Background: an optimization exercise with open tools, aiming at small area, a short achievable clock period and few clock cycles. Do not read the settings as production practice. The RTL was checked by simulation tests, not by an equivalence proof against the original design. Some runs may be left out. An edit can pass the tests and still lose a function that they never use. Power is estimated from default activity; no workload was simulated.

==> design/flow/design.v <==
module alu(input [31:0] op1,op2,
           input [3:0] alu_op,
           output reg [31:0] result,          
           output  zero);                      
parameter [3:0] ALUOP_AND = 4'b0000;          
parameter [3:0] ALUOP_OR = 4'b0001;           
parameter [3:0] ALUOP_ADD = 4'b0010;          
parameter [3:0] ALUOP_SUB = 4'b0110;          
parameter [3:0] ALUOP_SLT = 4'b0100;          
parameter [3:0] ALUOP_SLR = 4'b1000;          
parameter [3:0] ALUOP_SLL = 4'b1001;          
parameter [3:0] ALUOP_SAR = 4'b1010;          
parameter [3:0] ALUOP_XOR = 4'b0101;          
always @(*) begin                             
case(alu_op)
ALUOP_AND : result = op1 & op2;
ALUOP_OR  : result = op1 | op2;
ALUOP_SUB : result = op1 - op2;
ALUOP_XOR : result = op1 ^ op2;
ALUOP_SLT : result = ($signed(op1) < $signed(op2))? 32'b1:32'b0;  
ALUOP_SLR : result = op1 >> op2[4:0];
ALUOP_SLL : result = op1 << op2[4:0];
ALUOP_SAR : result = $unsigned($signed(op1) >>> op2[4:0]);
ALUOP_ADD : result = op1 + op2;
default result = 32'bX;
endcase
end
assign zero = (result == 0)?1:0;
endmodule
module regfile
             #(parameter DATAWIDTH = 32)
              (input clk, write,
               input [4:0] readReg1,
               input [4:0] readReg2,
               input [4:0] writeReg,
               input [DATAWIDTH-1:0] writeData,
               output reg [DATAWIDTH-1:0] readData1,
               output reg [DATAWIDTH-1:0] readData2);
reg [DATAWIDTH-1:0] register[31:1];  
always @(posedge clk) 
begin 
     if(write && writeReg != 5'd0) begin
      register[writeReg] <= writeData;
     end
      readData1 <= (readReg1 == 5'd0) ? {DATAWIDTH{1'b0}} : register[readReg1];
      readData2 <= (readReg2 == 5'd0) ? {DATAWIDTH{1'b0}} : register[readReg2];
end
endmodule
module datapath
             #(parameter [31:0] INITIAL_PC = 32'h00400000)
              (input clk,rst,PCSrc,ALUSrc,RegWrite,MemToReg,loadPC,
               input [3:0] ALUCtrl,
               input [31:0] instr,
               input [31:0] dReadData,
               output zero,
               output reg [31:0] PC,
               output [31:0] dAddress,              
               output [31:0] dWriteData,
               output reg [31:0] WriteBackData);
parameter [2:0] R_type = 0;      
parameter [2:0] I_type = 1;      
parameter [2:0] S_type = 2;      
parameter [2:0] L_type = 3;      
parameter [2:0] B_type = 4;      
wire [31:0] RegRead1,RegRead2,branch_offset,result;         
reg [2:0] itype;
reg [31:0] immediate,op2;
always @(posedge clk)
begin
      if(rst)
        PC <= INITIAL_PC;     
      else if(loadPC) begin
              if(PCSrc)
                 PC <= PC + branch_offset;
              else
                 PC <= PC + 4;
         end
end
always @(*)
begin
 if(instr[6:0] == 7'b0110011)
    itype = 0;             
 else if(instr[6:0] == 7'b0100011)
    itype = 2;             
 else if(instr[6:0] == 7'b0000011)
    itype = 3;             
 else if(instr[6:0] == 7'b0010011)
    itype = 1;             
 else if(instr[6:0] == 7'b1100011)
    itype = 4;             
else 
     itype = 3'd7;          
end
regfile  R_F(clk,RegWrite,instr[19:15],instr[24:20],instr[11:7],WriteBackData,RegRead1,RegRead2);
always @(*) begin                            
  if(itype == L_type || itype == I_type)
                immediate = {{20{instr[31]}},instr[31:20]};
  else if(itype == S_type)
                immediate = {{20{instr[31]}},instr[31:25],instr[11:7]};
  else if(itype == B_type)
                immediate = {{20{instr[31]}},instr[31],instr[7],instr[30:25],instr[11:8]};               
  else
                immediate = 32'b0;
end
assign branch_offset = immediate << 1 ;
always @(*) begin
     case(ALUSrc)
          1'b1 : op2 = immediate;
          1'b0 : op2 = RegRead2;
          default : op2 = 32'bx;
     endcase
end
alu  A_L_U(RegRead1,op2,ALUCtrl,result,zero);
always @(*) begin
     case(MemToReg)
          1'b1 : WriteBackData = dReadData;
          1'b0 : WriteBackData = result;
          default : WriteBackData = 32'bx;
     endcase
end
assign dAddress = result;
assign dWriteData = RegRead2;
endmodule
module top_proc
             #(parameter INITIAL_PC = 32'h00400000)
              (input clk,rst,
               input [31:0] instr,
               input [31:0] dReadData,
               output [31:0] PC,
               output [31:0] dAddress,
               output [31:0] dWriteData,
               output reg MemWrite,MemRead);
parameter [2:0] IF = 3'b000;       
parameter [2:0] ID = 3'b001;       
parameter [2:0] EX = 3'b010;       
parameter [2:0] MEM = 3'b011;      
parameter [2:0] WB = 3'b100;       
parameter [2:0] R_type = 0;      
parameter [2:0] I_type = 1;      
parameter [2:0] S_type = 2;      
parameter [2:0] L_type = 3;      
parameter [2:0] B_type = 4;      
parameter [3:0] ALUOP_AND = 4'b0000;          
parameter [3:0] ALUOP_OR = 4'b0001;           
parameter [3:0] ALUOP_ADD = 4'b0010;          
parameter [3:0] ALUOP_SUB = 4'b0110;          
parameter [3:0] ALUOP_SLT = 4'b0100;          
parameter [3:0] ALUOP_SLR = 4'b1000;          
parameter [3:0] ALUOP_SLL = 4'b1001;          
parameter [3:0] ALUOP_SAR = 4'b1010;          
parameter [3:0] ALUOP_XOR = 4'b0101;          
wire zero;
wire [31:0] WriteBackData;
reg [2:0] current_state,next_state,itype;    
reg loadPC,PCSrc,MemToReg,RegWrite,ALUSrc;  
reg [3:0] ALUCtrl;
always @(posedge clk)                              
begin
       if(rst)
          current_state <= IF;
       else
          current_state <= next_state;
end
always @(*)                                                
begin
   case(current_state)
       IF :  next_state = ID;
       ID :  next_state = EX;
       EX : if(itype == L_type || itype == S_type)
             next_state = MEM;
            else 
             next_state = WB;    
       MEM : next_state = WB;
       WB : next_state = IF;
       default : next_state = IF;
    endcase
end
always @(*) 
 begin
     MemRead = 1'b0;
     MemWrite = 1'b0;
     RegWrite = 1'b0;
     MemToReg = 1'b0;
     loadPC = 1'b0;
     PCSrc = 1'b0;
     case(current_state)
        MEM : begin
                  if(itype == L_type) begin          
                             MemRead = 1'b1;
                             MemWrite = 1'b0;
                   end
                   else if(itype == S_type) begin
                              MemRead = 1'b0;
                              MemWrite = 1'b1;
                   end
                   else  begin
                              MemRead = 1'b0;
                              MemWrite = 1'b0;
                   end
               end
        WB : begin
                     loadPC = 1;
                     PCSrc = (itype == B_type && zero == 1)?1:0;
                     if(itype == L_type) begin
                           RegWrite = 1'b1;
                           MemToReg = 1'b1;
                     end             
                     else if(itype == R_type || itype == I_type) begin
                           RegWrite = 1'b1;
                           MemToReg = 1'b0;
                     end
                     else begin
                     RegWrite = 1'b0;
                     MemToReg = 1'b0;
                     end
              end  
        default : begin
                  end          
    endcase
end
always @(*)
begin
 if(instr[6:0] == 7'b0110011)
    itype = 0;             
 else if(instr[6:0] == 7'b0100011)
    itype = 2;             
 else if(instr[6:0] == 7'b0000011)
    itype = 3;             
 else if(instr[6:0] == 7'b0010011)
    itype = 1;             
 else if(instr[6:0] == 7'b1100011)
    itype = 4;             
else 
     itype = 3'd7;          
end
datapath D_P(clk,rst,PCSrc,ALUSrc,RegWrite,MemToReg,loadPC,ALUCtrl,instr,
                          dReadData,zero,PC,dAddress,dWriteData,WriteBackData);
always @(*)
begin
      if(itype == L_type || itype == S_type)
              ALUCtrl = ALUOP_ADD;
      else if(itype == B_type)
              ALUCtrl = ALUOP_SUB;
      else begin
            if(instr[14:12] == 3'b010)
              ALUCtrl = ALUOP_SLT;
             else if(instr[14:12] == 3'b100)
              ALUCtrl = ALUOP_XOR;
             else if(instr[14:12] == 3'b110)
              ALUCtrl = ALUOP_OR;
             else if(instr[14:12] == 3'b111)
              ALUCtrl = ALUOP_AND;
             else if(instr[14:12] == 3'b001)
              ALUCtrl = ALUOP_SLL;
             else if(instr[14:12] == 3'b101 && instr[31:25] == 7'b0)
              ALUCtrl = ALUOP_SLR;
             else if(instr[14:12] == 3'b101 && instr[31:25] == 7'b0100000)
              ALUCtrl = ALUOP_SAR;
             else if(instr[14:12] == 3'b000 && instr[31:25] == 7'b0100000)
              ALUCtrl = ALUOP_SUB;
             else 
              ALUCtrl = ALUOP_ADD;
      end
end
always @(*)
begin
        if(itype == R_type || itype == B_type)
            ALUSrc = 1'b0;
        else
            ALUSrc = 1'b1;
end
endmodule
==> design/flow/run.sh <==
#!/bin/bash
# synth_recipe.tcl (not shown) runs the flow's synth.tcl, then flattens the netlist and writes it again
# the make line also repeats each setting of config.mk as NAME=value (left out here)
make -C /OpenROAD-flow-scripts/flow DESIGN_CONFIG=/design/flow/config.mk WORK_HOME=/design/flow/orfs CLKGATE_MAP_FILE= SYNTH_SCRIPT=/design/flow/synth_recipe.tcl finish
==> design/flow/config.mk <==
export PLATFORM = sky130hd
export DESIGN_NAME = top_proc
export DESIGN_NICKNAME = top_proc
export VERILOG_FILES = /design/flow/design.v
export SDC_FILE = /design/flow/constraint.sdc
export NUM_CORES = 8
export LEC_CHECK = 0
export CAP_MARGIN = 20
export CORE_MARGIN = 2
export CORE_UTILIZATION = 40
export SLEW_MARGIN = 20
==> design/flow/constraint.sdc <==
create_clock -name core_clock -period 12.0 [get_ports {clk}]
set_input_delay 2.4000 -clock core_clock [delete_from_list [all_inputs] [get_ports {clk}]]
set_output_delay 2.4000 -clock core_clock [all_outputs]
set_load 0.01 [all_outputs]
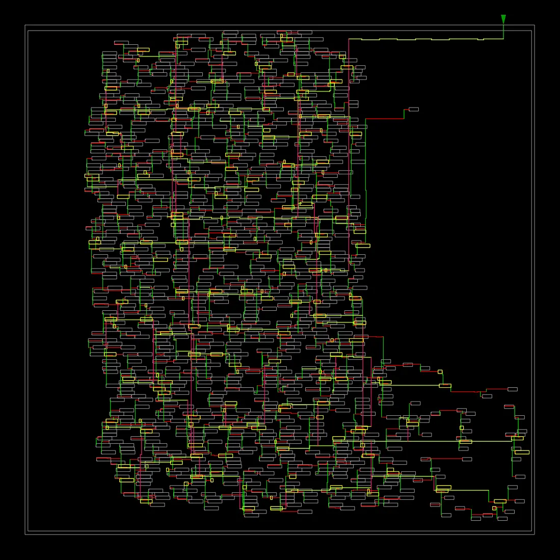
*Clock routing, run 1*
clock buffers: 147
clock group total power: 3.55 mW

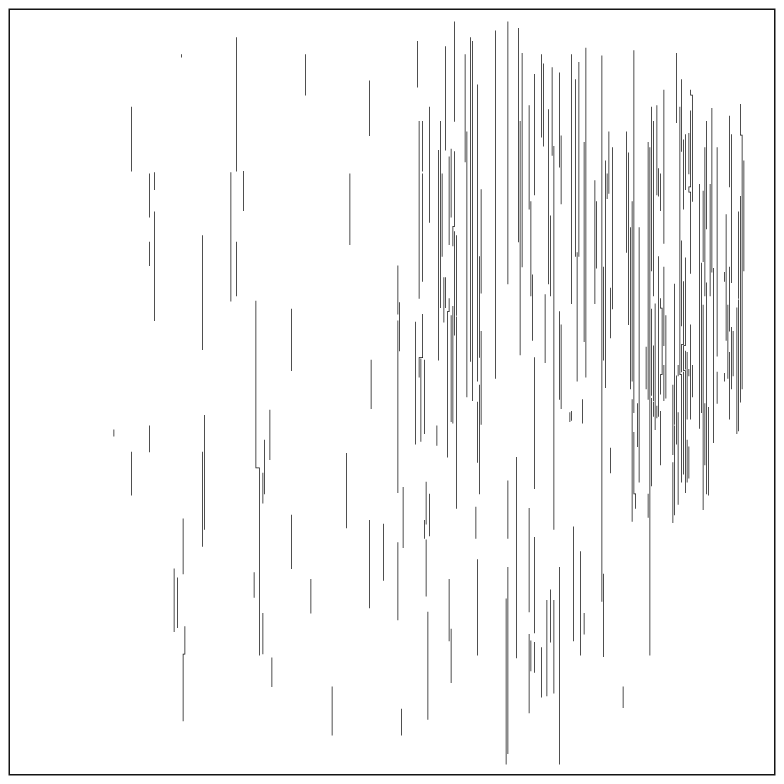
*M4 wires, run 1*
share of all routed wire = 5.7%
longest straight run = 283 um
main direction = vertical
nets with wire on the layer = 163
wire length on this layer = 13100 um
DR vias: 44400
final wirelength: 229 mm

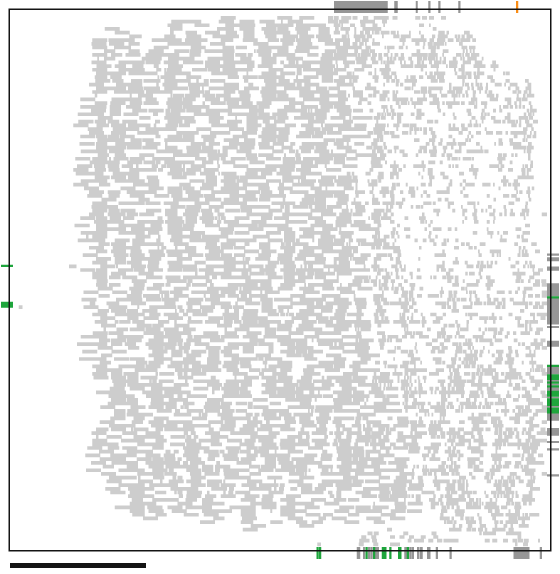
*Pin map, run 1*
The bar under the picture is 100 um long. Pins as bars across the die edge, other pins in grey.
clk -> orange  # pins 1, direction input, edge north
instr -> green  # pins 32, direction input, edge 17 east, 11 south, 4 west
all pins by edge = 68 east, 49 north, 43 south, 4 west
DIE WIDTH: 396 um
I/O Buffers: 162
DIE HEIGHT: 396 um

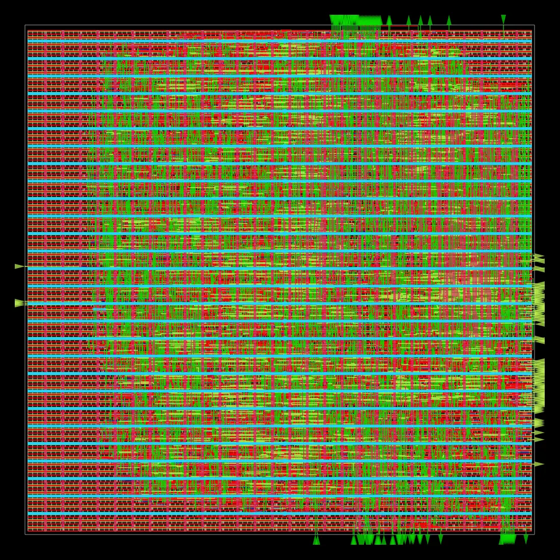
*Full-chip view from the flow's report step, run 1*
final instance area: 69600 sq um
fin util: 45.7%
Ports: 164
die area: 157000 sq um
fin cells: 6674

==> out/qor.txt, run 1 <==
Crit path kind: input pin to primary output
R2r startpoint: D_P.R_F.readData2[0]$_SDFF_PN0_
Clock slew at reported path FFs: 0.06 ns
H-tree levels: 3
Routing usage on met2: 46.2%
Bufs on Longest Clock Path: 3
Met1 usage: 37.9%
Clk Latency, worst-skew pair: 0.76 ns
Setup crit end: dAddress[27]
Final net count: 4748
Avg Inst Size Synth: 13.8 sq um
Status: timing/DRC/antenna clean
DP Wirelength: 143 mm
Root buf cell: clkbuf_16
Register bit total from synthesis: 1090
Grt peak-use layer: met2
Clock Skew: 0.0657 ns
Placed Cells incl. Taps: 6469
Final setup fails: 0
Post-cts sizing count: 0
Top cell type's share of synthesized area: 48.5%
Lkg Pwr: 23.4 nW
Core Box Area: 152000 sq um
First-pass GRT wire length: 323 mm
Max VDD drop: 0.108 mV
Register area share after synthesis: 51.6%
Async SR Flop Fraction: 0%
Post-synth top area cell: edfxtp_1
Setup crit end kind: primary output
Global placement routability congestion: 1.06
EDFF count, synth: 992
Site Rows: 143
Origin of the worst setup path: instr[5]
RSZ-0062 raised after global routing: no
Worst Reg-to-Reg Cells: 20
Synth area leaders: edfxtp_1 (48%), mux4_2 (21%), dfxtp_1 (3.2%)
GRT Util Overall: 28.8%
DRC: 0
Hold-fix buffers, CTS: 0
Vias per cell: 6.65
Fin Hold WS: 0.532 ns
Critical-path maximum fanout: 13
Largest net degree at the start of global routing: 132
Num Clock Sinks: 1090
Share of layout cells above drive strength 1: 22.2%
Placed Area: 65900 sq um
Slew Limit Headroom: 23.7%
Fill cells: 13400
Syn Std Cell Area: 61500 sq um
DRT antenna net count: 0
Crit start category: input pin
Vias in the first global route: 43400
Worst Hold Class: flop to flop
M3 GR Usage: 4.48%
Drt first pass iters: 8
Antenna violations before repair: 3
Testbench counts for the RTL of run 1, summed over its fixed seeds: cycles 142,232.
==> run 1: metrics by stage <==
stage / utilization, % / setup WS [ns] / power (mW)
global route: 45.7 / 0.0986 / 10.1
global placement: 43.2 / 0.692 / 6.30
finish: 45.7 / 0.523 / 9.82
detailed placement: 43.3 / 0.602 / 6.31
floorplan: - / 2.32 / 5.54
CTS: 45.7 / 0.571 / 9.82
==> run 1: cell families (layout without fill, tap and decap cells) <==
family                   count (synthesis)  in the layout  share of synthesized area [%]
multiplexers                           740            740                           23.6
AO/OA/AOI/OAI                          891            891                           9.86
other                                    1              5                        0.00610
buffers and inverters                  453            631                           2.91
XOR/XNOR                                47             47                          0.670
AND/OR/NAND/NOR                       1108           1108                           8.65
adder cells (fa/ha/maj)                132            132                           2.72
flip-flops                            1090           1090                           51.6
==> run 1: worst min-delay path by stage <==
stage | startpoint | end | slack, ns | cells after the start
finish | current_state[0]$_SDFF_PP0_ | current_state[0]$_SDFF_PP0_ | 0.53 | 1
global route | current_state[0]$_SDFF_PP0_ | current_state[0]$_SDFF_PP0_ | 0.57 | 1
detailed placement | current_state[0]$_SDFF_PP0_ | current_state[0]$_SDFF_PP0_ | 0.52 | 1
floorplan | current_state[2]$_SDFF_PP0_ | current_state[1]$_SDFF_PP0_ | 0.46 | 1
global placement | current_state[0]$_SDFF_PP0_ | current_state[0]$_SDFF_PP0_ | 0.52 | 1
CTS | current_state[0]$_SDFF_PP0_ | current_state[0]$_SDFF_PP0_ | 0.53 | 1
==> run 1: routing by layer <==
| metal | vias to the layer above | routed length [um] |
|---|---|---|
| met2 | 2490 | 108000 |
| li1 | 18300 | - |
| met4 | 2 | 13100 |
| met5 | - | 8 |
| met3 | 531 | 20300 |
| met1 | 23000 | 87600 |
==> run 1: layout make-up <==
type                            count  share of cell area [%]
Sequential cell                  1090                    45.6
Tap cell                         2030                    3.65
Multi-Input combinational cell   2919                    40.7
Clock inverter                     54                   0.994
Clock buffer                      147                    4.31
Antenna cell                        4                  0.0144
Timing Repair Buffer              318                    4.08
Inverter                          112                   0.604
==> run 1: worst max-delay path: stages <==
cell and delay (ns):
clkdlybuf4s50_1 0.78, inv_1 0.14, nor2_1 0.40, nand2_1 0.11
a21oi_1 0.18, nor2_1 0.06, nor2_1 0.24, inv_1 0.13
ha_1 0.35, nor3b_1 0.08, o41ai_1 0.49, a21o_1 0.25
a311oi_1 0.10, buf_4 0.19, a211o_1 0.34, a31oi_1 0.36
a221oi_1 0.13, buf_4 0.18, nor4b_1 0.14, o31ai_1 0.39
o211ai_1 0.14, o21ai_1 0.61, inv_1 0.29, clkdlybuf4s50_1 0.56
==> run 1: state kept, by name, summed over array words and instances, names as in the netlist <==
name               flops
current_state          3
D_P.R_F.readData1     32
D_P.PC                31
D_P.R_F.readData2     32
D_P.R_F.register     992
==> run 1: power by group <==
part | switching, mW | internal, mW | leakage, nW
Combinational | 1.15 | 0.621 | 11.8
Clock | 1.51 | 2.04 | 1.80
Sequential | 0.0974 | 4.40 | 9.79
Total | 2.76 | 7.06 | 23.4
==> run 1: layout by cell type (no fill, tap or decap), drive strengths merged, types with 29 or more instances in the layout <==
master / n
o211ai: 43
edfxtp: 992
nor2b: 29
clkinv: 33
nor4: 59
nand2: 222
dfxtp: 98
ha: 128
o21ai: 127
a211oi: 55
clkbuf: 147
a21oi: 235
nand3: 107
inv: 116
a21o: 60
mux2i: 163
clkdlybuf4s50: 151
xnor2: 36
mux4: 564
nor2: 382
a31oi: 49
o31ai: 30
nand4: 36
buf: 167
nor3: 105
## Run 2: files that changed since run 1, shown whole
==> design/flow/design.v <==
module alu(input [31:0] op1,op2,
           input sub,                  
           input sel_add, sel_slt, sel_xor, sel_or, sel_and, sel_sll, sel_sr,
           input arith,                
           output [31:0] result);
wire [31:0] sum = op1 + (sub ? ~op2 : op2) + {31'b0, sub};
wire lt = (op1[31] ^ op2[31]) ? op1[31] : sum[31];
wire [31:0] shl = op1 << op2[4:0];
wire signed [32:0] sext = {arith & op1[31], op1};
wire [32:0] shr_x = sext >>> op2[4:0];
wire [31:0] shr = shr_x[31:0];
assign result = ({32{sel_add}} & sum)
              | ({32{sel_slt}} & {31'b0, lt})
              | ({32{sel_xor}} & (op1 ^ op2))
              | ({32{sel_or}}  & (op1 | op2))
              | ({32{sel_and}} & (op1 & op2))
              | ({32{sel_sll}} & shl)
              | ({32{sel_sr}}  & shr);
endmodule
module regfile
             #(parameter DATAWIDTH = 32)
              (input clk, write,
               input [4:0] readReg1,
               input [4:0] readReg2,
               input [4:0] writeReg,
               input [DATAWIDTH-1:0] writeData,
               output [DATAWIDTH-1:0] readData1,
               output [DATAWIDTH-1:0] readData2);
reg [DATAWIDTH-1:0] register[31:1];  
always @(posedge clk)
     if(write && writeReg != 5'd0)
          register[writeReg] <= writeData;
assign readData1 = (readReg1 == 5'd0) ? {DATAWIDTH{1'b0}} : register[readReg1];
assign readData2 = (readReg2 == 5'd0) ? {DATAWIDTH{1'b0}} : register[readReg2];
endmodule
module datapath
             #(parameter [31:0] INITIAL_PC = 32'h00400000)
              (input clk,rst,
               input [31:0] instr,
               input [31:0] dReadData,
               output reg [31:0] PC,
               output reg [31:0] dAddress,
               output reg [31:0] dWriteData,
               output reg MemWrite,MemRead);
localparam [6:0] OP_R = 7'b0110011, OP_I = 7'b0010011, OP_L = 7'b0000011,
                 OP_S = 7'b0100011, OP_B = 7'b1100011;
reg [31:0] pc_i;       
reg        v_i;        
reg        v_d;
reg [31:0] ir_d, pc_d;
reg        redir_d;    
reg        v_e, we_e, ld_e, st_e, br_e, pred_e;
reg [4:0]  rd_e;
reg [31:0] a_e, b_e, s_e, alt_e;
reg        sub_e, sel_add_e, sel_slt_e, sel_xor_e, sel_or_e, sel_and_e, sel_sll_e, sel_sr_e, arith_e;
reg        we_m, ld_m;
reg [4:0]  rd_m;
reg        we_w, ld_w;
reg [4:0]  rd_w;
reg [31:0] res_w;
wire [6:0] opc_d = ir_d[6:0];
wire d_r = opc_d == OP_R;
wire d_i = opc_d == OP_I;
wire d_l = opc_d == OP_L;
wire d_s = opc_d == OP_S;
wire d_b = opc_d == OP_B;
wire [4:0] rs1_d = ir_d[19:15];
wire [4:0] rs2_d = ir_d[24:20];
wire [4:0] rd_d  = ir_d[11:7];
wire [2:0] f3_d  = ir_d[14:12];
wire [6:0] f7_d  = ir_d[31:25];
wire use1_d = d_r | d_i | d_l | d_s | d_b;
wire use2_d = d_r | d_s | d_b;
wire wr_d   = (d_r | d_i | d_l) & (rd_d != 5'd0);
wire [31:0] imm_i = {{20{ir_d[31]}}, ir_d[31:20]};
wire [31:0] imm_s = {{20{ir_d[31]}}, ir_d[31:25], ir_d[11:7]};
wire [31:0] imm_b = {{19{ir_d[31]}}, ir_d[31], ir_d[7], ir_d[30:25], ir_d[11:8], 1'b0};
wire [31:0] imm_d = d_s ? imm_s : imm_i;
wire alu_d = d_r | d_i;
wire op_slt = alu_d & (f3_d == 3'b010);
wire op_xor = alu_d & (f3_d == 3'b100);
wire op_or  = alu_d & (f3_d == 3'b110);
wire op_and = alu_d & (f3_d == 3'b111);
wire op_sll = alu_d & (f3_d == 3'b001);
wire op_srl = alu_d & (f3_d == 3'b101) & (f7_d == 7'b0000000);
wire op_sra = alu_d & (f3_d == 3'b101) & (f7_d == 7'b0100000);
wire op_sub = alu_d & (f3_d == 3'b000) & (f7_d == 7'b0100000);
wire op_add = ~(op_slt | op_xor | op_or | op_and | op_sll | op_srl | op_sra);
wire pred_d   = d_b & ((rs1_d == rs2_d) | ir_d[31]);
wire [31:0] target_d = pc_d + imm_b;
wire [31:0] pc4_d    = pc_d + 32'd4;
wire        wen_w;
wire [31:0] wdata_w = ld_w ? dReadData : res_w;
wire [31:0] rf1, rf2;
assign wen_w = we_w;
regfile R_F(.clk(clk), .write(wen_w), .readReg1(rs1_d), .readReg2(rs2_d),
            .writeReg(rd_w), .writeData(wdata_w), .readData1(rf1), .readData2(rf2));
wire [31:0] alu_out;
alu A_L_U(.op1(a_e), .op2(b_e), .sub(sub_e),
          .sel_add(sel_add_e), .sel_slt(sel_slt_e), .sel_xor(sel_xor_e), .sel_or(sel_or_e),
          .sel_and(sel_and_e), .sel_sll(sel_sll_e), .sel_sr(sel_sr_e), .arith(arith_e),
          .result(alu_out));
wire eq_e = (a_e == s_e);
wire mispredict = v_e & br_e & (eq_e != pred_e);
wire f1_e = v_e & we_e & (rd_e == rs1_d);
wire f1_m = we_m & (rd_m == rs1_d);
wire f1_w = we_w & (rd_w == rs1_d);
wire f2_e = v_e & we_e & (rd_e == rs2_d);
wire f2_m = we_m & (rd_m == rs2_d);
wire f2_w = we_w & (rd_w == rs2_d);
wire [31:0] rs1_old = f1_m ? dAddress : f1_w ? wdata_w : rf1;
wire [31:0] rs2_old = f2_m ? dAddress : f2_w ? wdata_w : rf2;
wire [31:0] rs1_v   = f1_e ? alu_out : rs1_old;
wire [31:0] rs2_v   = f2_e ? alu_out : rs2_old;
wire stall_d = v_d & ((use1_d & ((f1_e & ld_e) | (f1_m & ld_m))) |
                      (use2_d & ((f2_e & ld_e) | (f2_m & ld_m))));
wire pred_redirect = v_d & pred_d & ~redir_d;
wire        redirect = mispredict | pred_redirect | (stall_d & v_i);
wire [31:0] new_pc   = mispredict ? alt_e : pred_redirect ? target_d : pc_i;
always @(posedge clk) begin
     if (rst) begin
          PC  <= INITIAL_PC;
          v_i <= 1'b0;
     end else begin
          PC  <= redirect ? new_pc : PC + 32'd4;
          v_i <= ~redirect;
     end
     pc_i <= PC;
end
always @(posedge clk) begin
     if (rst | mispredict)
          v_d <= 1'b0;
     else if (stall_d)
          redir_d <= redir_d | pred_redirect;
     else begin
          v_d     <= v_i & ~pred_redirect;
          ir_d    <= instr;
          pc_d    <= pc_i;
          redir_d <= 1'b0;
     end
end
always @(posedge clk) begin
     if (rst | mispredict | stall_d)
          v_e <= 1'b0;
     else
          v_e <= v_d;
     we_e      <= wr_d;
     ld_e      <= d_l;
     st_e      <= d_s;
     br_e      <= d_b;
     pred_e    <= pred_d;
     rd_e      <= rd_d;
     a_e       <= rs1_v;
     b_e       <= (d_r | d_b) ? rs2_v : imm_d;
     s_e       <= rs2_v;
     alt_e     <= pred_d ? pc4_d : target_d;
     sub_e     <= op_sub | op_slt;
     sel_add_e <= op_add | op_sub;
     sel_slt_e <= op_slt;
     sel_xor_e <= op_xor;
     sel_or_e  <= op_or;
     sel_and_e <= op_and;
     sel_sll_e <= op_sll;
     sel_sr_e  <= op_srl | op_sra;
     arith_e   <= op_sra;
end
always @(posedge clk) begin
     if (rst) begin
          MemRead  <= 1'b0;
          MemWrite <= 1'b0;
          we_m     <= 1'b0;
     end else begin
          MemRead  <= v_e & ld_e;
          MemWrite <= v_e & st_e;
          we_m     <= v_e & we_e;
     end
     ld_m       <= ld_e;
     rd_m       <= rd_e;
     dAddress   <= alu_out;
     dWriteData <= s_e;
end
always @(posedge clk) begin
     if (rst)
          we_w <= 1'b0;
     else
          we_w <= we_m;
     ld_w  <= ld_m;
     rd_w  <= rd_m;
     res_w <= dAddress;
end
endmodule
module top_proc
             #(parameter INITIAL_PC = 32'h00400000)
              (input clk,rst,
               input [31:0] instr,
               input [31:0] dReadData,
               output [31:0] PC,
               output [31:0] dAddress,
               output [31:0] dWriteData,
               output MemWrite,MemRead);
datapath #(.INITIAL_PC(INITIAL_PC)) D_P(
    .clk(clk), .rst(rst), .instr(instr), .dReadData(dReadData),
    .PC(PC), .dAddress(dAddress), .dWriteData(dWriteData),
    .MemWrite(MemWrite), .MemRead(MemRead));
endmodule
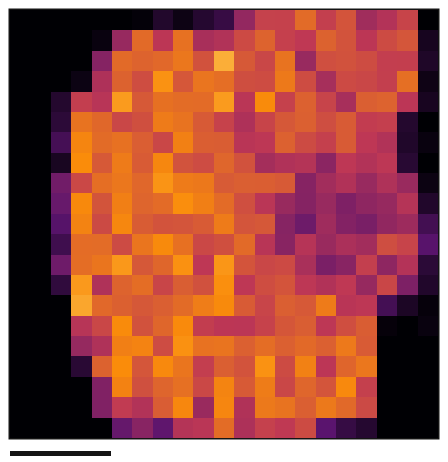
*Cell density map, run 2*
The bar under the picture is 100 um long. The die is cut into 21 by 21 equal tiles; black is low, pale yellow is high, 0 to 100% covered.
fullest tile = 82%
mean over tiles = 43%
nearly empty tiles = 19%
tiles over 75% full = 3.4%
fin util: 45.5%
Core Box Area: 174000 sq um
Initial Util: 40.2%

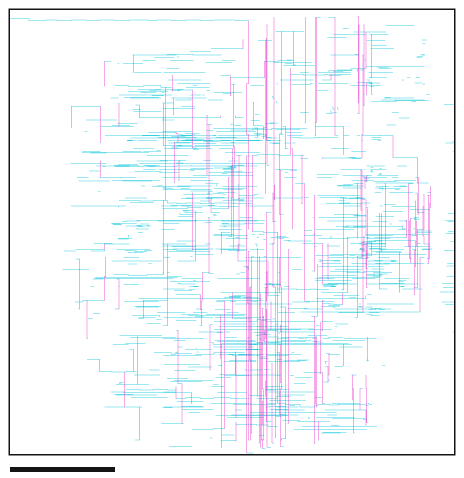
*Metal layers overlaid, run 2*
The bar under the picture is 100 um long. Two of the layers only.
metal 4 -> magenta  # wire length 10200 um
metal 3 -> cyan  # wire length 17000 um
DR vias: 45500
final wirelength: 226 mm
GRT Util Overall: 25.0%
DR WL/cell: 30.8 um

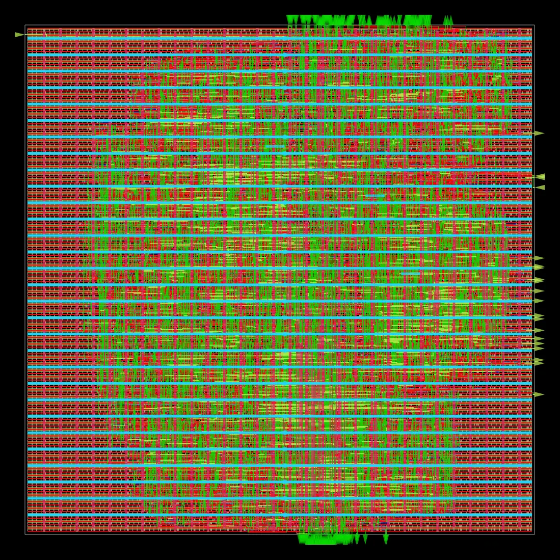
*Full-chip view from the flow's report step, run 2*
DIE HEIGHT: 422 um
Site Rows: 153
fin cells: 7326

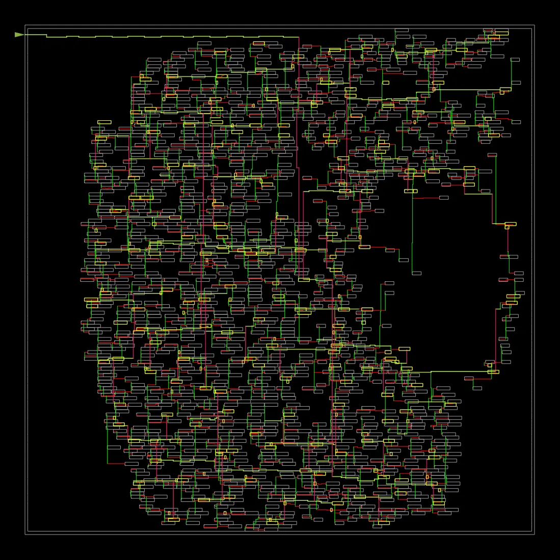
*Clock routing, run 2*
Clk Latency, worst-skew pair: 0.81 ns
TritonCTS buffer count: 150

==> run 2 against run 1 <==
Final cell count is 9.8% higher. Via count is 2.6% higher. Sequential power is 42% higher. Design area is 13% higher. First-iteration DRC count is 4.5% lower. Largest cell class unchanged. Largest power group unchanged.
==> out/qor.txt, run 2 <==
Status: timing/DRC/antenna clean
Bufs on Longest Clock Path: 3 (unchanged)
Clock slew at reported path FFs: 0.06 ns (about the same)
CP Buf/Inv Count: 4 (-3)
CP max stage cell: clkdlybuf4s50_1
Post-synth top area cell: edfxtp_1
Largest net degree at the start of global routing: 130 (-1.5%)
Max stage delay on crit path: 0.82 ns (+0.04 ns)
Post-cts sizing count: 0 (unchanged)
Most frequent cell after synthesis: edfxtp_1
WL met3: 17.0 mm (-16%)
Period utilization: 42.3%
Largest register FFs: 992 (unchanged)
Post-CTS setup buffers: 0
Synth area leaders: edfxtp_1 (45%), mux4_2 (19%), dfxtp_1 (9.6%)
Antenna violations before repair: 10 (+7)
Tot Pwr: 14.1 mW (+43%)
Area growth from synthesis to layout: 13.0%
Final setup fails: 0 (unchanged)
Register bit total from synthesis: 1393 (+28%)
Ys Warns: 2
Critical-path maximum fanout: 47 (+34)
Setup crit end kind: flop
Most frequent cells in the layout: edfxtp_1 (1057), mux4_2 (595), dfxtp_1 (320)
Drt first pass iters: 5 (-3)
Num Clock Sinks: 1393 (+28%)
Synth unique cells: 78
Clock Skew: 0.0302 ns (-0.0355 ns)
Avg Inst Size Synth: 14.4 sq um (+4.8%)
Slew Limit Headroom: 25.6% (+1.9 points)
Met2 routed WL: 109 mm (+0.25%)
Worst Hold Class: flop to flop
Metal-1 WL: 89.9 mm (+2.7%)
Share of layout cells above drive strength 1: 21.6% (-0.59 points)
H-tree levels: 4 (+1)
RSZ-0062 raised after global routing: no
Drt first-iter violations: 5461
Syn Std Cell Area: 69800 sq um (+14%)
Pins Over Slew Limit: 0
DP Wirelength: 142 mm (-1.2%)
CTS tree: yes
Crit start category: input pin
Vias in the first global route: 44500 (+2.5%)
Most common flop cell mapped by yosys: edfxtp_1
Worst-path cell chain: clkdlybuf4s50_1, or3_1, inv_2, nand2b_1, inv_2, buf_4
Global placement routability congestion: 0.961 (-9.2%)
Register area share after synthesis: 55.1% (+3.4 points)
Vias per cell: 6.21 (-6.6%)
Grt ovf: 0
Root buf cell: clkbuf_16
Ports: 164 (unchanged)
Final Critical Period: 5.07 ns
Hold violation count in the final report: 0
DRT antenna net count: 0 (unchanged)
Hold-fix buffers, CTS: 0 (unchanged)
CP required: 12.43 ns
Actual slew at the worst max-slew pin: 1.11 ns
Critical path's top delay family: buffers and inverters
DR top layer: met5
Fmax: 197 MHz
Synth top cells by count: edfxtp_1 (1057), mux4_2 (595), dfxtp_1 (336)
Die area: 178000 sq um (+13%)
Fin Hold WS: 0.355 ns (-0.177 ns)
Top cell type's share of synthesized area: 45.5% (-3.0 points)
Async SR Flop Fraction: 0% (unchanged)
Top reg by flops: D_P.R_F.register
First-pass GRT wire length: 323 mm (+0.28%)
Power Density: 178 nW/um^2
Crit path kind: input pin to flop
Most common cell after layout, fill and taps aside: edfxtp_1
Final net count: 5080 (+7.0%)
I/O Buffers: 163 (+0.62%)
Max Cap Violations: 0
CP most frequent cell: inv_2
Lkg Pwr: 26.8 nW (+15%)
DIE WIDTH: 422 um (+6.5%)
EDFF count, synth: 1057 (+6.6%)
Data arrival time of the critical path: 5.50 ns
Max VDD drop: 0.165 mV (+53%)
Post-Synthesis Cells: 4837
Placed Cells incl. Taps: 7057 (+9.1%)
Setup TNS: 0 ns
DRC: 0 (unchanged)
Testbench counts for the RTL of run 2, summed over its fixed seeds: cycles 39,465.
[run 2: changes by cell type after synthesis, sizes merged, moves of 41 or more]
cell    change
nor2       -61
nand2      +44
nand3      -50
dfxtp     +238
xnor2      +41
nor3       -48
xor2      +114
mux2       +58
a211oi     +60
edfxtp     +65
mux2i      +44
o21ai      +60
[run 2: metal layers]
layer,track usage [%],vias up
met1,33.5,23700
met2,40.5,2091
li1,-,19300
met4,10.6,6
met5,0,-
met3,3.96,428
[run 2: per-stage QoR]
step	utilization, %	setup WS (ns)	area (sq um)
after floorplan	-	7.03	69800
after global placement	42.6	6.22	73900
after detailed placement	42.6	6.16	73900
after CTS	45.5	6.98	78900
after global routing	45.5	6.81	78900
final	45.5	6.93	78900
[run 2: worst reg2reg max path, stage by stage, from the launching register on]
cell and delay (ns):
dfxtp_1 0.65, xor2_1 0.21, nor4_1 0.77, nand2_1 0.18
nor3_1 0.41, nor2_1 0.29, or3_1 0.44, inv_2 0.10
nand2b_1 0.38, inv_2 0.53, buf_4 0.65
[run 2: layout make-up]
cell class	count	area (sq um)
Clock buffer	196	4250
Multi-Input combinational cell	2964	29700
Clock inverter	70	722
Sequential cell	1393	38500
Timing Repair Buffer	259	2420
Fill cell	15200	94700
Antenna cell	2	5.00
Inverter	117	439
Tap cell	2325	2910
[run 2: path summary, 6_finish.rpt]
| kind | slack, ns | start | depth (start not counted) | endpoint |
|---|---|---|---|---|
| worst max register to register | 6.99 | D_P.a_e[1]$_DFF_P_ | 10 | D_P.ir_d[20]$_DFFE_PP_ |
| worst max-delay path | 6.93 | rst | 6 | D_P.ir_d[20]$_DFFE_PP_ |
| worst min register to register | 0.36 | D_P.s_e[7]$_DFF_P_ | 0 | D_P.dWriteData[7]$_DFF_P_ |
| worst min-delay path | 0.36 | D_P.s_e[7]$_DFF_P_ | 0 | D_P.dWriteData[7]$_DFF_P_ |
[run 2: power by group]
group,internal (mW),leakage [nW],switching (mW)
Clock,2.76,2.46,1.97
Sequential,5.94,12.4,0.449
Combinational,1.09,12.0,1.86
Total,9.79,26.8,4.28
[run 2: cells by family (layout without fill, tap and decap cells)]
kind of cell               count (synthesis)  after routing  share of synthesized area (%)
DFF                                     1393           1393                           55.1
other                                      0              2                              0
AOI/OAI and AO/OA                        894            894                           8.34
and+or+nand+nor                          865            865                           5.54
adders and majority gates                129            129                           2.33
muxes                                    873            873                           23.3
xor gates and xnor gates                 203            203                           2.57
buffers and inverters                    480            642                           2.83
==> run 3: a larger rewrite; changed files in full <==
removed: design/flow/run.sh
==> design/flow/design.v <==
module alu(input [31:0] op1,
           input [31:0] op2x,          
           input [4:0]  shamt,         
           input sub,
           input sel_add, sel_slt, sel_xor, sel_or, sel_and, sel_sll, sel_sr,
           input arith,                
           output [31:0] result);
wire [31:0] g0 = op1 & op2x;
wire [31:0] p0 = op1 ^ op2x;
wire [31:0] G [0:5];
wire [31:0] P [0:5];
assign G[0] = {g0[31:1], g0[0] | (p0[0] & sub)};
assign P[0] = p0;
genvar l, i;
generate for (l = 0; l < 5; l = l + 1) begin : lv
  for (i = 0; i < 32; i = i + 1) begin : bt
    if (i >= (1 << l)) begin : pr
      assign G[l+1][i] = G[l][i] | (P[l][i] & G[l][i - (1 << l)]);
      assign P[l+1][i] = P[l][i] & P[l][i - (1 << l)];
    end else begin : pa
      assign G[l+1][i] = G[l][i];
      assign P[l+1][i] = P[l][i];
    end
  end
end endgenerate
wire [31:0] carry = {G[5][30:0], sub};
wire [31:0] add_hi = {32{sel_add}} & ~p0;
wire [31:0] add_lo = {32{sel_add}} & p0;
wire [31:0] sum_sel;
generate for (i = 0; i < 32; i = i + 1) begin : sm
  assign sum_sel[i] = carry[i] ? add_hi[i] : add_lo[i];
end endgenerate
wire slt_hi = sel_slt & op1[31] & op2x[31];
wire slt_lo = sel_slt & (op1[31] | op2x[31]);
wire lt_sel = carry[31] ? slt_hi : slt_lo;
wire [31:0] shl = op1 << shamt;
wire signed [32:0] sext = {arith & op1[31], op1};
wire [32:0] shr_x = sext >>> shamt;
wire [31:0] shr = shr_x[31:0];
assign result = sum_sel
              | {31'b0, lt_sel}
              | ({32{sel_xor}} & p0)
              | ({32{sel_or}}  & (op1 | op2x))
              | ({32{sel_and}} & g0)
              | ({32{sel_sll}} & shl)
              | ({32{sel_sr}}  & shr);
endmodule
module regfile
             #(parameter DATAWIDTH = 32)
              (input clk, write,
               input [4:0] readReg1,
               input [4:0] readReg2,
               input [4:0] writeReg,
               input [DATAWIDTH-1:0] writeData,
               output reg [DATAWIDTH-1:0] readData1,
               output reg [DATAWIDTH-1:0] readData2);
reg [DATAWIDTH-1:0] register[31:1];  
always @(posedge clk)
     if(write && writeReg != 5'd0)
          register[writeReg] <= writeData;
integer k;
always @(*) begin
     readData1 = {DATAWIDTH{1'b0}};
     readData2 = {DATAWIDTH{1'b0}};
     for (k = 1; k < 32; k = k + 1) begin
          readData1 = readData1 | ({DATAWIDTH{readReg1 == k}} & register[k]);
          readData2 = readData2 | ({DATAWIDTH{readReg2 == k}} & register[k]);
     end
end
endmodule
module datapath
             #(parameter [31:0] INITIAL_PC = 32'h00400000)
              (input clk,rst,
               input [31:0] instr,
               input [31:0] dReadData,
               output reg [31:0] PC,
               output reg [31:0] dAddress,
               output reg [31:0] dWriteData,
               output reg MemWrite,MemRead);
localparam [6:0] OP_R = 7'b0110011, OP_I = 7'b0010011, OP_L = 7'b0000011,
                 OP_S = 7'b0100011, OP_B = 7'b1100011;
reg [31:0] pc_i;       
reg        v_i;        
reg        v_d;
reg [31:0] ir_d, pc_d;
reg        redir_d;    
reg        v_e, we_e, ld_e, st_e, br_e, pred_e;
reg [4:0]  rd_e, sh_e;
reg [31:0] a_e, bx_e, s_e, alt_e;
reg        sub_e, sel_add_e, sel_slt_e, sel_xor_e, sel_or_e, sel_and_e, sel_sll_e, sel_sr_e, arith_e;
reg        we_m, ld_m;
reg [4:0]  rd_m;
reg        we_w, ld_w;
reg [4:0]  rd_w;
reg [31:0] res_w;
wire [6:0] opc_d = ir_d[6:0];
wire d_r = opc_d == OP_R;
wire d_i = opc_d == OP_I;
wire d_l = opc_d == OP_L;
wire d_s = opc_d == OP_S;
wire d_b = opc_d == OP_B;
wire [4:0] rs1_d = ir_d[19:15];
wire [4:0] rs2_d = ir_d[24:20];
wire [4:0] rd_d  = ir_d[11:7];
wire [2:0] f3_d  = ir_d[14:12];
wire [6:0] f7_d  = ir_d[31:25];
wire use1_d = d_r | d_i | d_l | d_s | d_b;
wire use2_d = d_r | d_s | d_b;
wire wr_d   = (d_r | d_i | d_l) & (rd_d != 5'd0);
wire b_rs2  = d_r | d_b;           
wire [31:0] imm_i = {{20{ir_d[31]}}, ir_d[31:20]};
wire [31:0] imm_s = {{20{ir_d[31]}}, ir_d[31:25], ir_d[11:7]};
wire [31:0] imm_b = {{19{ir_d[31]}}, ir_d[31], ir_d[7], ir_d[30:25], ir_d[11:8], 1'b0};
wire [31:0] imm_d = d_s ? imm_s : imm_i;
wire alu_d = d_r | d_i;
wire op_slt = alu_d & (f3_d == 3'b010);
wire op_xor = alu_d & (f3_d == 3'b100);
wire op_or  = alu_d & (f3_d == 3'b110);
wire op_and = alu_d & (f3_d == 3'b111);
wire op_sll = alu_d & (f3_d == 3'b001);
wire op_srl = alu_d & (f3_d == 3'b101) & (f7_d == 7'b0000000);
wire op_sra = alu_d & (f3_d == 3'b101) & (f7_d == 7'b0100000);
wire op_sub = alu_d & (f3_d == 3'b000) & (f7_d == 7'b0100000);
wire op_add = ~(op_slt | op_xor | op_or | op_and | op_sll | op_srl | op_sra);
wire sub_d  = op_sub | op_slt;
wire pred_d   = d_b & ((rs1_d == rs2_d) | ir_d[31]);
wire [31:0] target_d = pc_d + imm_b;
wire [31:0] pc4_d    = pc_d + 32'd4;
wire [31:0] wdata_w = ld_w ? dReadData : res_w;
wire [31:0] rf1, rf2;
regfile R_F(.clk(clk), .write(we_w), .readReg1(rs1_d), .readReg2(rs2_d),
            .writeReg(rd_w), .writeData(wdata_w), .readData1(rf1), .readData2(rf2));
wire [31:0] alu_out;
alu A_L_U(.op1(a_e), .op2x(bx_e), .shamt(sh_e), .sub(sub_e),
          .sel_add(sel_add_e), .sel_slt(sel_slt_e), .sel_xor(sel_xor_e), .sel_or(sel_or_e),
          .sel_and(sel_and_e), .sel_sll(sel_sll_e), .sel_sr(sel_sr_e), .arith(arith_e),
          .result(alu_out));
wire eq_e = (a_e == s_e);
wire mispredict = v_e & br_e & (eq_e != pred_e);
wire f1_e = v_e & we_e & (rd_e == rs1_d);
wire f1_m = we_m & (rd_m == rs1_d);
wire f1_w = we_w & (rd_w == rs1_d);
wire f2_e = v_e & we_e & (rd_e == rs2_d);
wire f2_m = we_m & (rd_m == rs2_d);
wire f2_w = we_w & (rd_w == rs2_d);
wire s1_e  = f1_e;
wire s1_m  = ~f1_e & f1_m;
wire s1_ld = ~f1_e & ~f1_m & f1_w & ld_w;
wire s1_rw = ~f1_e & ~f1_m & f1_w & ~ld_w;
wire s1_rf = ~f1_e & ~f1_m & ~f1_w;
wire s2_e  = f2_e;
wire s2_m  = ~f2_e & f2_m;
wire s2_ld = ~f2_e & ~f2_m & f2_w & ld_w;
wire s2_rw = ~f2_e & ~f2_m & f2_w & ~ld_w;
wire s2_rf = ~f2_e & ~f2_m & ~f2_w;
wire [31:0] rs1_old = ({32{s1_m}} & dAddress) | ({32{s1_rw}} & res_w) | ({32{s1_rf}} & rf1);
wire [31:0] rs2_old = ({32{s2_m}} & dAddress) | ({32{s2_rw}} & res_w) | ({32{s2_rf}} & rf2);
wire [31:0] rs1_v = ({32{s1_e}} & alu_out) | ({32{s1_ld}} & dReadData) | rs1_old;
wire [31:0] rs2_v = ({32{s2_e}} & alu_out) | ({32{s2_ld}} & dReadData) | rs2_old;
wire        bx_e_alu = b_rs2 & s2_e;
wire        bx_ld    = b_rs2 & s2_ld;
wire [31:0] bx_old   = b_rs2 ? rs2_old : imm_d;
wire [31:0] bx_pre   = ({32{bx_e_alu}} & alu_out) | ({32{bx_ld}} & dReadData) | bx_old;
wire [31:0] bx_d     = bx_pre ^ {32{sub_d}};
wire stall_d = v_d & ((use1_d & ((f1_e & ld_e) | (f1_m & ld_m))) |
                      (use2_d & ((f2_e & ld_e) | (f2_m & ld_m))));
wire pred_redirect = v_d & pred_d & ~redir_d;
wire        redirect = mispredict | pred_redirect | (stall_d & v_i);
wire [31:0] new_pc   = mispredict ? alt_e : pred_redirect ? target_d : pc_i;
always @(posedge clk) begin
     if (rst) begin
          PC  <= INITIAL_PC;
          v_i <= 1'b0;
     end else begin
          PC  <= redirect ? new_pc : PC + 32'd4;
          v_i <= ~redirect;
     end
     pc_i <= PC;
end
always @(posedge clk) begin
     if (rst | mispredict)
          v_d <= 1'b0;
     else if (~stall_d)
          v_d <= v_i & ~pred_redirect;
     if (stall_d)
          redir_d <= redir_d | pred_redirect;
     else
          redir_d <= 1'b0;
     if (~stall_d) begin
          ir_d <= instr;
          pc_d <= pc_i;
     end
end
always @(posedge clk) begin
     if (rst | mispredict | stall_d)
          v_e <= 1'b0;
     else
          v_e <= v_d;
     we_e      <= wr_d;
     ld_e      <= d_l;
     st_e      <= d_s;
     br_e      <= d_b;
     pred_e    <= pred_d;
     rd_e      <= rd_d;
     a_e       <= rs1_v;
     bx_e      <= bx_d;
     s_e       <= rs2_v;
     alt_e     <= pred_d ? pc4_d : target_d;
     sub_e     <= sub_d;
     sel_add_e <= op_add | op_sub;
     sel_slt_e <= op_slt;
     sel_xor_e <= op_xor;
     sel_or_e  <= op_or;
     sel_and_e <= op_and;
     sel_sll_e <= op_sll;
     sel_sr_e  <= op_srl | op_sra;
     arith_e   <= op_sra;
     if (op_sll | op_srl | op_sra)
          sh_e <= bx_pre[4:0];
end
always @(posedge clk) begin
     if (rst) begin
          MemRead  <= 1'b0;
          MemWrite <= 1'b0;
          we_m     <= 1'b0;
     end else begin
          MemRead  <= v_e & ld_e;
          MemWrite <= v_e & st_e;
          we_m     <= v_e & we_e;
     end
     ld_m       <= ld_e;
     rd_m       <= rd_e;
     dAddress   <= alu_out;
     dWriteData <= s_e;
end
always @(posedge clk) begin
     if (rst)
          we_w <= 1'b0;
     else
          we_w <= we_m;
     ld_w  <= ld_m;
     rd_w  <= rd_m;
     res_w <= dAddress;
end
endmodule
module top_proc
             #(parameter INITIAL_PC = 32'h00400000)
              (input clk,rst,
               input [31:0] instr,
               input [31:0] dReadData,
               output [31:0] PC,
               output [31:0] dAddress,
               output [31:0] dWriteData,
               output MemWrite,MemRead);
datapath #(.INITIAL_PC(INITIAL_PC)) D_P(
    .clk(clk), .rst(rst), .instr(instr), .dReadData(dReadData),
    .PC(PC), .dAddress(dAddress), .dWriteData(dWriteData),
    .MemWrite(MemWrite), .MemRead(MemRead));
endmodule
==> design/flow/flow/run.sh <==
#!/bin/bash
# Layout flow: the standard ORFS flow, with repair_timing asked for more
# setup slack than the clock needs, so that it keeps improving the critical
# paths. The clock period and constraints are the design's own.
set -euo pipefail
bash standard.sh SETUP_SLACK_MARGIN=8 finish > flow_standard.log 2>&1
==> design/flow/standard.sh <==
#!/bin/bash
# synth_recipe.tcl (not shown) runs the flow's synth.tcl, then flattens the netlist and writes it again
# the make line also repeats each setting of config.mk as NAME=value (left out here)
make -C /OpenROAD-flow-scripts/flow DESIGN_CONFIG=/design/flow/config.mk WORK_HOME=/design/flow/orfs CLKGATE_MAP_FILE= SYNTH_SCRIPT=/design/flow/synth_recipe.tcl "${@:-finish}"
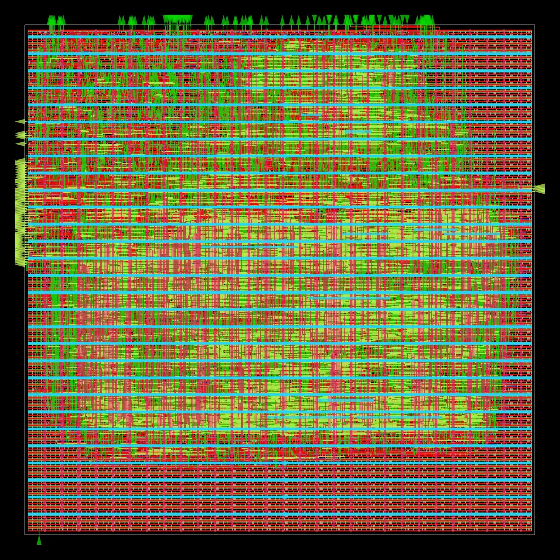
*Full-chip view from the flow's report step, run 3*
die area: 165000 sq um
DIE HEIGHT: 407 um

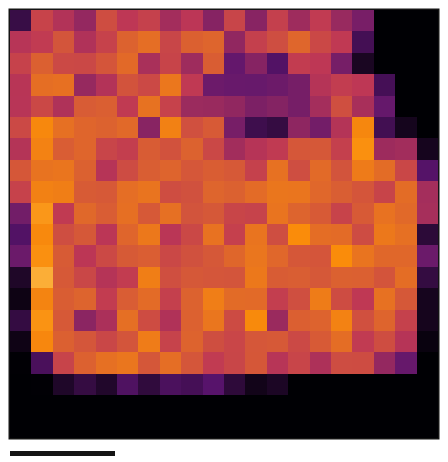
*Cell density map, run 3*
The bar under the picture is 100 um long. The die is cut into 20 by 20 equal tiles; black is low, pale yellow is high, 0 to 100% covered.
Initial Util: 40.3%
Core Box Area: 161000 sq um
fin util: 46.6%

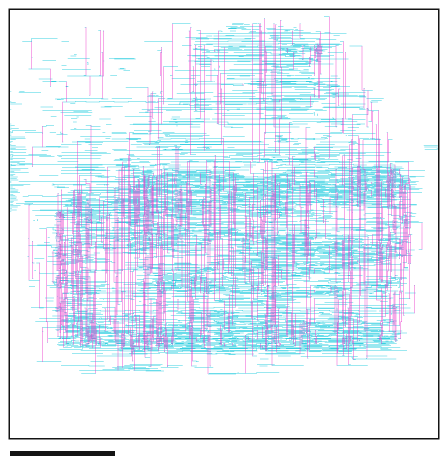
*Metal layers overlaid, run 3*
The bar under the picture is 100 um long. Two of the layers only.
metal 4 -> magenta  # wire length 23.7 mm
metal 3 -> cyan  # wire length 55.6 mm
final wirelength: 311 mm
DR vias: 56000
GRT Util Overall: 36.6%
DR WL/cell: 40.3 um

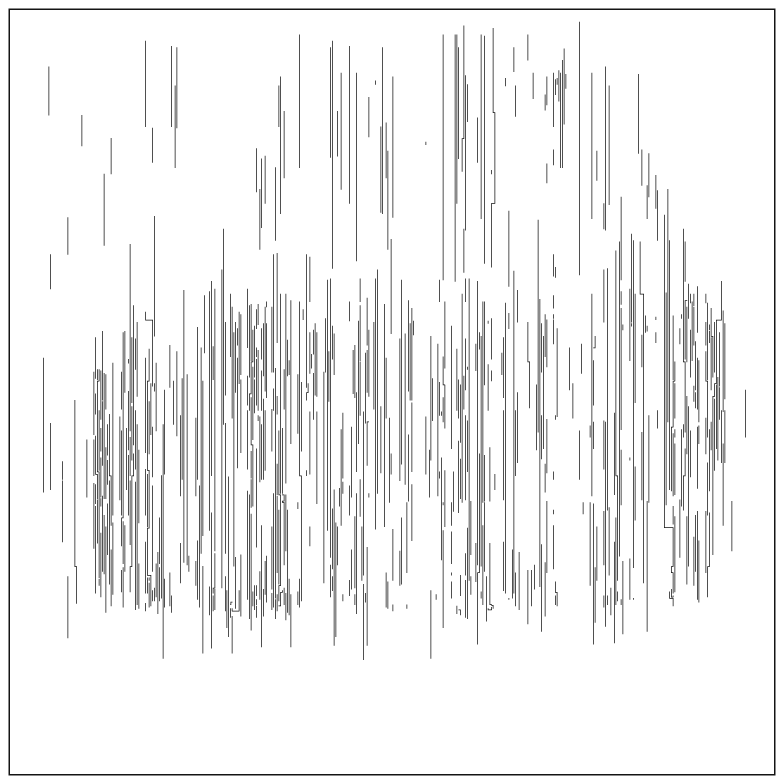
*M4 wires, run 3*
wire length on this layer = 23.7 mm
share of all routed wire = 7.6%

==> run 3 against run 2 <==
Register-to-register slack improved by 0.90 ns. Die area shrank 7.1%. Clock power about the same. Critical path depth is 6 higher. Largest cell class unchanged. Combinational power decreased by 42%.
==> out/qor.txt, run 3 <==
Syn Std Cell Area: 64800 sq um (-7.2%)
Tot Pwr: 12.5 mW (-11%)
TritonCTS buffer count: 147 (-2.0%)
Ys Warns: 3 (+1)
Sequential fraction of design power: 48.2% (+2.7 points)
Clock slew at reported path FFs: 0.07 ns (about the same)
RSZ-0062 raised after global routing: yes
Num Clock Sinks: 1388 (-0.36%)
Register area share after synthesis: 59.3% (+4.2 points)
DIE WIDTH: 407 um (-3.6%)
Root buf cell: clkbuf_16
H-tree levels: 4 (unchanged)
Grt ovf: 0 (unchanged)
CP required: 12.77 ns (+0.34 ns)
Post-synth top area cell: edfxtp_1
Bufs on Longest Clock Path: 3 (unchanged)
Flop2flop setup slack: 7.89 ns (+0.90 ns)
Pins Over Slew Limit: 0 (unchanged)
Post-Synthesis Cells: 5316 (+9.9%)
Critical-path maximum fanout: 27 (-43%)
Drt first pass iters: 13 (+8)
Sw Pwr: 3.54 mW (-17%)
Lkg Pwr: 26.0 nW (-3.0%)
Clock power share: 38.0% (+4.4 points)
Most frequent cells in the layout: edfxtp_1 (1061), a22oi_1 (632), nand2_1 (346)
Clock Skew: 0.0450 ns (+0.0148 ns)
Area growth from synthesis to layout: 15.7%
Status: timing/DRC/antenna clean
Most common cell after layout, fill and taps aside: edfxtp_1
Async SR Flop Fraction: 0% (unchanged)
Crit start category: flop
Top reg by flops: D_P.R_F.register
First-pass GRT wire length: 420 mm (+30%)
Share of layout cells above drive strength 1: 13.6% (-8.0 points)
Top cell type's share of synthesized area: 49.2% (+3.7 points)
Antenna violations before repair: 15 (+5)
Avg Inst Size Synth: 12.2 sq um (-16%)
Register bit total from synthesis: 1388 (-0.36%)
Drt first-iter violations: 12300 (+120%)
Cell Int Power: 8.95 mW (-8.6%)
Period utilization: 34.3% (-8.0 points)
Max Cap Violations: 0 (unchanged)
Slew Limit Headroom: 13.2% (-12 points)
Fmax: 243 MHz (+23%)
DRT antenna net count: 0 (unchanged)
Actual slew at the worst max-slew pin: 1.30 ns (+0.189 ns)
Setup TNS: 0 ns (unchanged)
Max VDD drop: 0.159 mV (-4.0%)
CTS tree: yes
Comb pwr share: 13.8% (-7.2 points)
I/O Buffers: 163 (unchanged)
Final Critical Period: 4.11 ns (-0.961 ns)
Vias in the first global route: 52500 (+18%)
DRC: 0 (unchanged)
Final setup fails: 0 (unchanged)
Setup crit end kind: flop
Testbench counts for the RTL of run 3, summed over its fixed seeds: cycles 39,465.
[run 3: cell count changes after synthesis, sizes merged, moves of 35 or more]
cell,previous run,this run
a211oi,115,40
a21oi,233,144
a221oi,18,143
a222oi,0,70
a22o,2,161
a22oi,21,632
clkbuf,235,294
mux2i,207,64
mux4,595,74
nand2,266,348
nand3,57,217
nand4,26,95
or4,4,39
[run 3: power groups by stage]
stage / registers (mW) / clock network (mW) / logic (mW)
finish: 6.02 / 4.74 / 1.72
global route: 6.03 / 4.92 / 1.78
CTS: 6.01 / 4.73 / 1.62
detailed placement: 6.10 / 0 / 1.65
global placement: 6.10 / 0 / 1.63
floorplan: 5.92 / 0 / 0.889
[run 3: final timing paths]
kind / cells after the start / endpoint / from
worst max-delay path: 12 / D_P.bx_e[22]$_DFF_P_ / D_P.ir_d[23]$_DFFE_PN_
worst max register to register: 12 / D_P.bx_e[22]$_DFF_P_ / D_P.ir_d[23]$_DFFE_PN_
worst min-delay path: 0 / D_P.ld_w$_DFF_P_ / D_P.ld_m$_DFF_P_
worst min register to register: 0 / D_P.ld_w$_DFF_P_ / D_P.ld_m$_DFF_P_
[run 3: critical path: stages, from the launching register on]
cell and delay (ns):
edfxtp_1 0.33, buf_4 0.38, nand3b_1 0.40, nor2_4 0.64
buf_4 0.69, a22oi_1 0.14, nand2_1 0.11, nor4_1 0.06
buf_4 0.13, a21oi_1 0.63, o31ai_1 0.17, a21oi_1 0.19
xor2_1 0.15
[run 3: per-stage QoR]
| stage | instance area (sq um) | instances | worst slack [ns] | hold slack (ns) | utilization [%] |
|---|---|---|---|---|---|
| 2_1_floorplan | 64800 | 5316 | 8.16 | 0.324 | - |
| 3_3_place_gp | 69600 | 7411 | 7.04 | 0.342 | 43.3 |
| 3_5_place_dp | 69600 | 7412 | 7.00 | 0.350 | 43.3 |
| 4_1_cts | 74600 | 7692 | 7.87 | 0.358 | 46.4 |
| 5_1_grt | 75000 | 7715 | 7.84 | 0.368 | 46.6 |
| 6_report | 75000 | 7720 | 7.89 | 0.356 | 46.6 |
[run 3: cells by family (layout without fill, tap and decap cells)]
logic type	after synthesis	in the layout	synth area share, %
AOI/OAI and AO/OA	1647	1647	18.9
DFF	1388	1388	59.3
and+or+nand+nor	1284	1284	9.63
buffers and inverters	518	756	3.16
xor gates and xnor gates	191	191	2.58
muxes	191	191	4.54
adders and majority gates	97	97	1.88
other	0	6	0
[run 3: cell type report]
type	count	area [sq um]
clock buffers	181	3970
well taps	2160	2700
clock inverters	88	937
inverters	129	488
repair buffers	357	3020
repair inverters	1	5.00
multi-input cells	3410	25300
fillers	14400	85800
flip-flops and latches	1388	38500
diodes	6	15.0
[run 3: per-layer routing]
| metal | share of wire, % | track usage (%) | vias to the layer above | routed length [um] |
|---|---|---|---|---|
| li1 | - | - | 21500 | - |
| met1 | 36 | 48.9 | 27400 | 112000 |
| met2 | 38 | 48.3 | 5744 | 119000 |
| met3 | 18 | 16.6 | 1414 | 55600 |
| met4 | 7.6 | 21.2 | 20 | 23700 |
| met5 | 0.14 | 0.446 | - | 449 |
[run 3: repair_timing]
item                                    4_1_cts  5_1_grt
endpoints found under the setup margin      158       46
pin swaps                                     2        5
buffers inserted                             11       21
hold buffers                                  0        0
gates cloned                                  0        1
resized for setup                           190       42
==> inputs of run 4 (changes only) <==
--- a/design/flow/design.v
+++ b/design/flow/design.v
@@ -49,6 +49,8 @@
              #(parameter DATAWIDTH = 32)
               (input clk, write,
-               input [4:0] readReg1,
-               input [4:0] readReg2,
+               input [3:0] read1_hi,
+               input [7:0] read1_lo,
+               input [3:0] read2_hi,
+               input [7:0] read2_lo,
                input [4:0] writeReg,
                input [DATAWIDTH-1:0] writeData,
@@ -59,11 +61,22 @@
      if(write && writeReg != 5'd0)
           register[writeReg] <= writeData;
-integer k;
+integer g, j;
+reg [DATAWIDTH-1:0] grp1 [0:3];
+reg [DATAWIDTH-1:0] grp2 [0:3];
 always @(*) begin
+     for (g = 0; g < 4; g = g + 1) begin
+          grp1[g] = {DATAWIDTH{1'b0}};
+          grp2[g] = {DATAWIDTH{1'b0}};
+          for (j = 0; j < 8; j = j + 1)
+               if (g * 8 + j != 0) begin
+                    grp1[g] = grp1[g] | ({DATAWIDTH{read1_lo[j]}} & register[g * 8 + j]);
+                    grp2[g] = grp2[g] | ({DATAWIDTH{read2_lo[j]}} & register[g * 8 + j]);
+               end
+     end
      readData1 = {DATAWIDTH{1'b0}};
      readData2 = {DATAWIDTH{1'b0}};
-     for (k = 1; k < 32; k = k + 1) begin
-          readData1 = readData1 | ({DATAWIDTH{readReg1 == k}} & register[k]);
-          readData2 = readData2 | ({DATAWIDTH{readReg2 == k}} & register[k]);
+     for (g = 0; g < 4; g = g + 1) begin
+          readData1 = readData1 | ({DATAWIDTH{read1_hi[g]}} & grp1[g]);
+          readData2 = readData2 | ({DATAWIDTH{read2_hi[g]}} & grp2[g]);
      end
 end
@@ -84,8 +97,9 @@
 reg        v_d;
 reg [31:0] ir_d, pc_d;
-reg        redir_d;    
+reg [3:0]  rs1_hi_d, rs2_hi_d;    
+reg [7:0]  rs1_lo_d, rs2_lo_d;
 reg        v_e, we_e, ld_e, st_e, br_e, pred_e;
 reg [4:0]  rd_e, sh_e;
-reg [31:0] a_e, bx_e, s_e, alt_e;
+reg [31:0] a_e, bx_e, s_e;    
 reg        sub_e, sel_add_e, sel_slt_e, sel_xor_e, sel_or_e, sel_and_e, sel_sll_e, sel_sr_e, arith_e;
 reg        we_m, ld_m;
@@ -108,5 +122,4 @@
 wire use2_d = d_r | d_s | d_b;
 wire wr_d   = (d_r | d_i | d_l) & (rd_d != 5'd0);
-wire b_rs2  = d_r | d_b;           
 wire [31:0] imm_i = {{20{ir_d[31]}}, ir_d[31:20]};
 wire [31:0] imm_s = {{20{ir_d[31]}}, ir_d[31:25], ir_d[11:7]};
@@ -129,5 +142,6 @@
 wire [31:0] wdata_w = ld_w ? dReadData : res_w;
 wire [31:0] rf1, rf2;
-regfile R_F(.clk(clk), .write(we_w), .readReg1(rs1_d), .readReg2(rs2_d),
+regfile R_F(.clk(clk), .write(we_w),
+            .read1_hi(rs1_hi_d), .read1_lo(rs1_lo_d), .read2_hi(rs2_hi_d), .read2_lo(rs2_lo_d),
             .writeReg(rd_w), .writeData(wdata_w), .readData1(rf1), .readData2(rf2));
 wire [31:0] alu_out;
@@ -136,5 +150,5 @@
           .sel_and(sel_and_e), .sel_sll(sel_sll_e), .sel_sr(sel_sr_e), .arith(arith_e),
           .result(alu_out));
-wire eq_e = (a_e == s_e);
+wire eq_e = (a_e == s_e);    
 wire mispredict = v_e & br_e & (eq_e != pred_e);
 wire f1_e = v_e & we_e & (rd_e == rs1_d);
@@ -158,14 +172,23 @@
 wire [31:0] rs1_v = ({32{s1_e}} & alu_out) | ({32{s1_ld}} & dReadData) | rs1_old;
 wire [31:0] rs2_v = ({32{s2_e}} & alu_out) | ({32{s2_ld}} & dReadData) | rs2_old;
-wire        bx_e_alu = b_rs2 & s2_e;
-wire        bx_ld    = b_rs2 & s2_ld;
-wire [31:0] bx_old   = b_rs2 ? rs2_old : imm_d;
+wire [31:0] alt_d    = pred_d ? pc4_d : target_d;
+wire        bx_e_alu = d_r & s2_e;
+wire        bx_ld    = d_r & s2_ld;
+wire [31:0] bx_old   = d_b ? alt_d : d_r ? rs2_old : imm_d;
 wire [31:0] bx_pre   = ({32{bx_e_alu}} & alu_out) | ({32{bx_ld}} & dReadData) | bx_old;
 wire [31:0] bx_d     = bx_pre ^ {32{sub_d}};
 wire stall_d = v_d & ((use1_d & ((f1_e & ld_e) | (f1_m & ld_m))) |
                       (use2_d & ((f2_e & ld_e) | (f2_m & ld_m))));
-wire pred_redirect = v_d & pred_d & ~redir_d;
-wire        redirect = mispredict | pred_redirect | (stall_d & v_i);
-wire [31:0] new_pc   = mispredict ? alt_e : pred_redirect ? target_d : pc_i;
+reg  [18:0] hi_p1_i, hi_m1_i;      
+wire        i_br     = instr[6:0] == OP_B;
+wire        i_pred   = v_i & i_br & ((instr[19:15] == instr[24:20]) | instr[31]);
+wire [12:0] i_imm_lo = {instr[31], instr[7], instr[30:25], instr[11:8], 1'b0};
+wire [13:0] i_lo     = {1'b0, pc_i[12:0]} + {1'b0, i_imm_lo};
+wire [18:0] i_hi     = (i_lo[13] == instr[31]) ? pc_i[31:13] : i_lo[13] ? hi_p1_i : hi_m1_i;
+wire [31:0] i_target = {i_hi, i_lo[12:0]};
+wire        refetch  = stall_d & v_i;
+wire        take_i   = i_pred & ~mispredict & ~refetch;
+wire        redirect = mispredict | refetch | i_pred;
+wire [31:0] pc_other = mispredict ? bx_e : refetch ? pc_i : PC + 32'd4;
 always @(posedge clk) begin
      if (rst) begin
@@ -173,8 +196,10 @@
           v_i <= 1'b0;
      end else begin
-          PC  <= redirect ? new_pc : PC + 32'd4;
+          PC  <= take_i ? i_target : pc_other;
           v_i <= ~redirect;
      end
-     pc_i <= PC;
+     pc_i    <= PC;
+     hi_p1_i <= PC[31:13] + 19'd1;
+     hi_m1_i <= PC[31:13] - 19'd1;
 end
 always @(posedge clk) begin
@@ -182,12 +207,12 @@
           v_d <= 1'b0;
      else if (~stall_d)
-          v_d <= v_i & ~pred_redirect;
-     if (stall_d)
-          redir_d <= redir_d | pred_redirect;
-     else
-          redir_d <= 1'b0;
+          v_d <= v_i;
      if (~stall_d) begin
-          ir_d <= instr;
-          pc_d <= pc_i;
+          ir_d     <= instr;
+          pc_d     <= pc_i;
+          rs1_hi_d <= 4'b1 << instr[19:18];
+          rs1_lo_d <= 8'b1 << instr[17:15];
+          rs2_hi_d <= 4'b1 << instr[24:23];
+          rs2_lo_d <= 8'b1 << instr[22:20];
      end
 end
@@ -206,5 +231,4 @@
      bx_e      <= bx_d;
      s_e       <= rs2_v;
-     alt_e     <= pred_d ? pc4_d : target_d;
      sub_e     <= sub_d;
      sel_add_e <= op_add | op_sub;
==> design/flow/flow/run.sh (replaced) <==
#!/bin/bash
# Layout flow: the standard ORFS flow (standard.sh) with these changes to
# how the layout is made; the clock period and constraints are the design's.
#  - repair_timing asks for 8 ns of setup slack (more than the clock needs),
#    so it keeps improving the critical paths; cells may change footprint
#  - 60% core utilisation; clock tree sinks clustered by up to 30 within
#    100 um; port buffers are buf_2 cells
set -euo pipefail
bash standard.sh \
  SETUP_SLACK_MARGIN=8 \
  MATCH_CELL_FOOTPRINT=0 \
  CORE_UTILIZATION=60 \
  CTS_CLUSTER_SIZE=30 \
  CTS_CLUSTER_DIAMETER=100 \
  "BUFFER_PORTS_ARGS=-buffer_cell sky130_fd_sc_hd__buf_2" \
  finish > flow_standard.log 2>&1
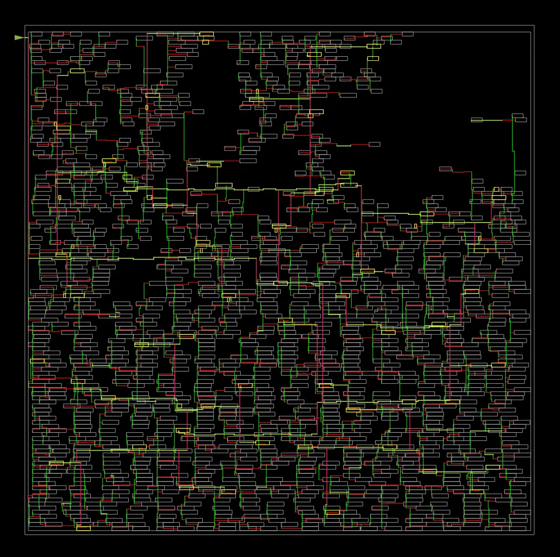
*Clock routing, run 4*
clock buffers: 68
Num Clock Sinks: 1416
TritonCTS buffer count: 55

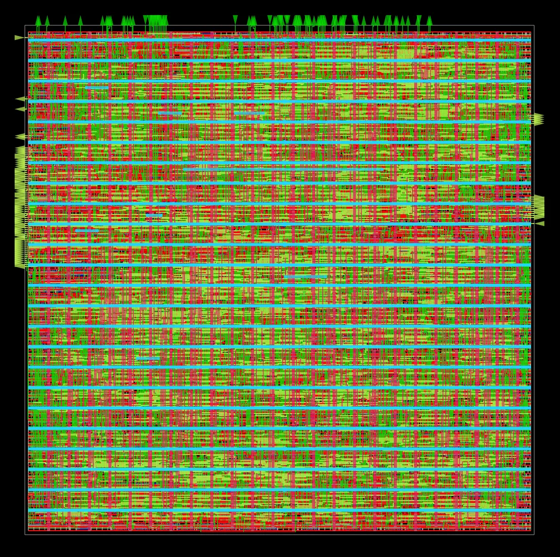
*Full-chip view from the flow's report step, run 4*
fin util: 64.8%
Site Rows: 122
final instance area: 71900 sq um

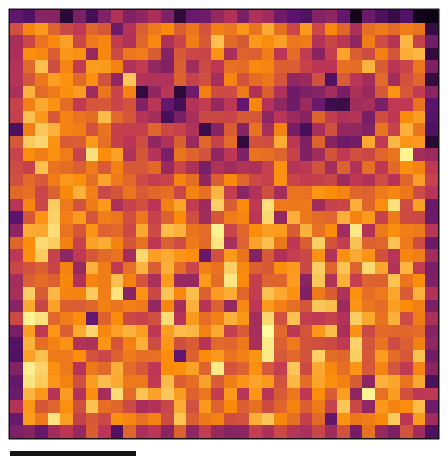
*Cell density map, run 4*
The bar under the picture is 100 um long. The die is cut into 34 by 34 equal tiles; black is low, pale yellow is high, 0 to 100% covered.
Initial Util: 60.7%
Core Box Area: 111000 sq um

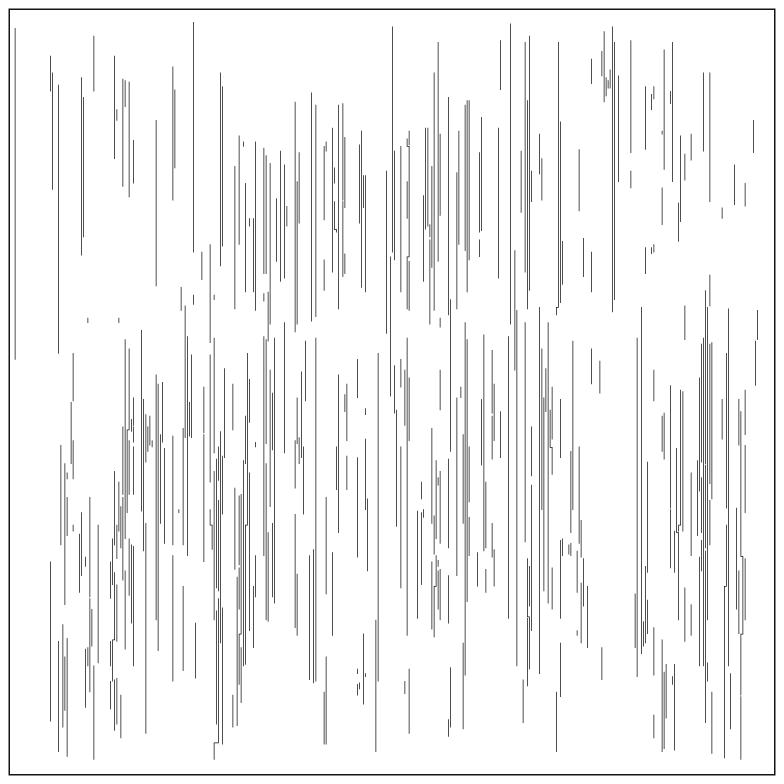
*M4 wires, run 4*
DR vias: 55100
final wirelength: 267 mm

==> run 4 against run 3 <==
First-iteration DRC count is 16% lower. Clock skew grew 0.00093 ns. Clock power decreased by 49%. Global-route usage up 8.5 points. Critical endpoint is now D_P.PC[19]$_SDFF_PP0_.
==> out/qor.txt, run 4 <==
Clock Skew: 0.0459 ns (+0.000931 ns)
Die area: 115000 sq um (-30%)
Grt ovf: 0 (unchanged)
Synth unique cells: 79
Ports: 164
Most common cell after layout, fill and taps aside: edfxtp_1
DP Wirelength: 161 mm
DIE WIDTH: 339 um (-17%)
Fin Hold WS: 0.370 ns (+0.0138 ns)
Fill cells: 8545 (-41%)
Data arrival time of the critical path: 4.78 ns
Worst Hold Class: flop to flop
Crit start category: input pin
Vias per cell: 7.79
Max VDD drop: 0.195 mV (+23%)
Final setup fails: 0 (unchanged)
Pins Over Slew Limit: 0 (unchanged)
Flop2flop setup slack: 7.93 ns (+0.04 ns)
Placement Setup Slack: 6.68 ns (-0.322 ns)
GRT Util Overall: 45.1% (+8.5 points)
DIE HEIGHT: 339 um (-17%)
EDFF count, synth: 1085
Crit path kind: input pin to flop
DR WL/cell: 37.8 um (-6.2%)
Synth area leaders: edfxtp_1 (48%), a22oi_1 (11%), dfxtp_1 (9.8%)
Async SR Flop Fraction: 0% (unchanged)
Largest net degree at the start of global routing: 119
Most frequent cell after synthesis: edfxtp_1
Drt first-iter violations: 10300 (-16%)
Ys Warns: 5 (+2)
First-pass GRT wire length: 373 mm (-11%)
Synth top cells by count: edfxtp_1 (1085), a22oi_1 (1019), clkbuf_1 (356)
Fmax: 242 MHz (-0.37%)
Register area share after synthesis: 58.2% (-1.0 points)
Lkg Pwr: 24.4 nW (-6.3%)
Vias in the first global route: 50700 (-3.5%)
Global placement routability congestion: 1.06
RSZ-0062 raised after global routing: yes
Hold violation count in the final report: 0
Top reg by flops: D_P.R_F.register
M3 GR Usage: 15.3% (-1.3 points)
Share of layout cells above drive strength 1: 11.2% (-2.4 points)
Final net count: 5737
Critical-path maximum fanout: 4 (-85%)
CTS tree: yes
Top cell type's share of synthesized area: 48.4% (-0.77 points)
Status: timing/DRC/antenna clean
I/O Buffers: 163 (unchanged)
CP required: 12.65 ns (-0.12 ns)
Register bit total from synthesis: 1416 (+2.0%)
Root buf cell: clkbuf_16
Most common flop cell mapped by yosys: edfxtp_1
Slew Limit Headroom: 26.1% (+13 points)
Period utilization: 34.4% (+0.13 points)
Post-synth top area cell: edfxtp_1
Clk Latency, worst-skew pair: 0.77 ns
Antenna violations before repair: 11 (-4)
Max Cap Violations: 0 (unchanged)
Largest register FFs: 992
Syn Std Cell Area: 67300 sq um (+3.9%)
Area growth from synthesis to layout: 6.72%
Tot Pwr: 10.2 mW (-18%)
H-tree levels: 2 (-2)
Actual slew at the worst max-slew pin: 1.11 ns (-0.191 ns)
Routing usage on met2: 63.0% (+15 points)
Post-Synthesis Cells: 5651 (+6.3%)
Drt first pass iters: 10 (-3)
Final Critical Period: 4.13 ns (+0.0151 ns)
Setup ws final: 7.87 ns (-0.0151 ns)
DRC: 0 (unchanged)
Bufs on Longest Clock Path: 3 (unchanged)
DRT antenna net count: 0 (unchanged)
Avg Inst Size Synth: 11.9 sq um (-2.3%)
Setup TNS: 0 ns (unchanged)
Met1 usage: 62.7% (+14 points)
Clock slew at reported path FFs: 0.11 ns (+0.04 ns)
Most frequent cells in the layout: edfxtp_1 (1085), a22oi_1 (1019), dfxtp_1 (301)
Setup crit end kind: flop
Power Density: 142 nW/um^2
Grt peak-use layer: met2
Testbench counts for the RTL of run 4, summed over its fixed seeds: cycles 37,429.
run 4: cell types whose count changed after synthesis, sizes merged, moves of 45 or more:
cell and delta:
a221oi -85, nand2 -109, inv +45, a21oi +75, a22oi +387, nand3 -59, nand4 +135, nor2 -51
a22o -154, xnor2 +45, clkbuf +62
run 4: worst paths after layout:
kind / depth (start not counted) / to / start
max: 16 / D_P.PC[19]$_SDFF_PP0_ / instr[8]
min: 0 / D_P.ld_w$_DFF_P_ / D_P.ld_m$_DFF_P_
max reg2reg: 9 / D_P.a_e[24]$_DFF_P_ / D_P.rs1_lo_d[5]$_SDFFCE_PN0N_
min reg2reg: 0 / D_P.ld_w$_DFF_P_ / D_P.ld_m$_DFF_P_
run 4: worst max-delay path: stages:
cell       delay [ns]
buf_8            0.08
ha_4             0.13
inv_2            0.04
fa_2             0.38
nor2b_4          0.15
o21ai_4          0.08
a21oi_4          0.19
o211ai_1         0.12
nand3b_1         0.11
o211ai_1         0.15
buf_4            0.22
clkbuf_16        0.17
mux2i_1          0.11
mux2i_1          0.13
nor2_1           0.06
a211oi_1         0.25
run 4: area by class of cell:
cell class	instances	area, sq um	share of cell area, %
sequential	1416	39200	54.6
tap	1488	1860	2.59
clock buffer	68	1430	1.98
timing repair inverter	1	5.00	0.00696
multi-input combinational	3594	26200	36.5
clock inverter	10	159	0.221
timing repair buffer	316	2270	3.16
inverter	175	661	0.919
antenna	3	7.51	0.0104
run 4: layer usage:
layer | wire (um) | vias up
met5 | 241 | -
met4 | 17400 | 16
met3 | 45900 | 956
met2 | 109000 | 5194
met1 | 94200 | 26600
li1 | - | 22300
run 4: cell families (layout without fill, tap and decap cells):
family,count (synthesis),in the layout,synth area share (%)
fa+ha+maj,112,112,2.10
xor+xnor,248,248,3.23
other cells,0,3,0
mux,193,193,3.89
simple gates,1123,1123,8.32
compound gates,1918,1918,20.5
buf+inv,641,570,3.71
flops,1416,1416,58.2
run 4: per-stage QoR:
stage                     cells  instance area, sq um
final                      7071                 71900
after CTS                  7053                 71500
after global routing       7068                 71900
after floorplan            5651                 67400
after detailed placement   6963                 69600
after global placement     6962                 69500
run 4: report_power, final:
group	internal, mW	total [mW]	switching, mW
sequential	5.79	6.05	0.256
clock	0.871	2.40	1.53
combinational	0.481	1.74	1.26
total	7.15	10.2	3.05
run 4: what timing repair did:
item                       4_1_cts  5_1_grt
gates cloned                     2        4
buffers inserted                10       10
resized for setup               73       57
hold endpoints to repair         0        0
pin swaps                       16       19
hold buffers                     0        0
setup endpoints to repair       83       62
==> inputs of run 5 (changes only) <==
--- a/design/flow/design.v
+++ b/design/flow/design.v
@@ -81,4 +81,31 @@
      end
 end
+endmodule
+module add13(input [12:0] a, b, output [12:0] s, output c);
+wire [12:0] G [0:4];
+wire [12:0] P [0:4];
+assign G[0] = a & b;
+assign P[0] = a ^ b;
+genvar l, i;
+generate for (l = 0; l < 4; l = l + 1) begin : lv
+  for (i = 0; i < 13; i = i + 1) begin : bt
+    if (i >= (1 << l)) begin : pr
+      assign G[l+1][i] = G[l][i] | (P[l][i] & G[l][i - (1 << l)]);
+      assign P[l+1][i] = P[l][i] & P[l][i - (1 << l)];
+    end else begin : pa
+      assign G[l+1][i] = G[l][i];
+      assign P[l+1][i] = P[l][i];
+    end
+  end
+end endgenerate
+assign s = P[0] ^ {G[4][11:0], 1'b0};
+assign c = G[4][12];
+endmodule
+module pcnext(input take, c, input [18:0] hi_c1, hi_c0, input [12:2] lo_t,
+              input [31:2] other, output [31:2] y);
+assign y = take ? {c ? hi_c1 : hi_c0, lo_t} : other;
+endmodule
+module ipred(input v, input [31:0] w, output p);
+assign p = v & (w[6:0] == 7'b1100011) & ((w[19:15] == w[24:20]) | w[31]);
 endmodule
 module datapath
@@ -181,22 +208,26 @@
                       (use2_d & ((f2_e & ld_e) | (f2_m & ld_m))));
 reg  [18:0] hi_p1_i, hi_m1_i;      
-wire        i_br     = instr[6:0] == OP_B;
-wire        i_pred   = v_i & i_br & ((instr[19:15] == instr[24:20]) | instr[31]);
+wire        i_pred;
+ipred I_PRED(.v(v_i), .w(instr), .p(i_pred));
 wire [12:0] i_imm_lo = {instr[31], instr[7], instr[30:25], instr[11:8], 1'b0};
-wire [13:0] i_lo     = {1'b0, pc_i[12:0]} + {1'b0, i_imm_lo};
-wire [18:0] i_hi     = (i_lo[13] == instr[31]) ? pc_i[31:13] : i_lo[13] ? hi_p1_i : hi_m1_i;
-wire [31:0] i_target = {i_hi, i_lo[12:0]};
+wire [12:0] i_lo;
+wire        i_c13;                   
+add13 I_ADD(.a(pc_i[12:0]), .b(i_imm_lo), .s(i_lo), .c(i_c13));
 wire        refetch  = stall_d & v_i;
-wire        take_i   = i_pred & ~mispredict & ~refetch;
+wire        take_i   = i_pred & ~rst & ~mispredict & ~refetch;
 wire        redirect = mispredict | refetch | i_pred;
-wire [31:0] pc_other = mispredict ? bx_e : refetch ? pc_i : PC + 32'd4;
-always @(posedge clk) begin
-     if (rst) begin
-          PC  <= INITIAL_PC;
+wire [31:0] pc_other = rst ? INITIAL_PC : mispredict ? bx_e : refetch ? pc_i : PC + 32'd4;
+wire [18:0] hi_c1    = instr[31] ? pc_i[31:13] : hi_p1_i;
+wire [18:0] hi_c0    = instr[31] ? hi_m1_i : pc_i[31:13];
+wire [31:0] pc_nx;
+pcnext PC_NX(.take(take_i), .c(i_c13), .hi_c1(hi_c1), .hi_c0(hi_c0), .lo_t(i_lo[12:2]),
+             .other(pc_other[31:2]), .y(pc_nx[31:2]));
+assign pc_nx[1:0] = take_i ? i_lo[1:0] : pc_other[1:0];
+always @(posedge clk) begin
+     PC <= pc_nx;
+     if (rst)
           v_i <= 1'b0;
-     end else begin
-          PC  <= take_i ? i_target : pc_other;
+     else
           v_i <= ~redirect;
-     end
      pc_i    <= PC;
      hi_p1_i <= PC[31:13] + 19'd1;
==> design/flow/flow/run.sh (replaced) <==
#!/bin/bash
# Layout flow: the standard ORFS flow (standard.sh, with its synthesis
# script synth_recipe.tcl) with these changes to how the layout is made; the
# clock period and constraints are the design's.
#  - synthesis: no full/half-adder cell extraction (ADDER_MAP_FILE empty), and
#    the three small fetch modules (add13, pcnext, ipred) are mapped on their
#    own before the design is flattened, so the late instruction input stays
#    near the end of the next-PC logic; the registers are the same as the
#    standard synthesis's
#  - repair_timing asks for 8.5 ns of setup slack (more than the clock needs),
#    so it keeps improving the critical paths; cells may change footprint
#  - 60% core utilisation; clock tree sinks clustered by up to 25 within
#    100 um; port buffers are buf_2 cells
set -euo pipefail
bash standard.sh \
  ADDER_MAP_FILE= \
  "SYNTH_KEEP_MODULES=add13 pcnext ipred" \
  SETUP_SLACK_MARGIN=8.5 \
  MATCH_CELL_FOOTPRINT=0 \
  CORE_UTILIZATION=60 \
  CTS_CLUSTER_SIZE=25 \
  CTS_CLUSTER_DIAMETER=100 \
  "BUFFER_PORTS_ARGS=-buffer_cell sky130_fd_sc_hd__buf_2" \
  finish > flow_standard.log 2>&1
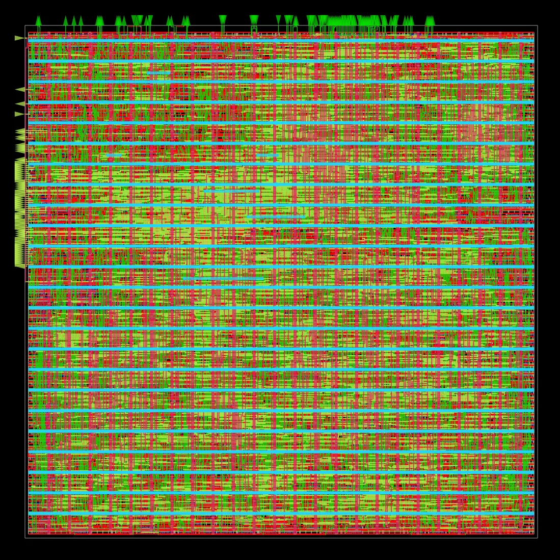
*Full-chip view from the flow's report step, run 5*
fin util: 67.7%
DIE WIDTH: 339 um
DIE HEIGHT: 339 um

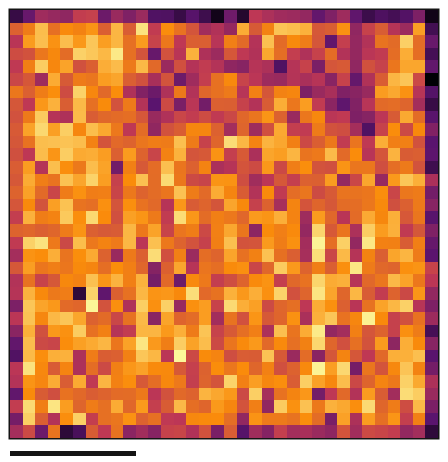
*Cell density map, run 5*
The bar under the picture is 100 um long. The die is cut into 34 by 34 equal tiles; black is low, pale yellow is high, 0 to 100% covered.
tiles over 75% full = 28%
mean over tiles = 64%
nearly empty tiles = 0.10%
Initial Util: 60.7%

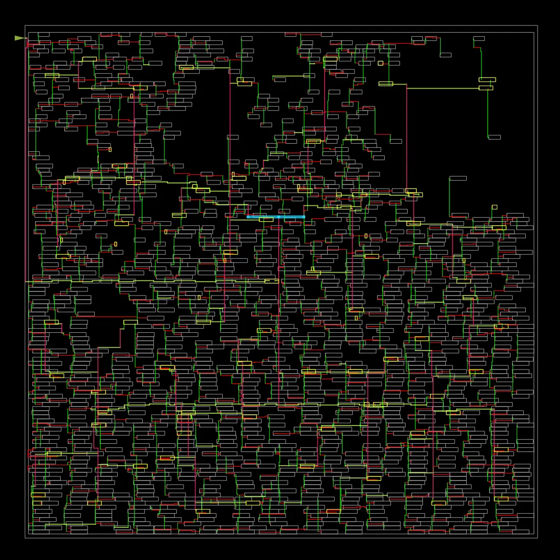
*Clock routing, run 5*
TritonCTS buffer count: 68
Clock Skew: 0.0374 ns
Clk Latency, worst-skew pair: 0.71 ns
clock buffers: 82

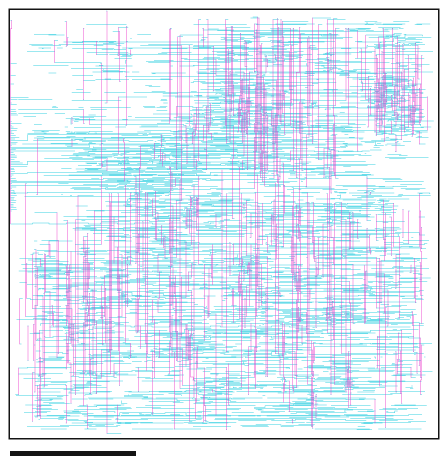
*Metal layers overlaid, run 5*
The bar under the picture is 100 um long. Two of the layers only.
metal 4 -> magenta  # wire length 20.9 mm
metal 3 -> cyan  # wire length 49.4 mm
GRT Util Overall: 46.3%
DR vias: 56800
final wirelength: 280 mm
DR WL/cell: 39.0 um

==> run 5 against run 4 <==
Still clean. Power grew 5.7%. Utilization grew 2.9 points. Non-clock buffer count grew 148. Via count grew 3.2%. Clock skew shrank 0.0086 ns. Die area is essentially flat. Critical path type is now flop to primary output. Critical endpoint is now PC[0]. Largest cell class unchanged.
==> out/qor.txt, run 5 <==
Max VDD drop: 0.142 mV (-27%)
Status: timing/DRC/antenna clean
Max stage delay on crit path: 0.46 ns (+0.08 ns)
Final setup fails: 0 (unchanged)
Top reg by flops: D_P.R_F.register
Origin of the worst setup path: D_P.PC[0]$_DFFE_PP_
Crit path kind: flop to primary output
Area growth from synthesis to layout: 11.5%
CP max stage cell: edfxtp_1
Lkg Pwr: 24.2 nW (-0.88%)
Antenna violations before repair: 9 (-2)
Power Density: 143 nW/um^2 (+1.1%)
Final net count: 5727 (-0.17%)
DRC: 0 (unchanged)
Setup crit end kind: primary output
Most common cell after layout, fill and taps aside: edfxtp_1
DP Wirelength: 159 mm (-1.6%)
Final Critical Period: 3.72 ns (-0.404 ns)
Hold endpoint: D_P.ld_w$_DFF_P_
Pins Over Slew Limit: 0 (unchanged)
Post-Synthesis Cells: 5652 (+0.018%)
Sw Pwr: 3.24 mW (+6.6%)
EDFF count, synth: 1087 (+0.18%)
RSZ-0062 raised after global routing: yes
Comb pwr share: 19.2% (+2.1 points)
Max Cap Violations: 0 (unchanged)
Clock power share: 24.7% (+1.1 points)
Drt first-iter violations: 11200 (+8.0%)
Synth unique cells: 102 (+29%)
Fill cells: 8157 (-4.5%)
Worst-path cell chain: buf_2
Num Clock Sinks: 1416 (unchanged)
Root buf cell: clkbuf_16
Sequential fraction of design power: 56.0% (-3.4 points)
CP Buf/Inv Count: 1 (-3)
Clock slew at reported path FFs: 0.11 ns (about the same)
Data arrival time of the critical path: 1.32 ns (-3.46 ns)
R2r startpoint: D_P.rs1_lo_d[4]$_SDFFCE_PN0N_
Async SR Flop Fraction: 0% (unchanged)
Largest net degree at the start of global routing: 129 (+8.4%)
CP required: 9.60 ns (-3.05 ns)
Setup TNS: 0 ns (unchanged)
Post-synth top area cell: edfxtp_1
Avg Inst Size Synth: 11.9 sq um (about the same)
Actual slew at the worst max-slew pin: 1.12 ns (+0.0143 ns)
Hold wc startpoint: D_P.ld_m$_DFF_P_
Most common flop cell mapped by yosys: edfxtp_1
DRT antenna net count: 0 (unchanged)
Ports: 164 (unchanged)
First-pass GRT wire length: 384 mm (+2.9%)
Crit start category: flop
Synth area leaders: edfxtp_1 (48%), a22oi_1 (11%), dfxtp_1 (9.8%)
Flop2flop setup slack: 8.30 ns (+0.37 ns)
Most frequent cells in the layout: edfxtp_1 (1087), a22oi_1 (957), nand2_1 (331)
Drt first pass iters: 12 (+2)
Critical-path maximum fanout: 2 (-2)
Ys Warns: 6 (+1)
Largest register FFs: 992 (unchanged)
Worst hold path cell count: 0 (unchanged)
Hold violation count in the final report: 0 (unchanged)
CTS tree: yes
Synth top cells by count: edfxtp_1 (1087), a22oi_1 (962), clkbuf_1 (354)
Syn Std Cell Area: 67400 sq um (about the same)
RR Endpoint: D_P.a_e[4]$_DFF_P_
Vias in the first global route: 52300 (+3.2%)
Core Box Area: 111000 sq um (unchanged)
Slew Limit Headroom: 25.1% (-0.96 points)
Vias per cell: 7.91 (+1.6%)
Grt ovf: 0 (unchanged)
Worst Reg-to-Reg Cells: 8 (-1)
I/O Buffers: 163 (unchanged)
Register bit total from synthesis: 1416 (unchanged)
Share of layout cells above drive strength 1: 18.2% (+7.0 points)
Testbench counts for the RTL of run 5, summed over its fixed seeds: cycles 37,429.
run 5: cell count changes in the layout (fill, tap and decap cells not counted), moves of 88 or more:
cell / previous run / this run
nand2_1: 238 / 331
buf_6: 14 / 109
inv_1: 172 / 47
ha_1: 107 / 0
buf_2: 160 / 72
nand4_1: 230 / 120
buf_4: 124 / 230
run 5: how the worst max path moves through the flow:
stage                         end  slack [ns]  depth (start not counted)
2_1_floorplan  D_P.PC[20]$_DFF_P_        7.74                         11
3_3_place_gp    D_P.PC[7]$_DFF_P_        6.80                          7
3_5_place_dp    D_P.PC[7]$_DFF_P_        6.80                          7
4_1_cts                     PC[0]        8.27                          1
5_1_grt        D_P.PC[26]$_DFF_P_        8.22                         10
6_report                    PC[0]        8.28                          1
run 5: cell families after synthesis:
logic type / count (synthesis) / share of synthesized area, %
fa+ha+maj: 24 / 0.362
mux: 217 / 4.75
other cells: 1 / 0.00556
simple gates: 1108 / 7.99
xor+xnor: 287 / 3.73
compound gates: 2009 / 21.5
flops: 1416 / 58.2
buf+inv: 590 / 3.45
run 5: per-layer routing:
metal / track usage [%] / vias to the layer above / part of all wire (%) / wire length, um
met4: 25.8 / 13 / 7.4 / 20900
met2: 63.4 / 5665 / 40 / 112000
met3: 16.1 / 1188 / 18 / 49400
li1: - / 22600 / - / -
met5: 0.286 / - / 0.056 / 158
met1: 64.4 / 27400 / 35 / 97800
run 5: area by class of cell:
class | count | area [sq um] | area share, %
flip-flops and latches | 1416 | 39500 | 52.6
well taps | 1488 | 1860 | 2.48
diodes | 8 | 20.0 | 0.0266
repair buffers | 464 | 4460 | 5.94
inverters | 55 | 214 | 0.285
multi-input cells | 3656 | 27100 | 36.1
clock inverters | 11 | 134 | 0.178
clock buffers | 82 | 1780 | 2.36
run 5: per-module statistics from Yosys, one instance, submodules excluded:
module | cells | cell area (sq um) | flops+latches
add13 | 91 | 643 | 0
ipred | 10 | 93.8 | 0
pcnext | 75 | 536 | 0
top_proc | 5476 | 66100 | 1416
run 5: worst register-to-register path, stage by stage, from the launching register on:
cell and delay (ns):
edfxtp_1 0.39, buf_4 0.35, buf_4 0.42, a22oi_1 0.31, nand3_1 0.10, a22o_1 0.27
a221oi_1 0.83, o21ai_0 0.44, a221o_1 0.45
run 5: timing repair:
action,4_1_cts,5_1_grt
setup endpoints to repair,323,254
buffers inserted,85,45
gates resized for setup,411,140
hold buffers,0,0
hold endpoints to repair,0,0
gates cloned,16,16
pin swaps,26,43
run 5: stage by stage:
step / hold slack, ns / instance area, sq um / setup WS [ns] / total power [mW] / instances
3_3_place_gp: 0.351 / 69500 / 6.80 / 7.79 / 6913
2_1_floorplan: 0.346 / 67500 / 7.74 / 6.98 / 5654
6_report: 0.368 / 75100 / 8.28 / 10.8 / 7180
5_1_grt: 0.381 / 75100 / 8.22 / 11.0 / 7175
4_1_cts: 0.368 / 73800 / 8.27 / 10.5 / 7109
3_5_place_dp: 0.352 / 69600 / 6.80 / 7.81 / 6915
run 5: power by group through the flow:
stage                     registers [mW]  logic (mW)  clock network (mW)
after CTS                           6.01        1.89                2.64
final                               6.03        2.07                2.66
after global placement              6.12        1.67                   0
after floorplan                     5.97        1.00                   0
after global routing                6.03        2.12                2.81
after detailed placement            6.12        1.69                   0
==> inputs of run 6 (changes only) <==
--- a/design/flow/design.v
+++ b/design/flow/design.v
@@ -179,10 +179,5 @@
 wire eq_e = (a_e == s_e);    
 wire mispredict = v_e & br_e & (eq_e != pred_e);
-wire f1_e = v_e & we_e & (rd_e == rs1_d);
-wire f1_m = we_m & (rd_m == rs1_d);
-wire f1_w = we_w & (rd_w == rs1_d);
-wire f2_e = v_e & we_e & (rd_e == rs2_d);
-wire f2_m = we_m & (rd_m == rs2_d);
-wire f2_w = we_w & (rd_w == rs2_d);
+reg f1_e, f1_m, f1_w, f2_e, f2_m, f2_w;
 wire s1_e  = f1_e;
 wire s1_m  = ~f1_e & f1_m;
@@ -239,4 +234,19 @@
      else if (~stall_d)
           v_d <= v_i;
+     if (stall_d) begin
+          f1_e <= 1'b0;
+          f1_m <= f1_e;
+          f1_w <= f1_m;
+          f2_e <= 1'b0;
+          f2_m <= f2_e;
+          f2_w <= f2_m;
+     end else begin
+          f1_e <= v_d & wr_d & (instr[19:15] == rd_d);
+          f1_m <= v_e & we_e & (instr[19:15] == rd_e);
+          f1_w <= we_m & (instr[19:15] == rd_m);
+          f2_e <= v_d & wr_d & (instr[24:20] == rd_d);
+          f2_m <= v_e & we_e & (instr[24:20] == rd_e);
+          f2_w <= we_m & (instr[24:20] == rd_m);
+     end
      if (~stall_d) begin
           ir_d     <= instr;
--- a/design/flow/flow/run.sh
+++ b/design/flow/flow/run.sh
@@ -8,5 +8,5 @@
 #    near the end of the next-PC logic; the registers are the same as the
 #    standard synthesis's
-#  - repair_timing asks for 8.5 ns of setup slack (more than the clock needs),
+#  - repair_timing asks for 8.3 ns of setup slack (more than the clock needs),
 #    so it keeps improving the critical paths; cells may change footprint
 #  - 60% core utilisation; clock tree sinks clustered by up to 25 within
@@ -16,5 +16,5 @@
   ADDER_MAP_FILE= \
   "SYNTH_KEEP_MODULES=add13 pcnext ipred" \
-  SETUP_SLACK_MARGIN=8.5 \
+  SETUP_SLACK_MARGIN=8.3 \
   MATCH_CELL_FOOTPRINT=0 \
   CORE_UTILIZATION=60 \
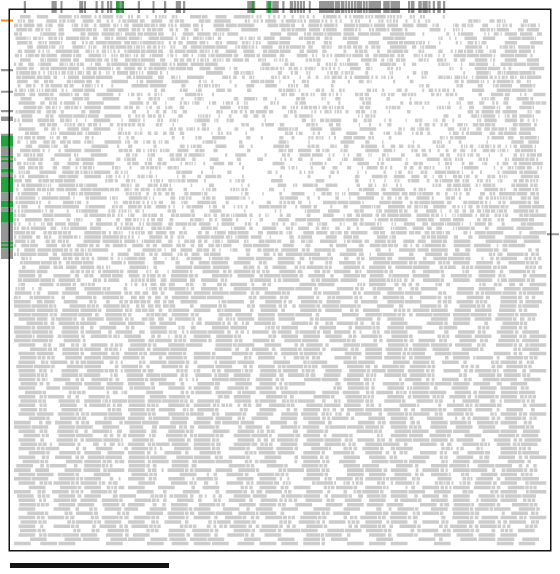
*Pin map, run 6*
The bar under the picture is 100 um long. Pins as bars across the die edge, other pins in grey.
instr -> green  # pins 32, direction input, edge 26 west, 6 north
clk -> orange  # pins 1, direction input, edge west
I/O Buffers: 163
DIE HEIGHT: 340 um
DIE WIDTH: 340 um

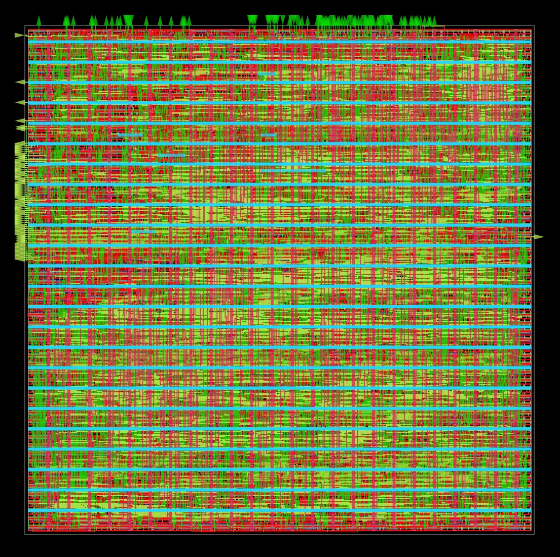
*Full-chip view from the flow's report step, run 6*
fin cells: 7150
Site Rows: 123
die area: 116000 sq um
fin util: 65.5%
final wirelength: 277 mm

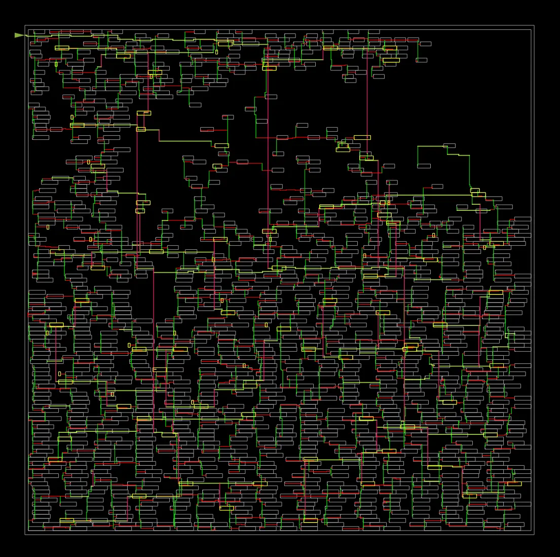
*Clock routing, run 6*
Num Clock Sinks: 1422
clock buffers: 90
Clock Skew: 0.0485 ns
seq_cells: 1422
clock group total power: 2.67 mW

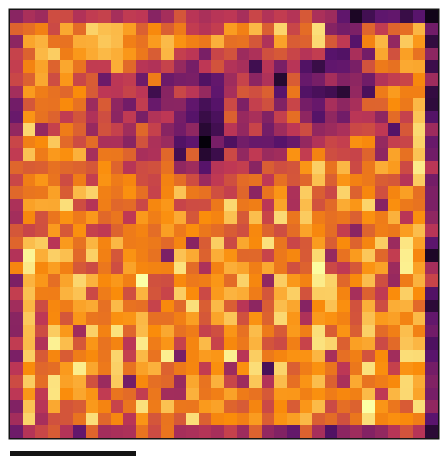
*Cell density map, run 6*
The bar under the picture is 100 um long. The die is cut into 34 by 34 equal tiles; black is low, pale yellow is high, 0 to 100% covered.
tiles over 75% full = 28%
fullest tile = 100%
mean over tiles = 62%
Initial Util: 60.4%
Core Box Area: 112000 sq um

==> run 6 against run 5 <==
Largest power group unchanged. Clock power about the same. Critical endpoint is now D_P.PC[15]$_DFF_P_. Die area up 0.59%. Design area down 2.0%. Largest cell class unchanged. Sequential power about the same.
==> out/qor.txt, run 6 <==
Crit start category: flop
RSZ-0062 raised after global routing: yes
DR vias: 56500 (-0.60%)
Critical-path maximum fanout: 66 (+64)
Worst hold path cell count: 0 (unchanged)
Status: timing/DRC/antenna clean
Sw frac: 29.8%
Global placement routability congestion: 1.04
Worst-path cell chain: buf_4, xnor2_1, nand4_1, nor4_1, nand2_1, xnor2_1, and3_2, clkbuf_8, a211oi_4, a21oi_2, nor2_1, nor2_1, a21oi_1
GRT Util Overall: 45.9% (-0.44 points)
First-pass GRT wire length: 382 mm (-0.43%)
CP max stage cell: a21oi_2
Actual slew at the worst max-slew pin: 1.17 ns (+0.0533 ns)
Register area share after synthesis: 58.0%
Clock slew at reported path FFs: 0.10 ns (about the same)
EDFF count, synth: 1087 (unchanged)
DRT antenna net count: 0 (unchanged)
Data arrival time of the critical path: 4.37 ns (+3.05 ns)
Fmax: 263 MHz
Lkg Pwr: 23.5 nW (-2.7%)
Avg Inst Size Synth: 11.9 sq um (-0.25%)
Share of layout cells above drive strength 1: 15.4% (-2.8 points)
WL met3: 47.0 mm (-4.7%)
Synth top cells by count: edfxtp_1 (1087), a22oi_1 (971), clkbuf_1 (384)
Post-synth top area cell: edfxtp_1
Final net count: 5682 (-0.79%)
DR WL/cell: 38.7 um (-0.85%)
Cell Int Power: 7.43 mW
Most frequent cells in the layout: edfxtp_1 (1087), a22oi_1 (971), a21oi_1 (305)
Tot Pwr: 10.6 mW (-1.8%)
Sw Pwr: 3.15 mW (-3.0%)
Worst Reg-to-Reg Cells: 13 (+5)
Max VDD drop: 0.169 mV (+19%)
Top reg by flops: D_P.R_F.register
Area growth from synthesis to layout: 8.57%
Drt first pass iters: 10 (-2)
Largest net degree at the start of global routing: 129 (unchanged)
Ys Warns: 6 (unchanged)
H-tree levels: 3
Root buf cell: clkbuf_16
Clk Latency, worst-skew pair: 0.71 ns (about the same)
Setup TNS: 0 ns (unchanged)
Period utilization: 31.7%
Setup crit end kind: flop
DR top layer: met5
Hold-fix buffers, CTS: 0 (unchanged)
Comb pwr share: 17.5% (-1.7 points)
Final setup fails: 0 (unchanged)
Antenna violations before repair: 12 (+3)
CTS tree: yes
Synth unique cells: 99 (-2.9%)
Final Critical Period: 3.80 ns (+0.0791 ns)
Most common cell after layout, fill and taps aside: edfxtp_1
TritonCTS buffer count: 68 (unchanged)
Grt ovf: 0 (unchanged)
Vias per cell: 7.90 (-0.18%)
Power Density: 144 nW/um^2 (+0.24%)
Crit path kind: flop to flop
Metal-1 WL: 96.8 mm (-1.0%)
Top cell type's share of synthesized area: 48.1%
DRC: 0 (unchanged)
Slew Limit Headroom: 21.8% (-3.4 points)
Hold violation count in the final report: 0 (unchanged)
Most common flop cell mapped by yosys: edfxtp_1
Bufs on Longest Clock Path: 3
Synth area leaders: edfxtp_1 (48%), a22oi_1 (11%), dfxtp_1 (9.9%)
Clock power share: 25.2% (+0.5 points)
Syn Std Cell Area: 67800 sq um (+0.60%)
Met2 routed WL: 113 mm (+0.56%)
Pins Over Slew Limit: 0 (unchanged)
Vias in the first global route: 52100 (-0.41%)
Async SR Flop Fraction: 0% (unchanged)
Post-Synthesis Cells: 5700 (+0.85%)
Max stage delay on crit path: 0.49 ns (+0.03 ns)
Max Cap Violations: 0 (unchanged)
Register bit total from synthesis: 1422 (+0.42%)
DP Wirelength: 164 mm (+3.2%)
Sequential fraction of design power: 57.3% (+1.3 points)
Largest register FFs: 992 (unchanged)
Ports: 164 (unchanged)
Drt first-iter violations: 10300 (-7.9%)
Most frequent cell after synthesis: edfxtp_1
CP required: 12.57 ns (+2.97 ns)
Testbench counts for the RTL of run 6, summed over its fixed seeds: cycles 37,429.
[run 6: cell types whose count changed in the layout (fill, tap and decap cells not counted), sizes merged, moves of 20 or more]
| cell | before | now |
|---|---|---|
| a211oi | 30 | 52 |
| xnor2 | 133 | 196 |
| buf | 443 | 361 |
| a41oi | 94 | 43 |
| mux2 | 76 | 96 |
| a21oi | 252 | 314 |
| nand2 | 344 | 278 |
| nand4 | 120 | 181 |
| xor2 | 154 | 99 |
| a31oi | 87 | 67 |
| nor4 | 57 | 33 |
[run 6: worst paths after layout]
kind,start,endpoint,slack (ns)
hold reg to reg,D_P.s_e[10]$_DFF_P_,D_P.dWriteData[10]$_DFF_P_,0.37
setup / recovery,D_P.a_e[12]$_DFF_P_,D_P.PC[15]$_DFF_P_,8.20
setup reg to reg,D_P.a_e[12]$_DFF_P_,D_P.PC[15]$_DFF_P_,8.20
hold / removal,D_P.s_e[10]$_DFF_P_,D_P.dWriteData[10]$_DFF_P_,0.37
[run 6: kinds of logic after synthesis]
family	after synthesis	share of synthesized area, %
adders and majority gates	24	0.356
DFF	1422	58.0
AOI/OAI and AO/OA	2024	21.4
other	1	0.00553
and+or+nand+nor	1104	7.96
muxes	230	4.91
xor gates and xnor gates	295	3.81
buffers and inverters	600	3.50
[run 6: layout make-up]
cell class | instances | area (sq um)
antenna | 5 | 12.5
clock buffer | 90 | 1780
clock inverter | 9 | 159
fill | 8403 | 38700
inverter | 61 | 238
multi-input combinational | 3684 | 27000
sequential | 1422 | 39600
tap | 1500 | 1880
timing repair buffer | 379 | 2970
[run 6: power by group through the flow]
stage / logic (mW) / clock network (mW) / registers (mW)
floorplan: 0.983 / 0 / 6.00
global placement: 1.67 / 0 / 6.13
detailed placement: 1.69 / 0 / 6.13
CTS: 1.73 / 2.65 / 6.04
global route: 1.91 / 2.82 / 6.06
finish: 1.85 / 2.67 / 6.06
[run 6: what timing repair did]
item	CTS	global route
cloned	5	8
buffers inserted	24	33
setup endpoints to repair	203	95
pin swaps	17	22
resized for setup	209	100
[run 6: through the flow]
step	hold slack, ns	setup WS [ns]	instances	cell area, sq um
3_3_place_gp	0.349	7.22	6975	70000
2_1_floorplan	0.343	7.74	5702	67900
3_5_place_dp	0.357	7.18	6976	70000
4_1_cts	0.370	8.21	7104	72800
5_1_grt	0.372	8.17	7145	73600
6_report	0.370	8.20	7150	73600
[run 6: layer usage]
| layer | vias up | global-route usage, % |
|---|---|---|
| met5 | - | 0.204 |
| met4 | 12 | 25.4 |
| met3 | 1116 | 15.2 |
| met2 | 5470 | 64.1 |
| met1 | 27300 | 63.2 |
| li1 | 22600 | - |
[run 6: Yosys stat by module, one instance, submodules excluded]
| module | times used | cells inside | flops+latches |
|---|---|---|---|
| pcnext | 1 | 75 | 0 |
| add13 | 1 | 91 | 0 |
| top_proc | 1 | 5524 | 1422 |
| ipred | 1 | 10 | 0 |
[run 6: critical path: cells and delay by family (launching register included)]
kind	cells	cell delay, ns
AOI/OAI and AO/OA	3	0.71
DFF	1	0.32
xor gates and xnor gates	2	0.52
and+or+nand+nor	6	1.19
buffers and inverters	2	0.81
==> inputs of run 7 (changes only) <==
--- a/design/flow/design.v
+++ b/design/flow/design.v
@@ -106,4 +106,8 @@
 assign y = take ? {c ? hi_c1 : hi_c0, lo_t} : other;
 endmodule
+module altsel(input p, c, input [31:0] pcv, input [18:0] hi_c1, hi_c0, input [12:0] lo,
+              output [31:0] y);
+assign y = p ? pcv : {c ? hi_c1 : hi_c0, lo};
+endmodule
 module ipred(input v, input [31:0] w, output p);
 assign p = v & (w[6:0] == 7'b1100011) & ((w[19:15] == w[24:20]) | w[31]);
@@ -123,5 +127,6 @@
 reg        v_i;        
 reg        v_d;
-reg [31:0] ir_d, pc_d;
+reg [31:0] ir_d;
+reg [31:0] alt_d;    
 reg [3:0]  rs1_hi_d, rs2_hi_d;    
 reg [7:0]  rs1_lo_d, rs2_lo_d;
@@ -151,5 +156,4 @@
 wire [31:0] imm_i = {{20{ir_d[31]}}, ir_d[31:20]};
 wire [31:0] imm_s = {{20{ir_d[31]}}, ir_d[31:25], ir_d[11:7]};
-wire [31:0] imm_b = {{19{ir_d[31]}}, ir_d[31], ir_d[7], ir_d[30:25], ir_d[11:8], 1'b0};
 wire [31:0] imm_d = d_s ? imm_s : imm_i;
 wire alu_d = d_r | d_i;
@@ -165,6 +169,4 @@
 wire sub_d  = op_sub | op_slt;
 wire pred_d   = d_b & ((rs1_d == rs2_d) | ir_d[31]);
-wire [31:0] target_d = pc_d + imm_b;
-wire [31:0] pc4_d    = pc_d + 32'd4;
 wire [31:0] wdata_w = ld_w ? dReadData : res_w;
 wire [31:0] rf1, rf2;
@@ -194,5 +196,4 @@
 wire [31:0] rs1_v = ({32{s1_e}} & alu_out) | ({32{s1_ld}} & dReadData) | rs1_old;
 wire [31:0] rs2_v = ({32{s2_e}} & alu_out) | ({32{s2_ld}} & dReadData) | rs2_old;
-wire [31:0] alt_d    = pred_d ? pc4_d : target_d;
 wire        bx_e_alu = d_r & s2_e;
 wire        bx_ld    = d_r & s2_ld;
@@ -216,4 +217,6 @@
 wire [18:0] hi_c0    = instr[31] ? hi_m1_i : pc_i[31:13];
 wire [31:0] pc_nx;
+wire [31:0] alt_i;
+altsel ALT_I(.p(i_pred), .c(i_c13), .pcv(PC), .hi_c1(hi_c1), .hi_c0(hi_c0), .lo(i_lo), .y(alt_i));
 pcnext PC_NX(.take(take_i), .c(i_c13), .hi_c1(hi_c1), .hi_c0(hi_c0), .lo_t(i_lo[12:2]),
              .other(pc_other[31:2]), .y(pc_nx[31:2]));
@@ -251,5 +254,5 @@
      if (~stall_d) begin
           ir_d     <= instr;
-          pc_d     <= pc_i;
+          alt_d    <= alt_i;
           rs1_hi_d <= 4'b1 << instr[19:18];
           rs1_lo_d <= 8'b1 << instr[17:15];
--- a/design/flow/flow/run.sh
+++ b/design/flow/flow/run.sh
@@ -4,5 +4,5 @@
 # clock period and constraints are the design's.
 #  - synthesis: no full/half-adder cell extraction (ADDER_MAP_FILE empty), and
-#    the three small fetch modules (add13, pcnext, ipred) are mapped on their
+#    the four small fetch modules (add13, pcnext, ipred, altsel) are mapped on their
 #    own before the design is flattened, so the late instruction input stays
 #    near the end of the next-PC logic; the registers are the same as the
@@ -15,5 +15,5 @@
 bash standard.sh \
   ADDER_MAP_FILE= \
-  "SYNTH_KEEP_MODULES=add13 pcnext ipred" \
+  "SYNTH_KEEP_MODULES=add13 pcnext ipred altsel" \
   SETUP_SLACK_MARGIN=8.3 \
   MATCH_CELL_FOOTPRINT=0 \
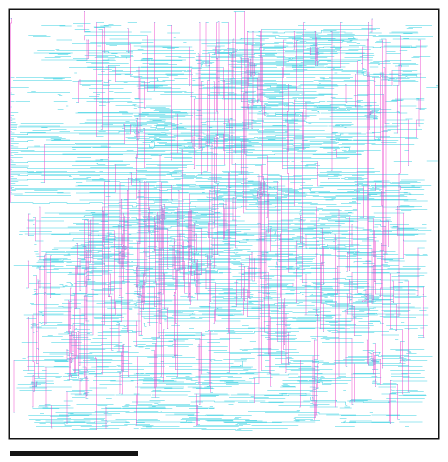
*Metal layers overlaid, run 7*
The bar under the picture is 100 um long. Two of the layers only.
metal 3 -> cyan  # wire length 44.1 mm
metal 4 -> magenta  # wire length 16100 um
DR vias: 53200
GRT Util Overall: 45.2%
final wirelength: 261 mm

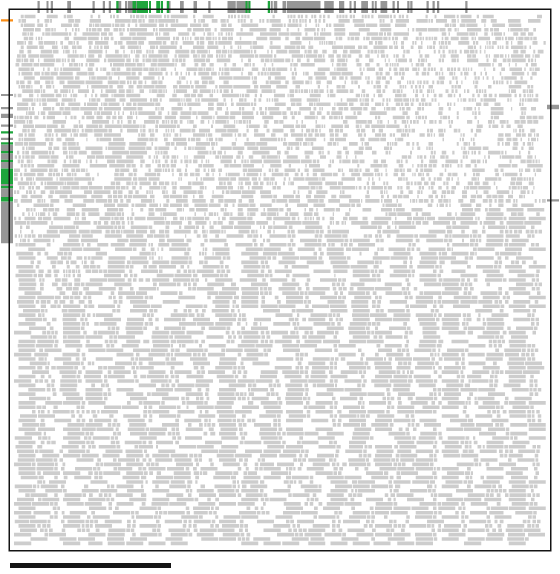
*Pin map, run 7*
The bar under the picture is 100 um long. Pins as bars across the die edge, other pins in grey.
instr -> green  # pins 32, direction input, edge 18 north, 14 west
clk -> orange  # pins 1, direction input, edge west
all pins by edge = 107 north, 54 west, 3 east
DIE WIDTH: 335 um
DIE HEIGHT: 335 um

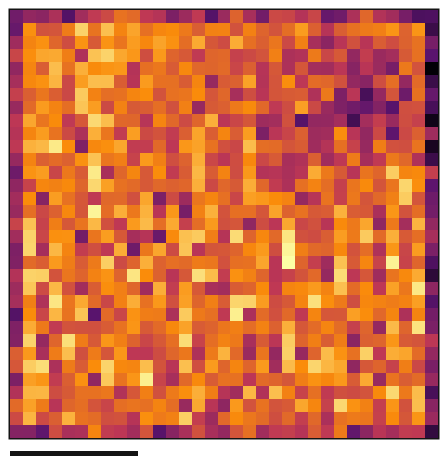
*Cell density map, run 7*
The bar under the picture is 100 um long. The die is cut into 33 by 33 equal tiles; black is low, pale yellow is high, 0 to 100% covered.
tiles over 75% full = 21%
nearly empty tiles = 0.10%
fullest tile = 100%
emptiest ninth of the die = north-east
mean over tiles = 62%
Core Box Area: 109000 sq um
Initial Util: 60.4%
fin util: 65.5%

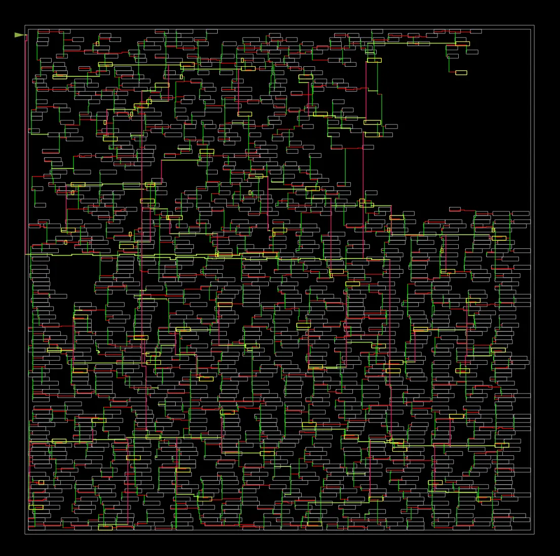
*Clock routing, run 7*
Clk Latency, worst-skew pair: 0.70 ns
clock group total power: 2.63 mW

==> run 7 against run 6 <==
Still clean. Worst setup slack worse by 0.043 ns. Non-clock buffer count down 22. Final cell count down 4.7%. Die area fell by 3.3%. Hold slack improved by 0.0038 ns. Sequential share of layout area is 1.9 points higher. Utilization hardly changed. Clock power shrank 1%. Area after synthesis decreased by 3.3%. Critical endpoint is now D_P.alt_d[7]$_DFFE_PN_. Highest routed layer unchanged.
==> out/qor.txt, run 7 <==
Setup ws final: 8.16 ns (-0.0425 ns)
Drt first pass iters: 9 (-1)
Drt first-iter violations: 10700 (+4.3%)
Register area share after synthesis: 60.0% (+2.0 points)
Final net count: 5442 (-4.2%)
Fill cells: 8155 (-3.0%)
Global placement routability congestion: 1.03 (-1.4%)
Vias per cell: 7.80 (-1.2%)
Power Density: 147 nW/um^2 (+2.4%)
CTS tree: yes
Antenna violations before repair: 10 (-2)
DR WL/cell: 38.3 um (-1.0%)
Clock Skew: 0.0450 ns (-0.00349 ns)
Setup crit end kind: flop
Placement Setup Slack: 6.56 ns (-0.612 ns)
Clock slew at reported path FFs: 0.10 ns (about the same)
Most frequent cell after synthesis: edfxtp_1
Critical-path maximum fanout: 5 (-92%)
CP required: 12.45 ns (-0.12 ns)
Lkg Pwr: 23.1 nW (-2.0%)
Setup TNS: 0 ns (unchanged)
Avg Inst Size Synth: 12.1 sq um (+1.4%)
Most common flop cell mapped by yosys: edfxtp_1
H-tree levels: 3 (unchanged)
Period utilization: 32.0% (+0.35 points)
Root buf cell: clkbuf_16
I/O Buffers: 163 (unchanged)
Synth top cells by count: edfxtp_1 (1087), a22oi_1 (1004), clkbuf_1 (379)
Hold-fix buffers, CTS: 0 (unchanged)
Largest net degree at the start of global routing: 100 (-22%)
RSZ-0062 raised after global routing: yes
Syn Std Cell Area: 65500 sq um (-3.3%)
Grt ovf: 0 (unchanged)
Synth area leaders: edfxtp_1 (50%), a22oi_1 (12%), dfxtp_1 (10%)
Pins Over Slew Limit: 0 (unchanged)
Share of layout cells above drive strength 1: 14.7% (-0.67 points)
DRC: 0 (unchanged)
First-pass GRT wire length: 361 mm (-5.4%)
Most common cell after layout, fill and taps aside: edfxtp_1
Area growth from synthesis to layout: 8.50% (about the same)
Die area: 112000 sq um (-3.3%)
Bufs on Longest Clock Path: 3 (unchanged)
Slew Limit Headroom: 20.9% (-0.84 points)
Status: timing/DRC/antenna clean
TritonCTS buffer count: 67 (-1.5%)
Final Critical Period: 3.84 ns (+0.0425 ns)
DRT antenna net count: 0 (unchanged)
Ports: 164 (unchanged)
Num Clock Sinks: 1422 (unchanged)
Synth unique cells: 93 (-6.1%)
Fmax: 260 MHz (-1.1%)
DP Wirelength: 150 mm (-8.1%)
Post-Synthesis Cells: 5435 (-4.6%)
Actual slew at the worst max-slew pin: 1.19 ns (+0.0125 ns)
Max Cap Violations: 0 (unchanged)
Largest register FFs: 992 (unchanged)
Max VDD drop: 0.180 mV (+6.4%)
Register area: 39500 sq um (about the same)
Async SR Flop Fraction: 0% (unchanged)
Ys Warns: 6 (unchanged)
Hold violation count in the final report: 0 (unchanged)
EDFF count, synth: 1087 (unchanged)
Crit start category: input pin
Final setup fails: 0 (unchanged)
Testbench counts for the RTL of run 7, summed over its fixed seeds: cycles 37,429.
-- run 7: cell count changes in the layout (fill, tap and decap cells not counted), moves of 15 or more --
cell / change
a211oi_1: -18
a21oi_1: -55
a22oi_1: +33
a31oi_1: -27
a41oi_1: -41
mux2i_1: +54
mux4_2: -35
nand4_1: +27
nor2_1: -23
nor3_1: -15
o21ai_0: +34
or3_1: -15
xnor2_1: -28
-- run 7: cell type report --
type / count / area share (%)
Clock buffer: 84 / 2.51
Clock inverter: 7 / 0.137
Inverter: 63 / 0.334
Timing Repair Buffer: 357 / 3.91
Antenna cell: 1 / 0.00352
Tap cell: 1414 / 2.49
Multi-Input combinational cell: 3465 / 35.0
Sequential cell: 1422 / 55.6
-- run 7: critical path, cell delays in order --
cell	delay, ns
buf_8	0.10
a22oi_2	0.30
a31oi_4	0.15
buf_6	0.14
o31ai_4	0.36
a21oi_2	0.11
maj3_2	0.34
xnor2_2	0.14
mux2_4	0.26
-- run 7: layer usage --
| layer | global-route usage [%] | part of all wire, % | wire [um] |
|---|---|---|---|
| met5 | 0 | 0.026 | 67 |
| met2 | 63.3 | 41 | 107000 |
| met1 | 63.3 | 36 | 93200 |
| met4 | 23.1 | 6.2 | 16100 |
| met3 | 14.6 | 17 | 44100 |
-- run 7: kinds of logic (layout without fill, tap and decap cells) --
logic type,Yosys count,after routing,share of synthesized area (%)
adder cells (fa/ha/maj),18,18,0.283
buffers and inverters,552,511,3.34
multiplexers,245,245,4.52
AND/OR/NAND/NOR,1017,1019,7.46
flip-flops,1422,1422,60.0
AO/OA/AOI/OAI,1928,1928,21.0
other,1,4,0.00572
XOR/XNOR,252,252,3.37
-- run 7: Yosys stat by module (local to each module, per instance) --
module	area [sq um]	cells
add13	643	91
altsel	621	78
ipred	93.8	10
pcnext	536	75
top_proc	63600	5181
-- run 7: path summary, 6_finish.rpt --
path	start	cells past startpoint	slack [ns]	endpoint
min reg2reg	D_P.ld_m$_DFF_P_	0	0.37	D_P.ld_w$_DFF_P_
max	instr[9]	9	8.16	D_P.alt_d[7]$_DFFE_PN_
min	D_P.ld_m$_DFF_P_	0	0.37	D_P.ld_w$_DFF_P_
max reg2reg	D_P.f2_e$_SDFF_PP0_	9	8.19	D_P.bx_e[24]$_DFF_P_
-- run 7: timing repair --
item                                    CTS  global route
endpoints found under the setup margin  198           178
setup buffers                            21            26
endpoints found under the hold margin     0             0
resized for setup                       189            85
gates cloned                              7             2
pin swaps                                17            33
-- run 7: power by group --
group / internal (mW) / switching, mW
registers: 5.81 / 0.270
logic: 0.510 / 1.24
clock network: 1.07 / 1.56
-- run 7: per-stage QoR --
| stage | std cells | power [mW] | hold WS, ns | cell area [sq um] |
|---|---|---|---|---|
| floorplan | 5437 | 6.96 | 0.350 | 65700 |
| global placement | 6664 | 7.74 | 0.354 | 67800 |
| detailed placement | 6665 | 7.76 | 0.350 | 67900 |
| CTS | 6784 | 10.3 | 0.371 | 70500 |
| global route | 6812 | 10.7 | 0.381 | 71100 |
| finish | 6813 | 10.5 | 0.374 | 71100 |
==> inputs of run 8 (changes only) <==
--- a/design/flow/design.v
+++ b/design/flow/design.v
@@ -82,4 +82,8 @@
 end
 endmodule
+module pfx1(input gh, ph, gl, pl, output g, p);
+assign g = gh | (ph & gl);
+assign p = ph & pl;
+endmodule
 module add13(input [12:0] a, b, output [12:0] s, output c);
 wire [12:0] G [0:4];
@@ -91,6 +95,6 @@
   for (i = 0; i < 13; i = i + 1) begin : bt
     if (i >= (1 << l)) begin : pr
-      assign G[l+1][i] = G[l][i] | (P[l][i] & G[l][i - (1 << l)]);
-      assign P[l+1][i] = P[l][i] & P[l][i - (1 << l)];
+      pfx1 C(.gh(G[l][i]), .ph(P[l][i]), .gl(G[l][i - (1 << l)]), .pl(P[l][i - (1 << l)]),
+             .g(G[l+1][i]), .p(P[l+1][i]));
     end else begin : pa
       assign G[l+1][i] = G[l][i];
==> design/flow/flow/run.sh (replaced) <==
#!/bin/bash
# Layout flow: the standard ORFS flow (standard.sh, with its synthesis
# script synth_recipe.tcl) with these changes to how the layout is made; the
# clock period and constraints are the design's.
#  - synthesis: no full/half-adder cell extraction (ADDER_MAP_FILE empty), and
#    the small fetch modules (add13 and its pfx1 cells, pcnext, ipred, altsel)
#    are mapped on their own before the design is flattened, so the late
#    instruction input stays near the end of the next-PC logic; the registers
#    are the same as the standard synthesis's
#  - repair_timing asks for 8.3 ns of setup slack (more than the clock needs),
#    so it keeps improving the critical paths; cells may change footprint
#  - 60% core utilisation, placement density 0.70; clock tree sinks clustered
#    by up to 25 within 100 um; port buffers are buf_2 cells
set -euo pipefail
bash standard.sh \
  ADDER_MAP_FILE= \
  "SYNTH_KEEP_MODULES=add13 pcnext ipred altsel pfx1" \
  SETUP_SLACK_MARGIN=8.3 \
  MATCH_CELL_FOOTPRINT=0 \
  CORE_UTILIZATION=60 \
  PLACE_DENSITY=0.70 \
  CTS_CLUSTER_SIZE=25 \
  CTS_CLUSTER_DIAMETER=100 \
  "BUFFER_PORTS_ARGS=-buffer_cell sky130_fd_sc_hd__buf_2" \
  finish > flow_standard.log 2>&1
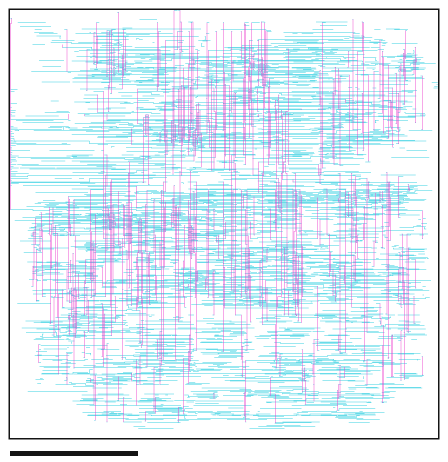
*Metal layers overlaid, run 8*
The bar under the picture is 100 um long. Two of the layers only.
DR WL/cell: 37.7 um
GRT Util Overall: 44.6%
final wirelength: 258 mm
DR vias: 53700

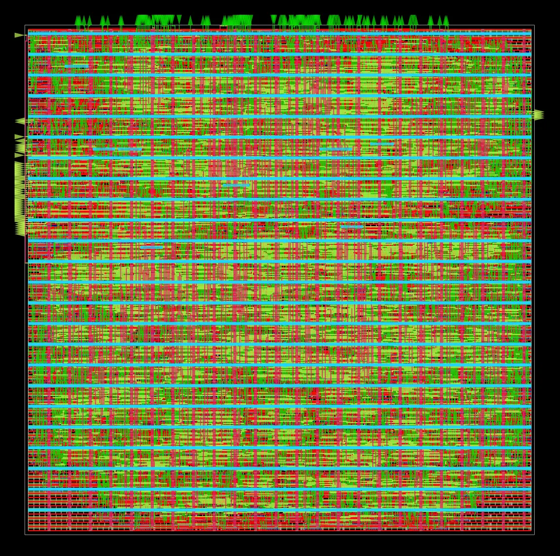
*Full-chip view from the flow's report step, run 8*
fin cells: 6843
fin util: 65.7%
die area: 112000 sq um

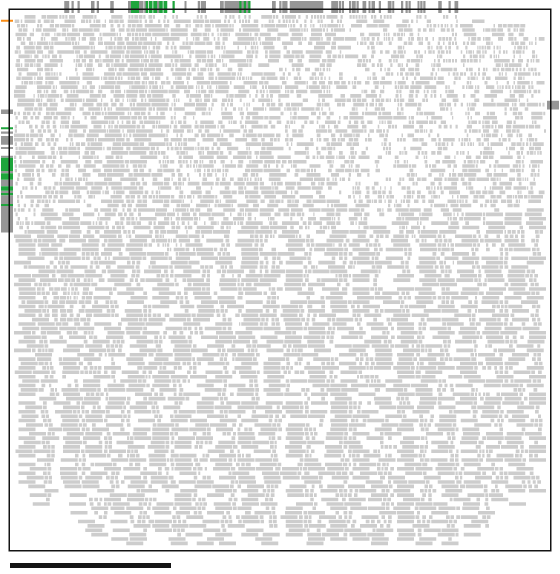
*Pin map, run 8*
The bar under the picture is 100 um long. Pins as bars across the die edge, other pins in grey.
instr -> green  # pins 32, direction input, edge 18 north, 14 west
clk -> orange  # pins 1, direction input, edge west
all pins by edge = 115 north, 45 west, 4 east
DIE WIDTH: 335 um
DIE HEIGHT: 335 um

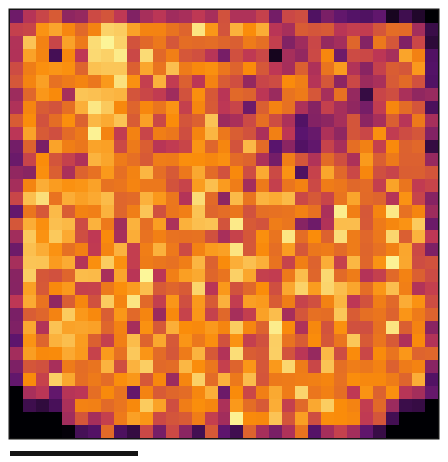
*Cell density map, run 8*
The bar under the picture is 100 um long. The die is cut into 33 by 33 equal tiles; black is low, pale yellow is high, 0 to 100% covered.
mean over tiles = 62%
emptiest ninth of the die = north-east
nearly empty tiles = 1.8%
tiles over 75% full = 25%
Initial Util: 60.4%
Core Box Area: 109000 sq um

==> run 8 against run 7 <==
Sequential share of layout area fell by 0.19 points. Critical path type is now flop to flop. Clock power barely moved. Worst setup slack improved by 0.072 ns. Combinational power barely moved. Utilization rose by 0.23 points. Clock-buffer cell count rose by 6. Highest routed layer unchanged. Largest power group unchanged. Critical path depth rose by 2. Non-clock buffer count rose by 5. Global-route usage fell by 0.69 points. Sequential power barely moved.
==> out/qor.txt, run 8 <==
DRT antenna net count: 0 (unchanged)
Num Clock Sinks: 1422 (unchanged)
Antenna violations before repair: 10 (unchanged)
Register area: 39600 sq um (+0.14%)
Worst Reg-to-Reg Cells: 11 (+2)
Setup crit end: D_P.bx_e[8]$_DFF_P_
Sw Pwr: 3.07 mW (about the same)
Most common cell after layout, fill and taps aside: edfxtp_1
Largest register FFs: 992 (unchanged)
Top reg by flops: D_P.R_F.register
H-tree levels: 3 (unchanged)
Comb pwr share: 16.6% (about the same)
Syn Std Cell Area: 65600 sq um (+0.15%)
Slew Limit Headroom: 19.7% (-1.3 points)
Grt peak-use layer: met1
Clock slew at reported path FFs: 0.11 ns (about the same)
Share of layout cells above drive strength 1: 15.0% (+0.27 points)
Global placement routability congestion: 1.03 (-0.31%)
Sequential fraction of design power: 58.0% (about the same)
Avg Inst Size Synth: 12.1 sq um (about the same)
Site Rows: 121
Pins Over Slew Limit: 0 (unchanged)
TritonCTS buffer count: 67 (unchanged)
Actual slew at the worst max-slew pin: 1.20 ns (+0.0161 ns)
First-pass GRT wire length: 358 mm (-0.94%)
Drt first pass iters: 9 (unchanged)
I/O Buffers: 163 (unchanged)
Final setup fails: 0 (unchanged)
Largest net degree at the start of global routing: 109 (+9.0%)
CP required: 12.57 ns (+0.12 ns)
Status: timing/DRC/antenna clean
Ys Warns: 6 (unchanged)
Fin Hold WS: 0.378 ns (+0.00389 ns)
Worst Hold Class: flop to flop
R2r startpoint: D_P.rs2_lo_d[1]$_SDFFCE_PP0N_
Setup TNS: 0 ns (unchanged)
Most frequent cells in the layout: edfxtp_1 (1087), a22oi_1 (1004), nand2_1 (270)
Lkg Pwr: 23.6 nW (+2.2%)
Fill cells: 8144 (-0.13%)
M3 GR Usage: 13.7% (-0.87 points)
CTS tree: yes
Cell Int Power: 7.42 mW (+0.43%)
Fmax: 265 MHz (+1.9%)
Origin of the worst setup path: D_P.rs2_lo_d[1]$_SDFFCE_PP0N_
Max Cap Violations: 0 (unchanged)
Max VDD drop: 0.126 mV (-30%)
Clock power share: 25.4% (+0.2 points)
Grt ovf: 0 (unchanged)
DRC: 0 (unchanged)
Area growth from synthesis to layout: 8.86%
Drt first-iter violations: 10900 (+1.2%)
Setup crit end kind: flop
Period utilization: 31.4% (-0.60 points)
Data arrival time of the critical path: 4.34 ns
Root buf cell: clkbuf_16
Final Critical Period: 3.77 ns (-0.0722 ns)
Met1 usage: 63.3% (about the same)
Hold-fix buffers, CTS: 0 (unchanged)
Hold violation count in the final report: 0 (unchanged)
Critical-path maximum fanout: 91 (+86)
Crit start category: flop
RSZ-0062 raised after global routing: yes
Routing usage on met2: 61.6% (-1.6 points)
Flop2flop setup slack: 8.23 ns (+0.04 ns)
Multi-input gate area: 25100 sq um
Sw frac: 29.3% (-0.078 points)
Vias in the first global route: 49300
DP Wirelength: 152 mm (+1.3%)
Crit path kind: flop to flop
Bufs on Longest Clock Path: 3 (unchanged)
Power Density: 147 nW/um^2 (-0.16%)
Final net count: 5466 (+0.44%)
Vias per cell: 7.85 (+0.59%)
Clock Skew: 0.0269 ns (-0.0181 ns)
Ports: 164 (unchanged)
Clk Latency, worst-skew pair: 0.70 ns (about the same)
Post-Synthesis Cells: 5445 (+0.18%)
RR Endpoint: D_P.bx_e[8]$_DFF_P_
Testbench counts for the RTL of run 8, summed over its fixed seeds: cycles 37,429.
## run 8: through the flow
stage,util [%],setup WS [ns],power [mW],cell area (sq um),cells
3_5_place_dp,62.5,7.00,7.75,68000,6675
4_1_cts,64.8,8.25,10.3,70500,6792
2_1_floorplan,-,7.99,6.96,65800,5446
5_1_grt,65.7,8.21,10.7,71400,6841
3_3_place_gp,62.5,7.05,7.73,67900,6675
6_report,65.7,8.23,10.5,71500,6843
## run 8: worst min-delay path by stage
stage,slack (ns),end,start,depth (start not counted)
4_1_cts,0.38,D_P.ld_w$_DFF_P_,D_P.ld_m$_DFF_P_,0
2_1_floorplan,0.35,D_P.dWriteData[0]$_DFF_P_,D_P.s_e[0]$_DFF_P_,0
5_1_grt,0.39,D_P.dWriteData[12]$_DFF_P_,D_P.s_e[12]$_DFF_P_,0
3_3_place_gp,0.36,D_P.ld_w$_DFF_P_,D_P.ld_m$_DFF_P_,0
6_report,0.38,D_P.dWriteData[12]$_DFF_P_,D_P.s_e[12]$_DFF_P_,0
3_5_place_dp,0.36,D_P.ld_w$_DFF_P_,D_P.ld_m$_DFF_P_,0
## run 8: final cells by class
type | count | area share (%)
Antenna cell | 2 | 0.00700
Clock buffer | 90 | 2.56
Clock inverter | 6 | 0.124
Inverter | 62 | 0.338
Multi-Input combinational cell | 3485 | 35.1
Sequential cell | 1422 | 55.4
Tap cell | 1414 | 2.48
Timing Repair Buffer | 362 | 3.96
## run 8: what timing repair did
| action | CTS | global route |
|---|---|---|
| cloned | 8 | 7 |
| pin swaps | 4 | 7 |
| setup endpoints to repair | 204 | 142 |
| resized for setup | 165 | 122 |
| hold endpoints to repair | 0 | 0 |
| setup buffers | 13 | 39 |
## run 8: power groups by stage
stage | clock network, mW | logic, mW | registers, mW
2_1_floorplan | 0 | 0.922 | 6.04
3_3_place_gp | 0 | 1.56 | 6.17
3_5_place_dp | 0 | 1.58 | 6.17
4_1_cts | 2.63 | 1.60 | 6.07
5_1_grt | 2.80 | 1.80 | 6.09
6_report | 2.66 | 1.74 | 6.09
## run 8: worst max-delay path, cell delays in order (launching register included)
cell	delay (ns)
edfxtp_1	0.39
buf_12	0.39
buf_4	0.66
a22oi_1	0.21
nand4_1	0.15
a22oi_1	0.12
a21oi_1	0.65
a221o_1	0.27
o22ai_1	0.08
a21oi_1	0.34
a21oi_1	0.09
xnor2_1	0.17
## run 8: metal layers
| layer | vias to the layer above | wire [um] |
|---|---|---|
| li1 | 21500 | - |
| met1 | 25900 | 91300 |
| met2 | 5310 | 106000 |
| met3 | 911 | 44500 |
| met4 | 16 | 16300 |
| met5 | - | 115 |

[static timing again, ports no longer ideal]
Ports are ideal in the flow. The routed layouts listed here were re-timed in OpenROAD. Step 1: set_driving_cell puts a clkbuf_16 on clk and a buf_2 on each other input, an assumption about the parent block. Step 2 also shifts input and output timing later by t, the mid clock arrival at the registers, as if the neighbouring blocks saw the same clock. Three values: ideal, step 1, step 2; two values: the first two.
| run | shift t [ns] | setup WS [ns] |
|---|---|---|
| run 1 | 0.808 | 0.523 / 0.489 / 0.489 |
| run 2 | 0.880 | 6.928 / 6.957 / 6.077 |
| run 3 | 0.903 | 7.888 / 7.888 / 7.115 |
| run 4 | 0.827 | 7.873 / 7.905 / 7.078 |
| run 5 | 0.763 | 8.277 / 8.202 / 7.550 |
| run 6 | 0.762 | 8.198 / 8.198 / 7.570 |
| run 7 | 0.753 | 8.155 / 8.170 / 7.417 |
| run 8 | 0.764 | 8.227 / 8.179 / 7.643 |
After both steps every run listed still meets setup and hold.
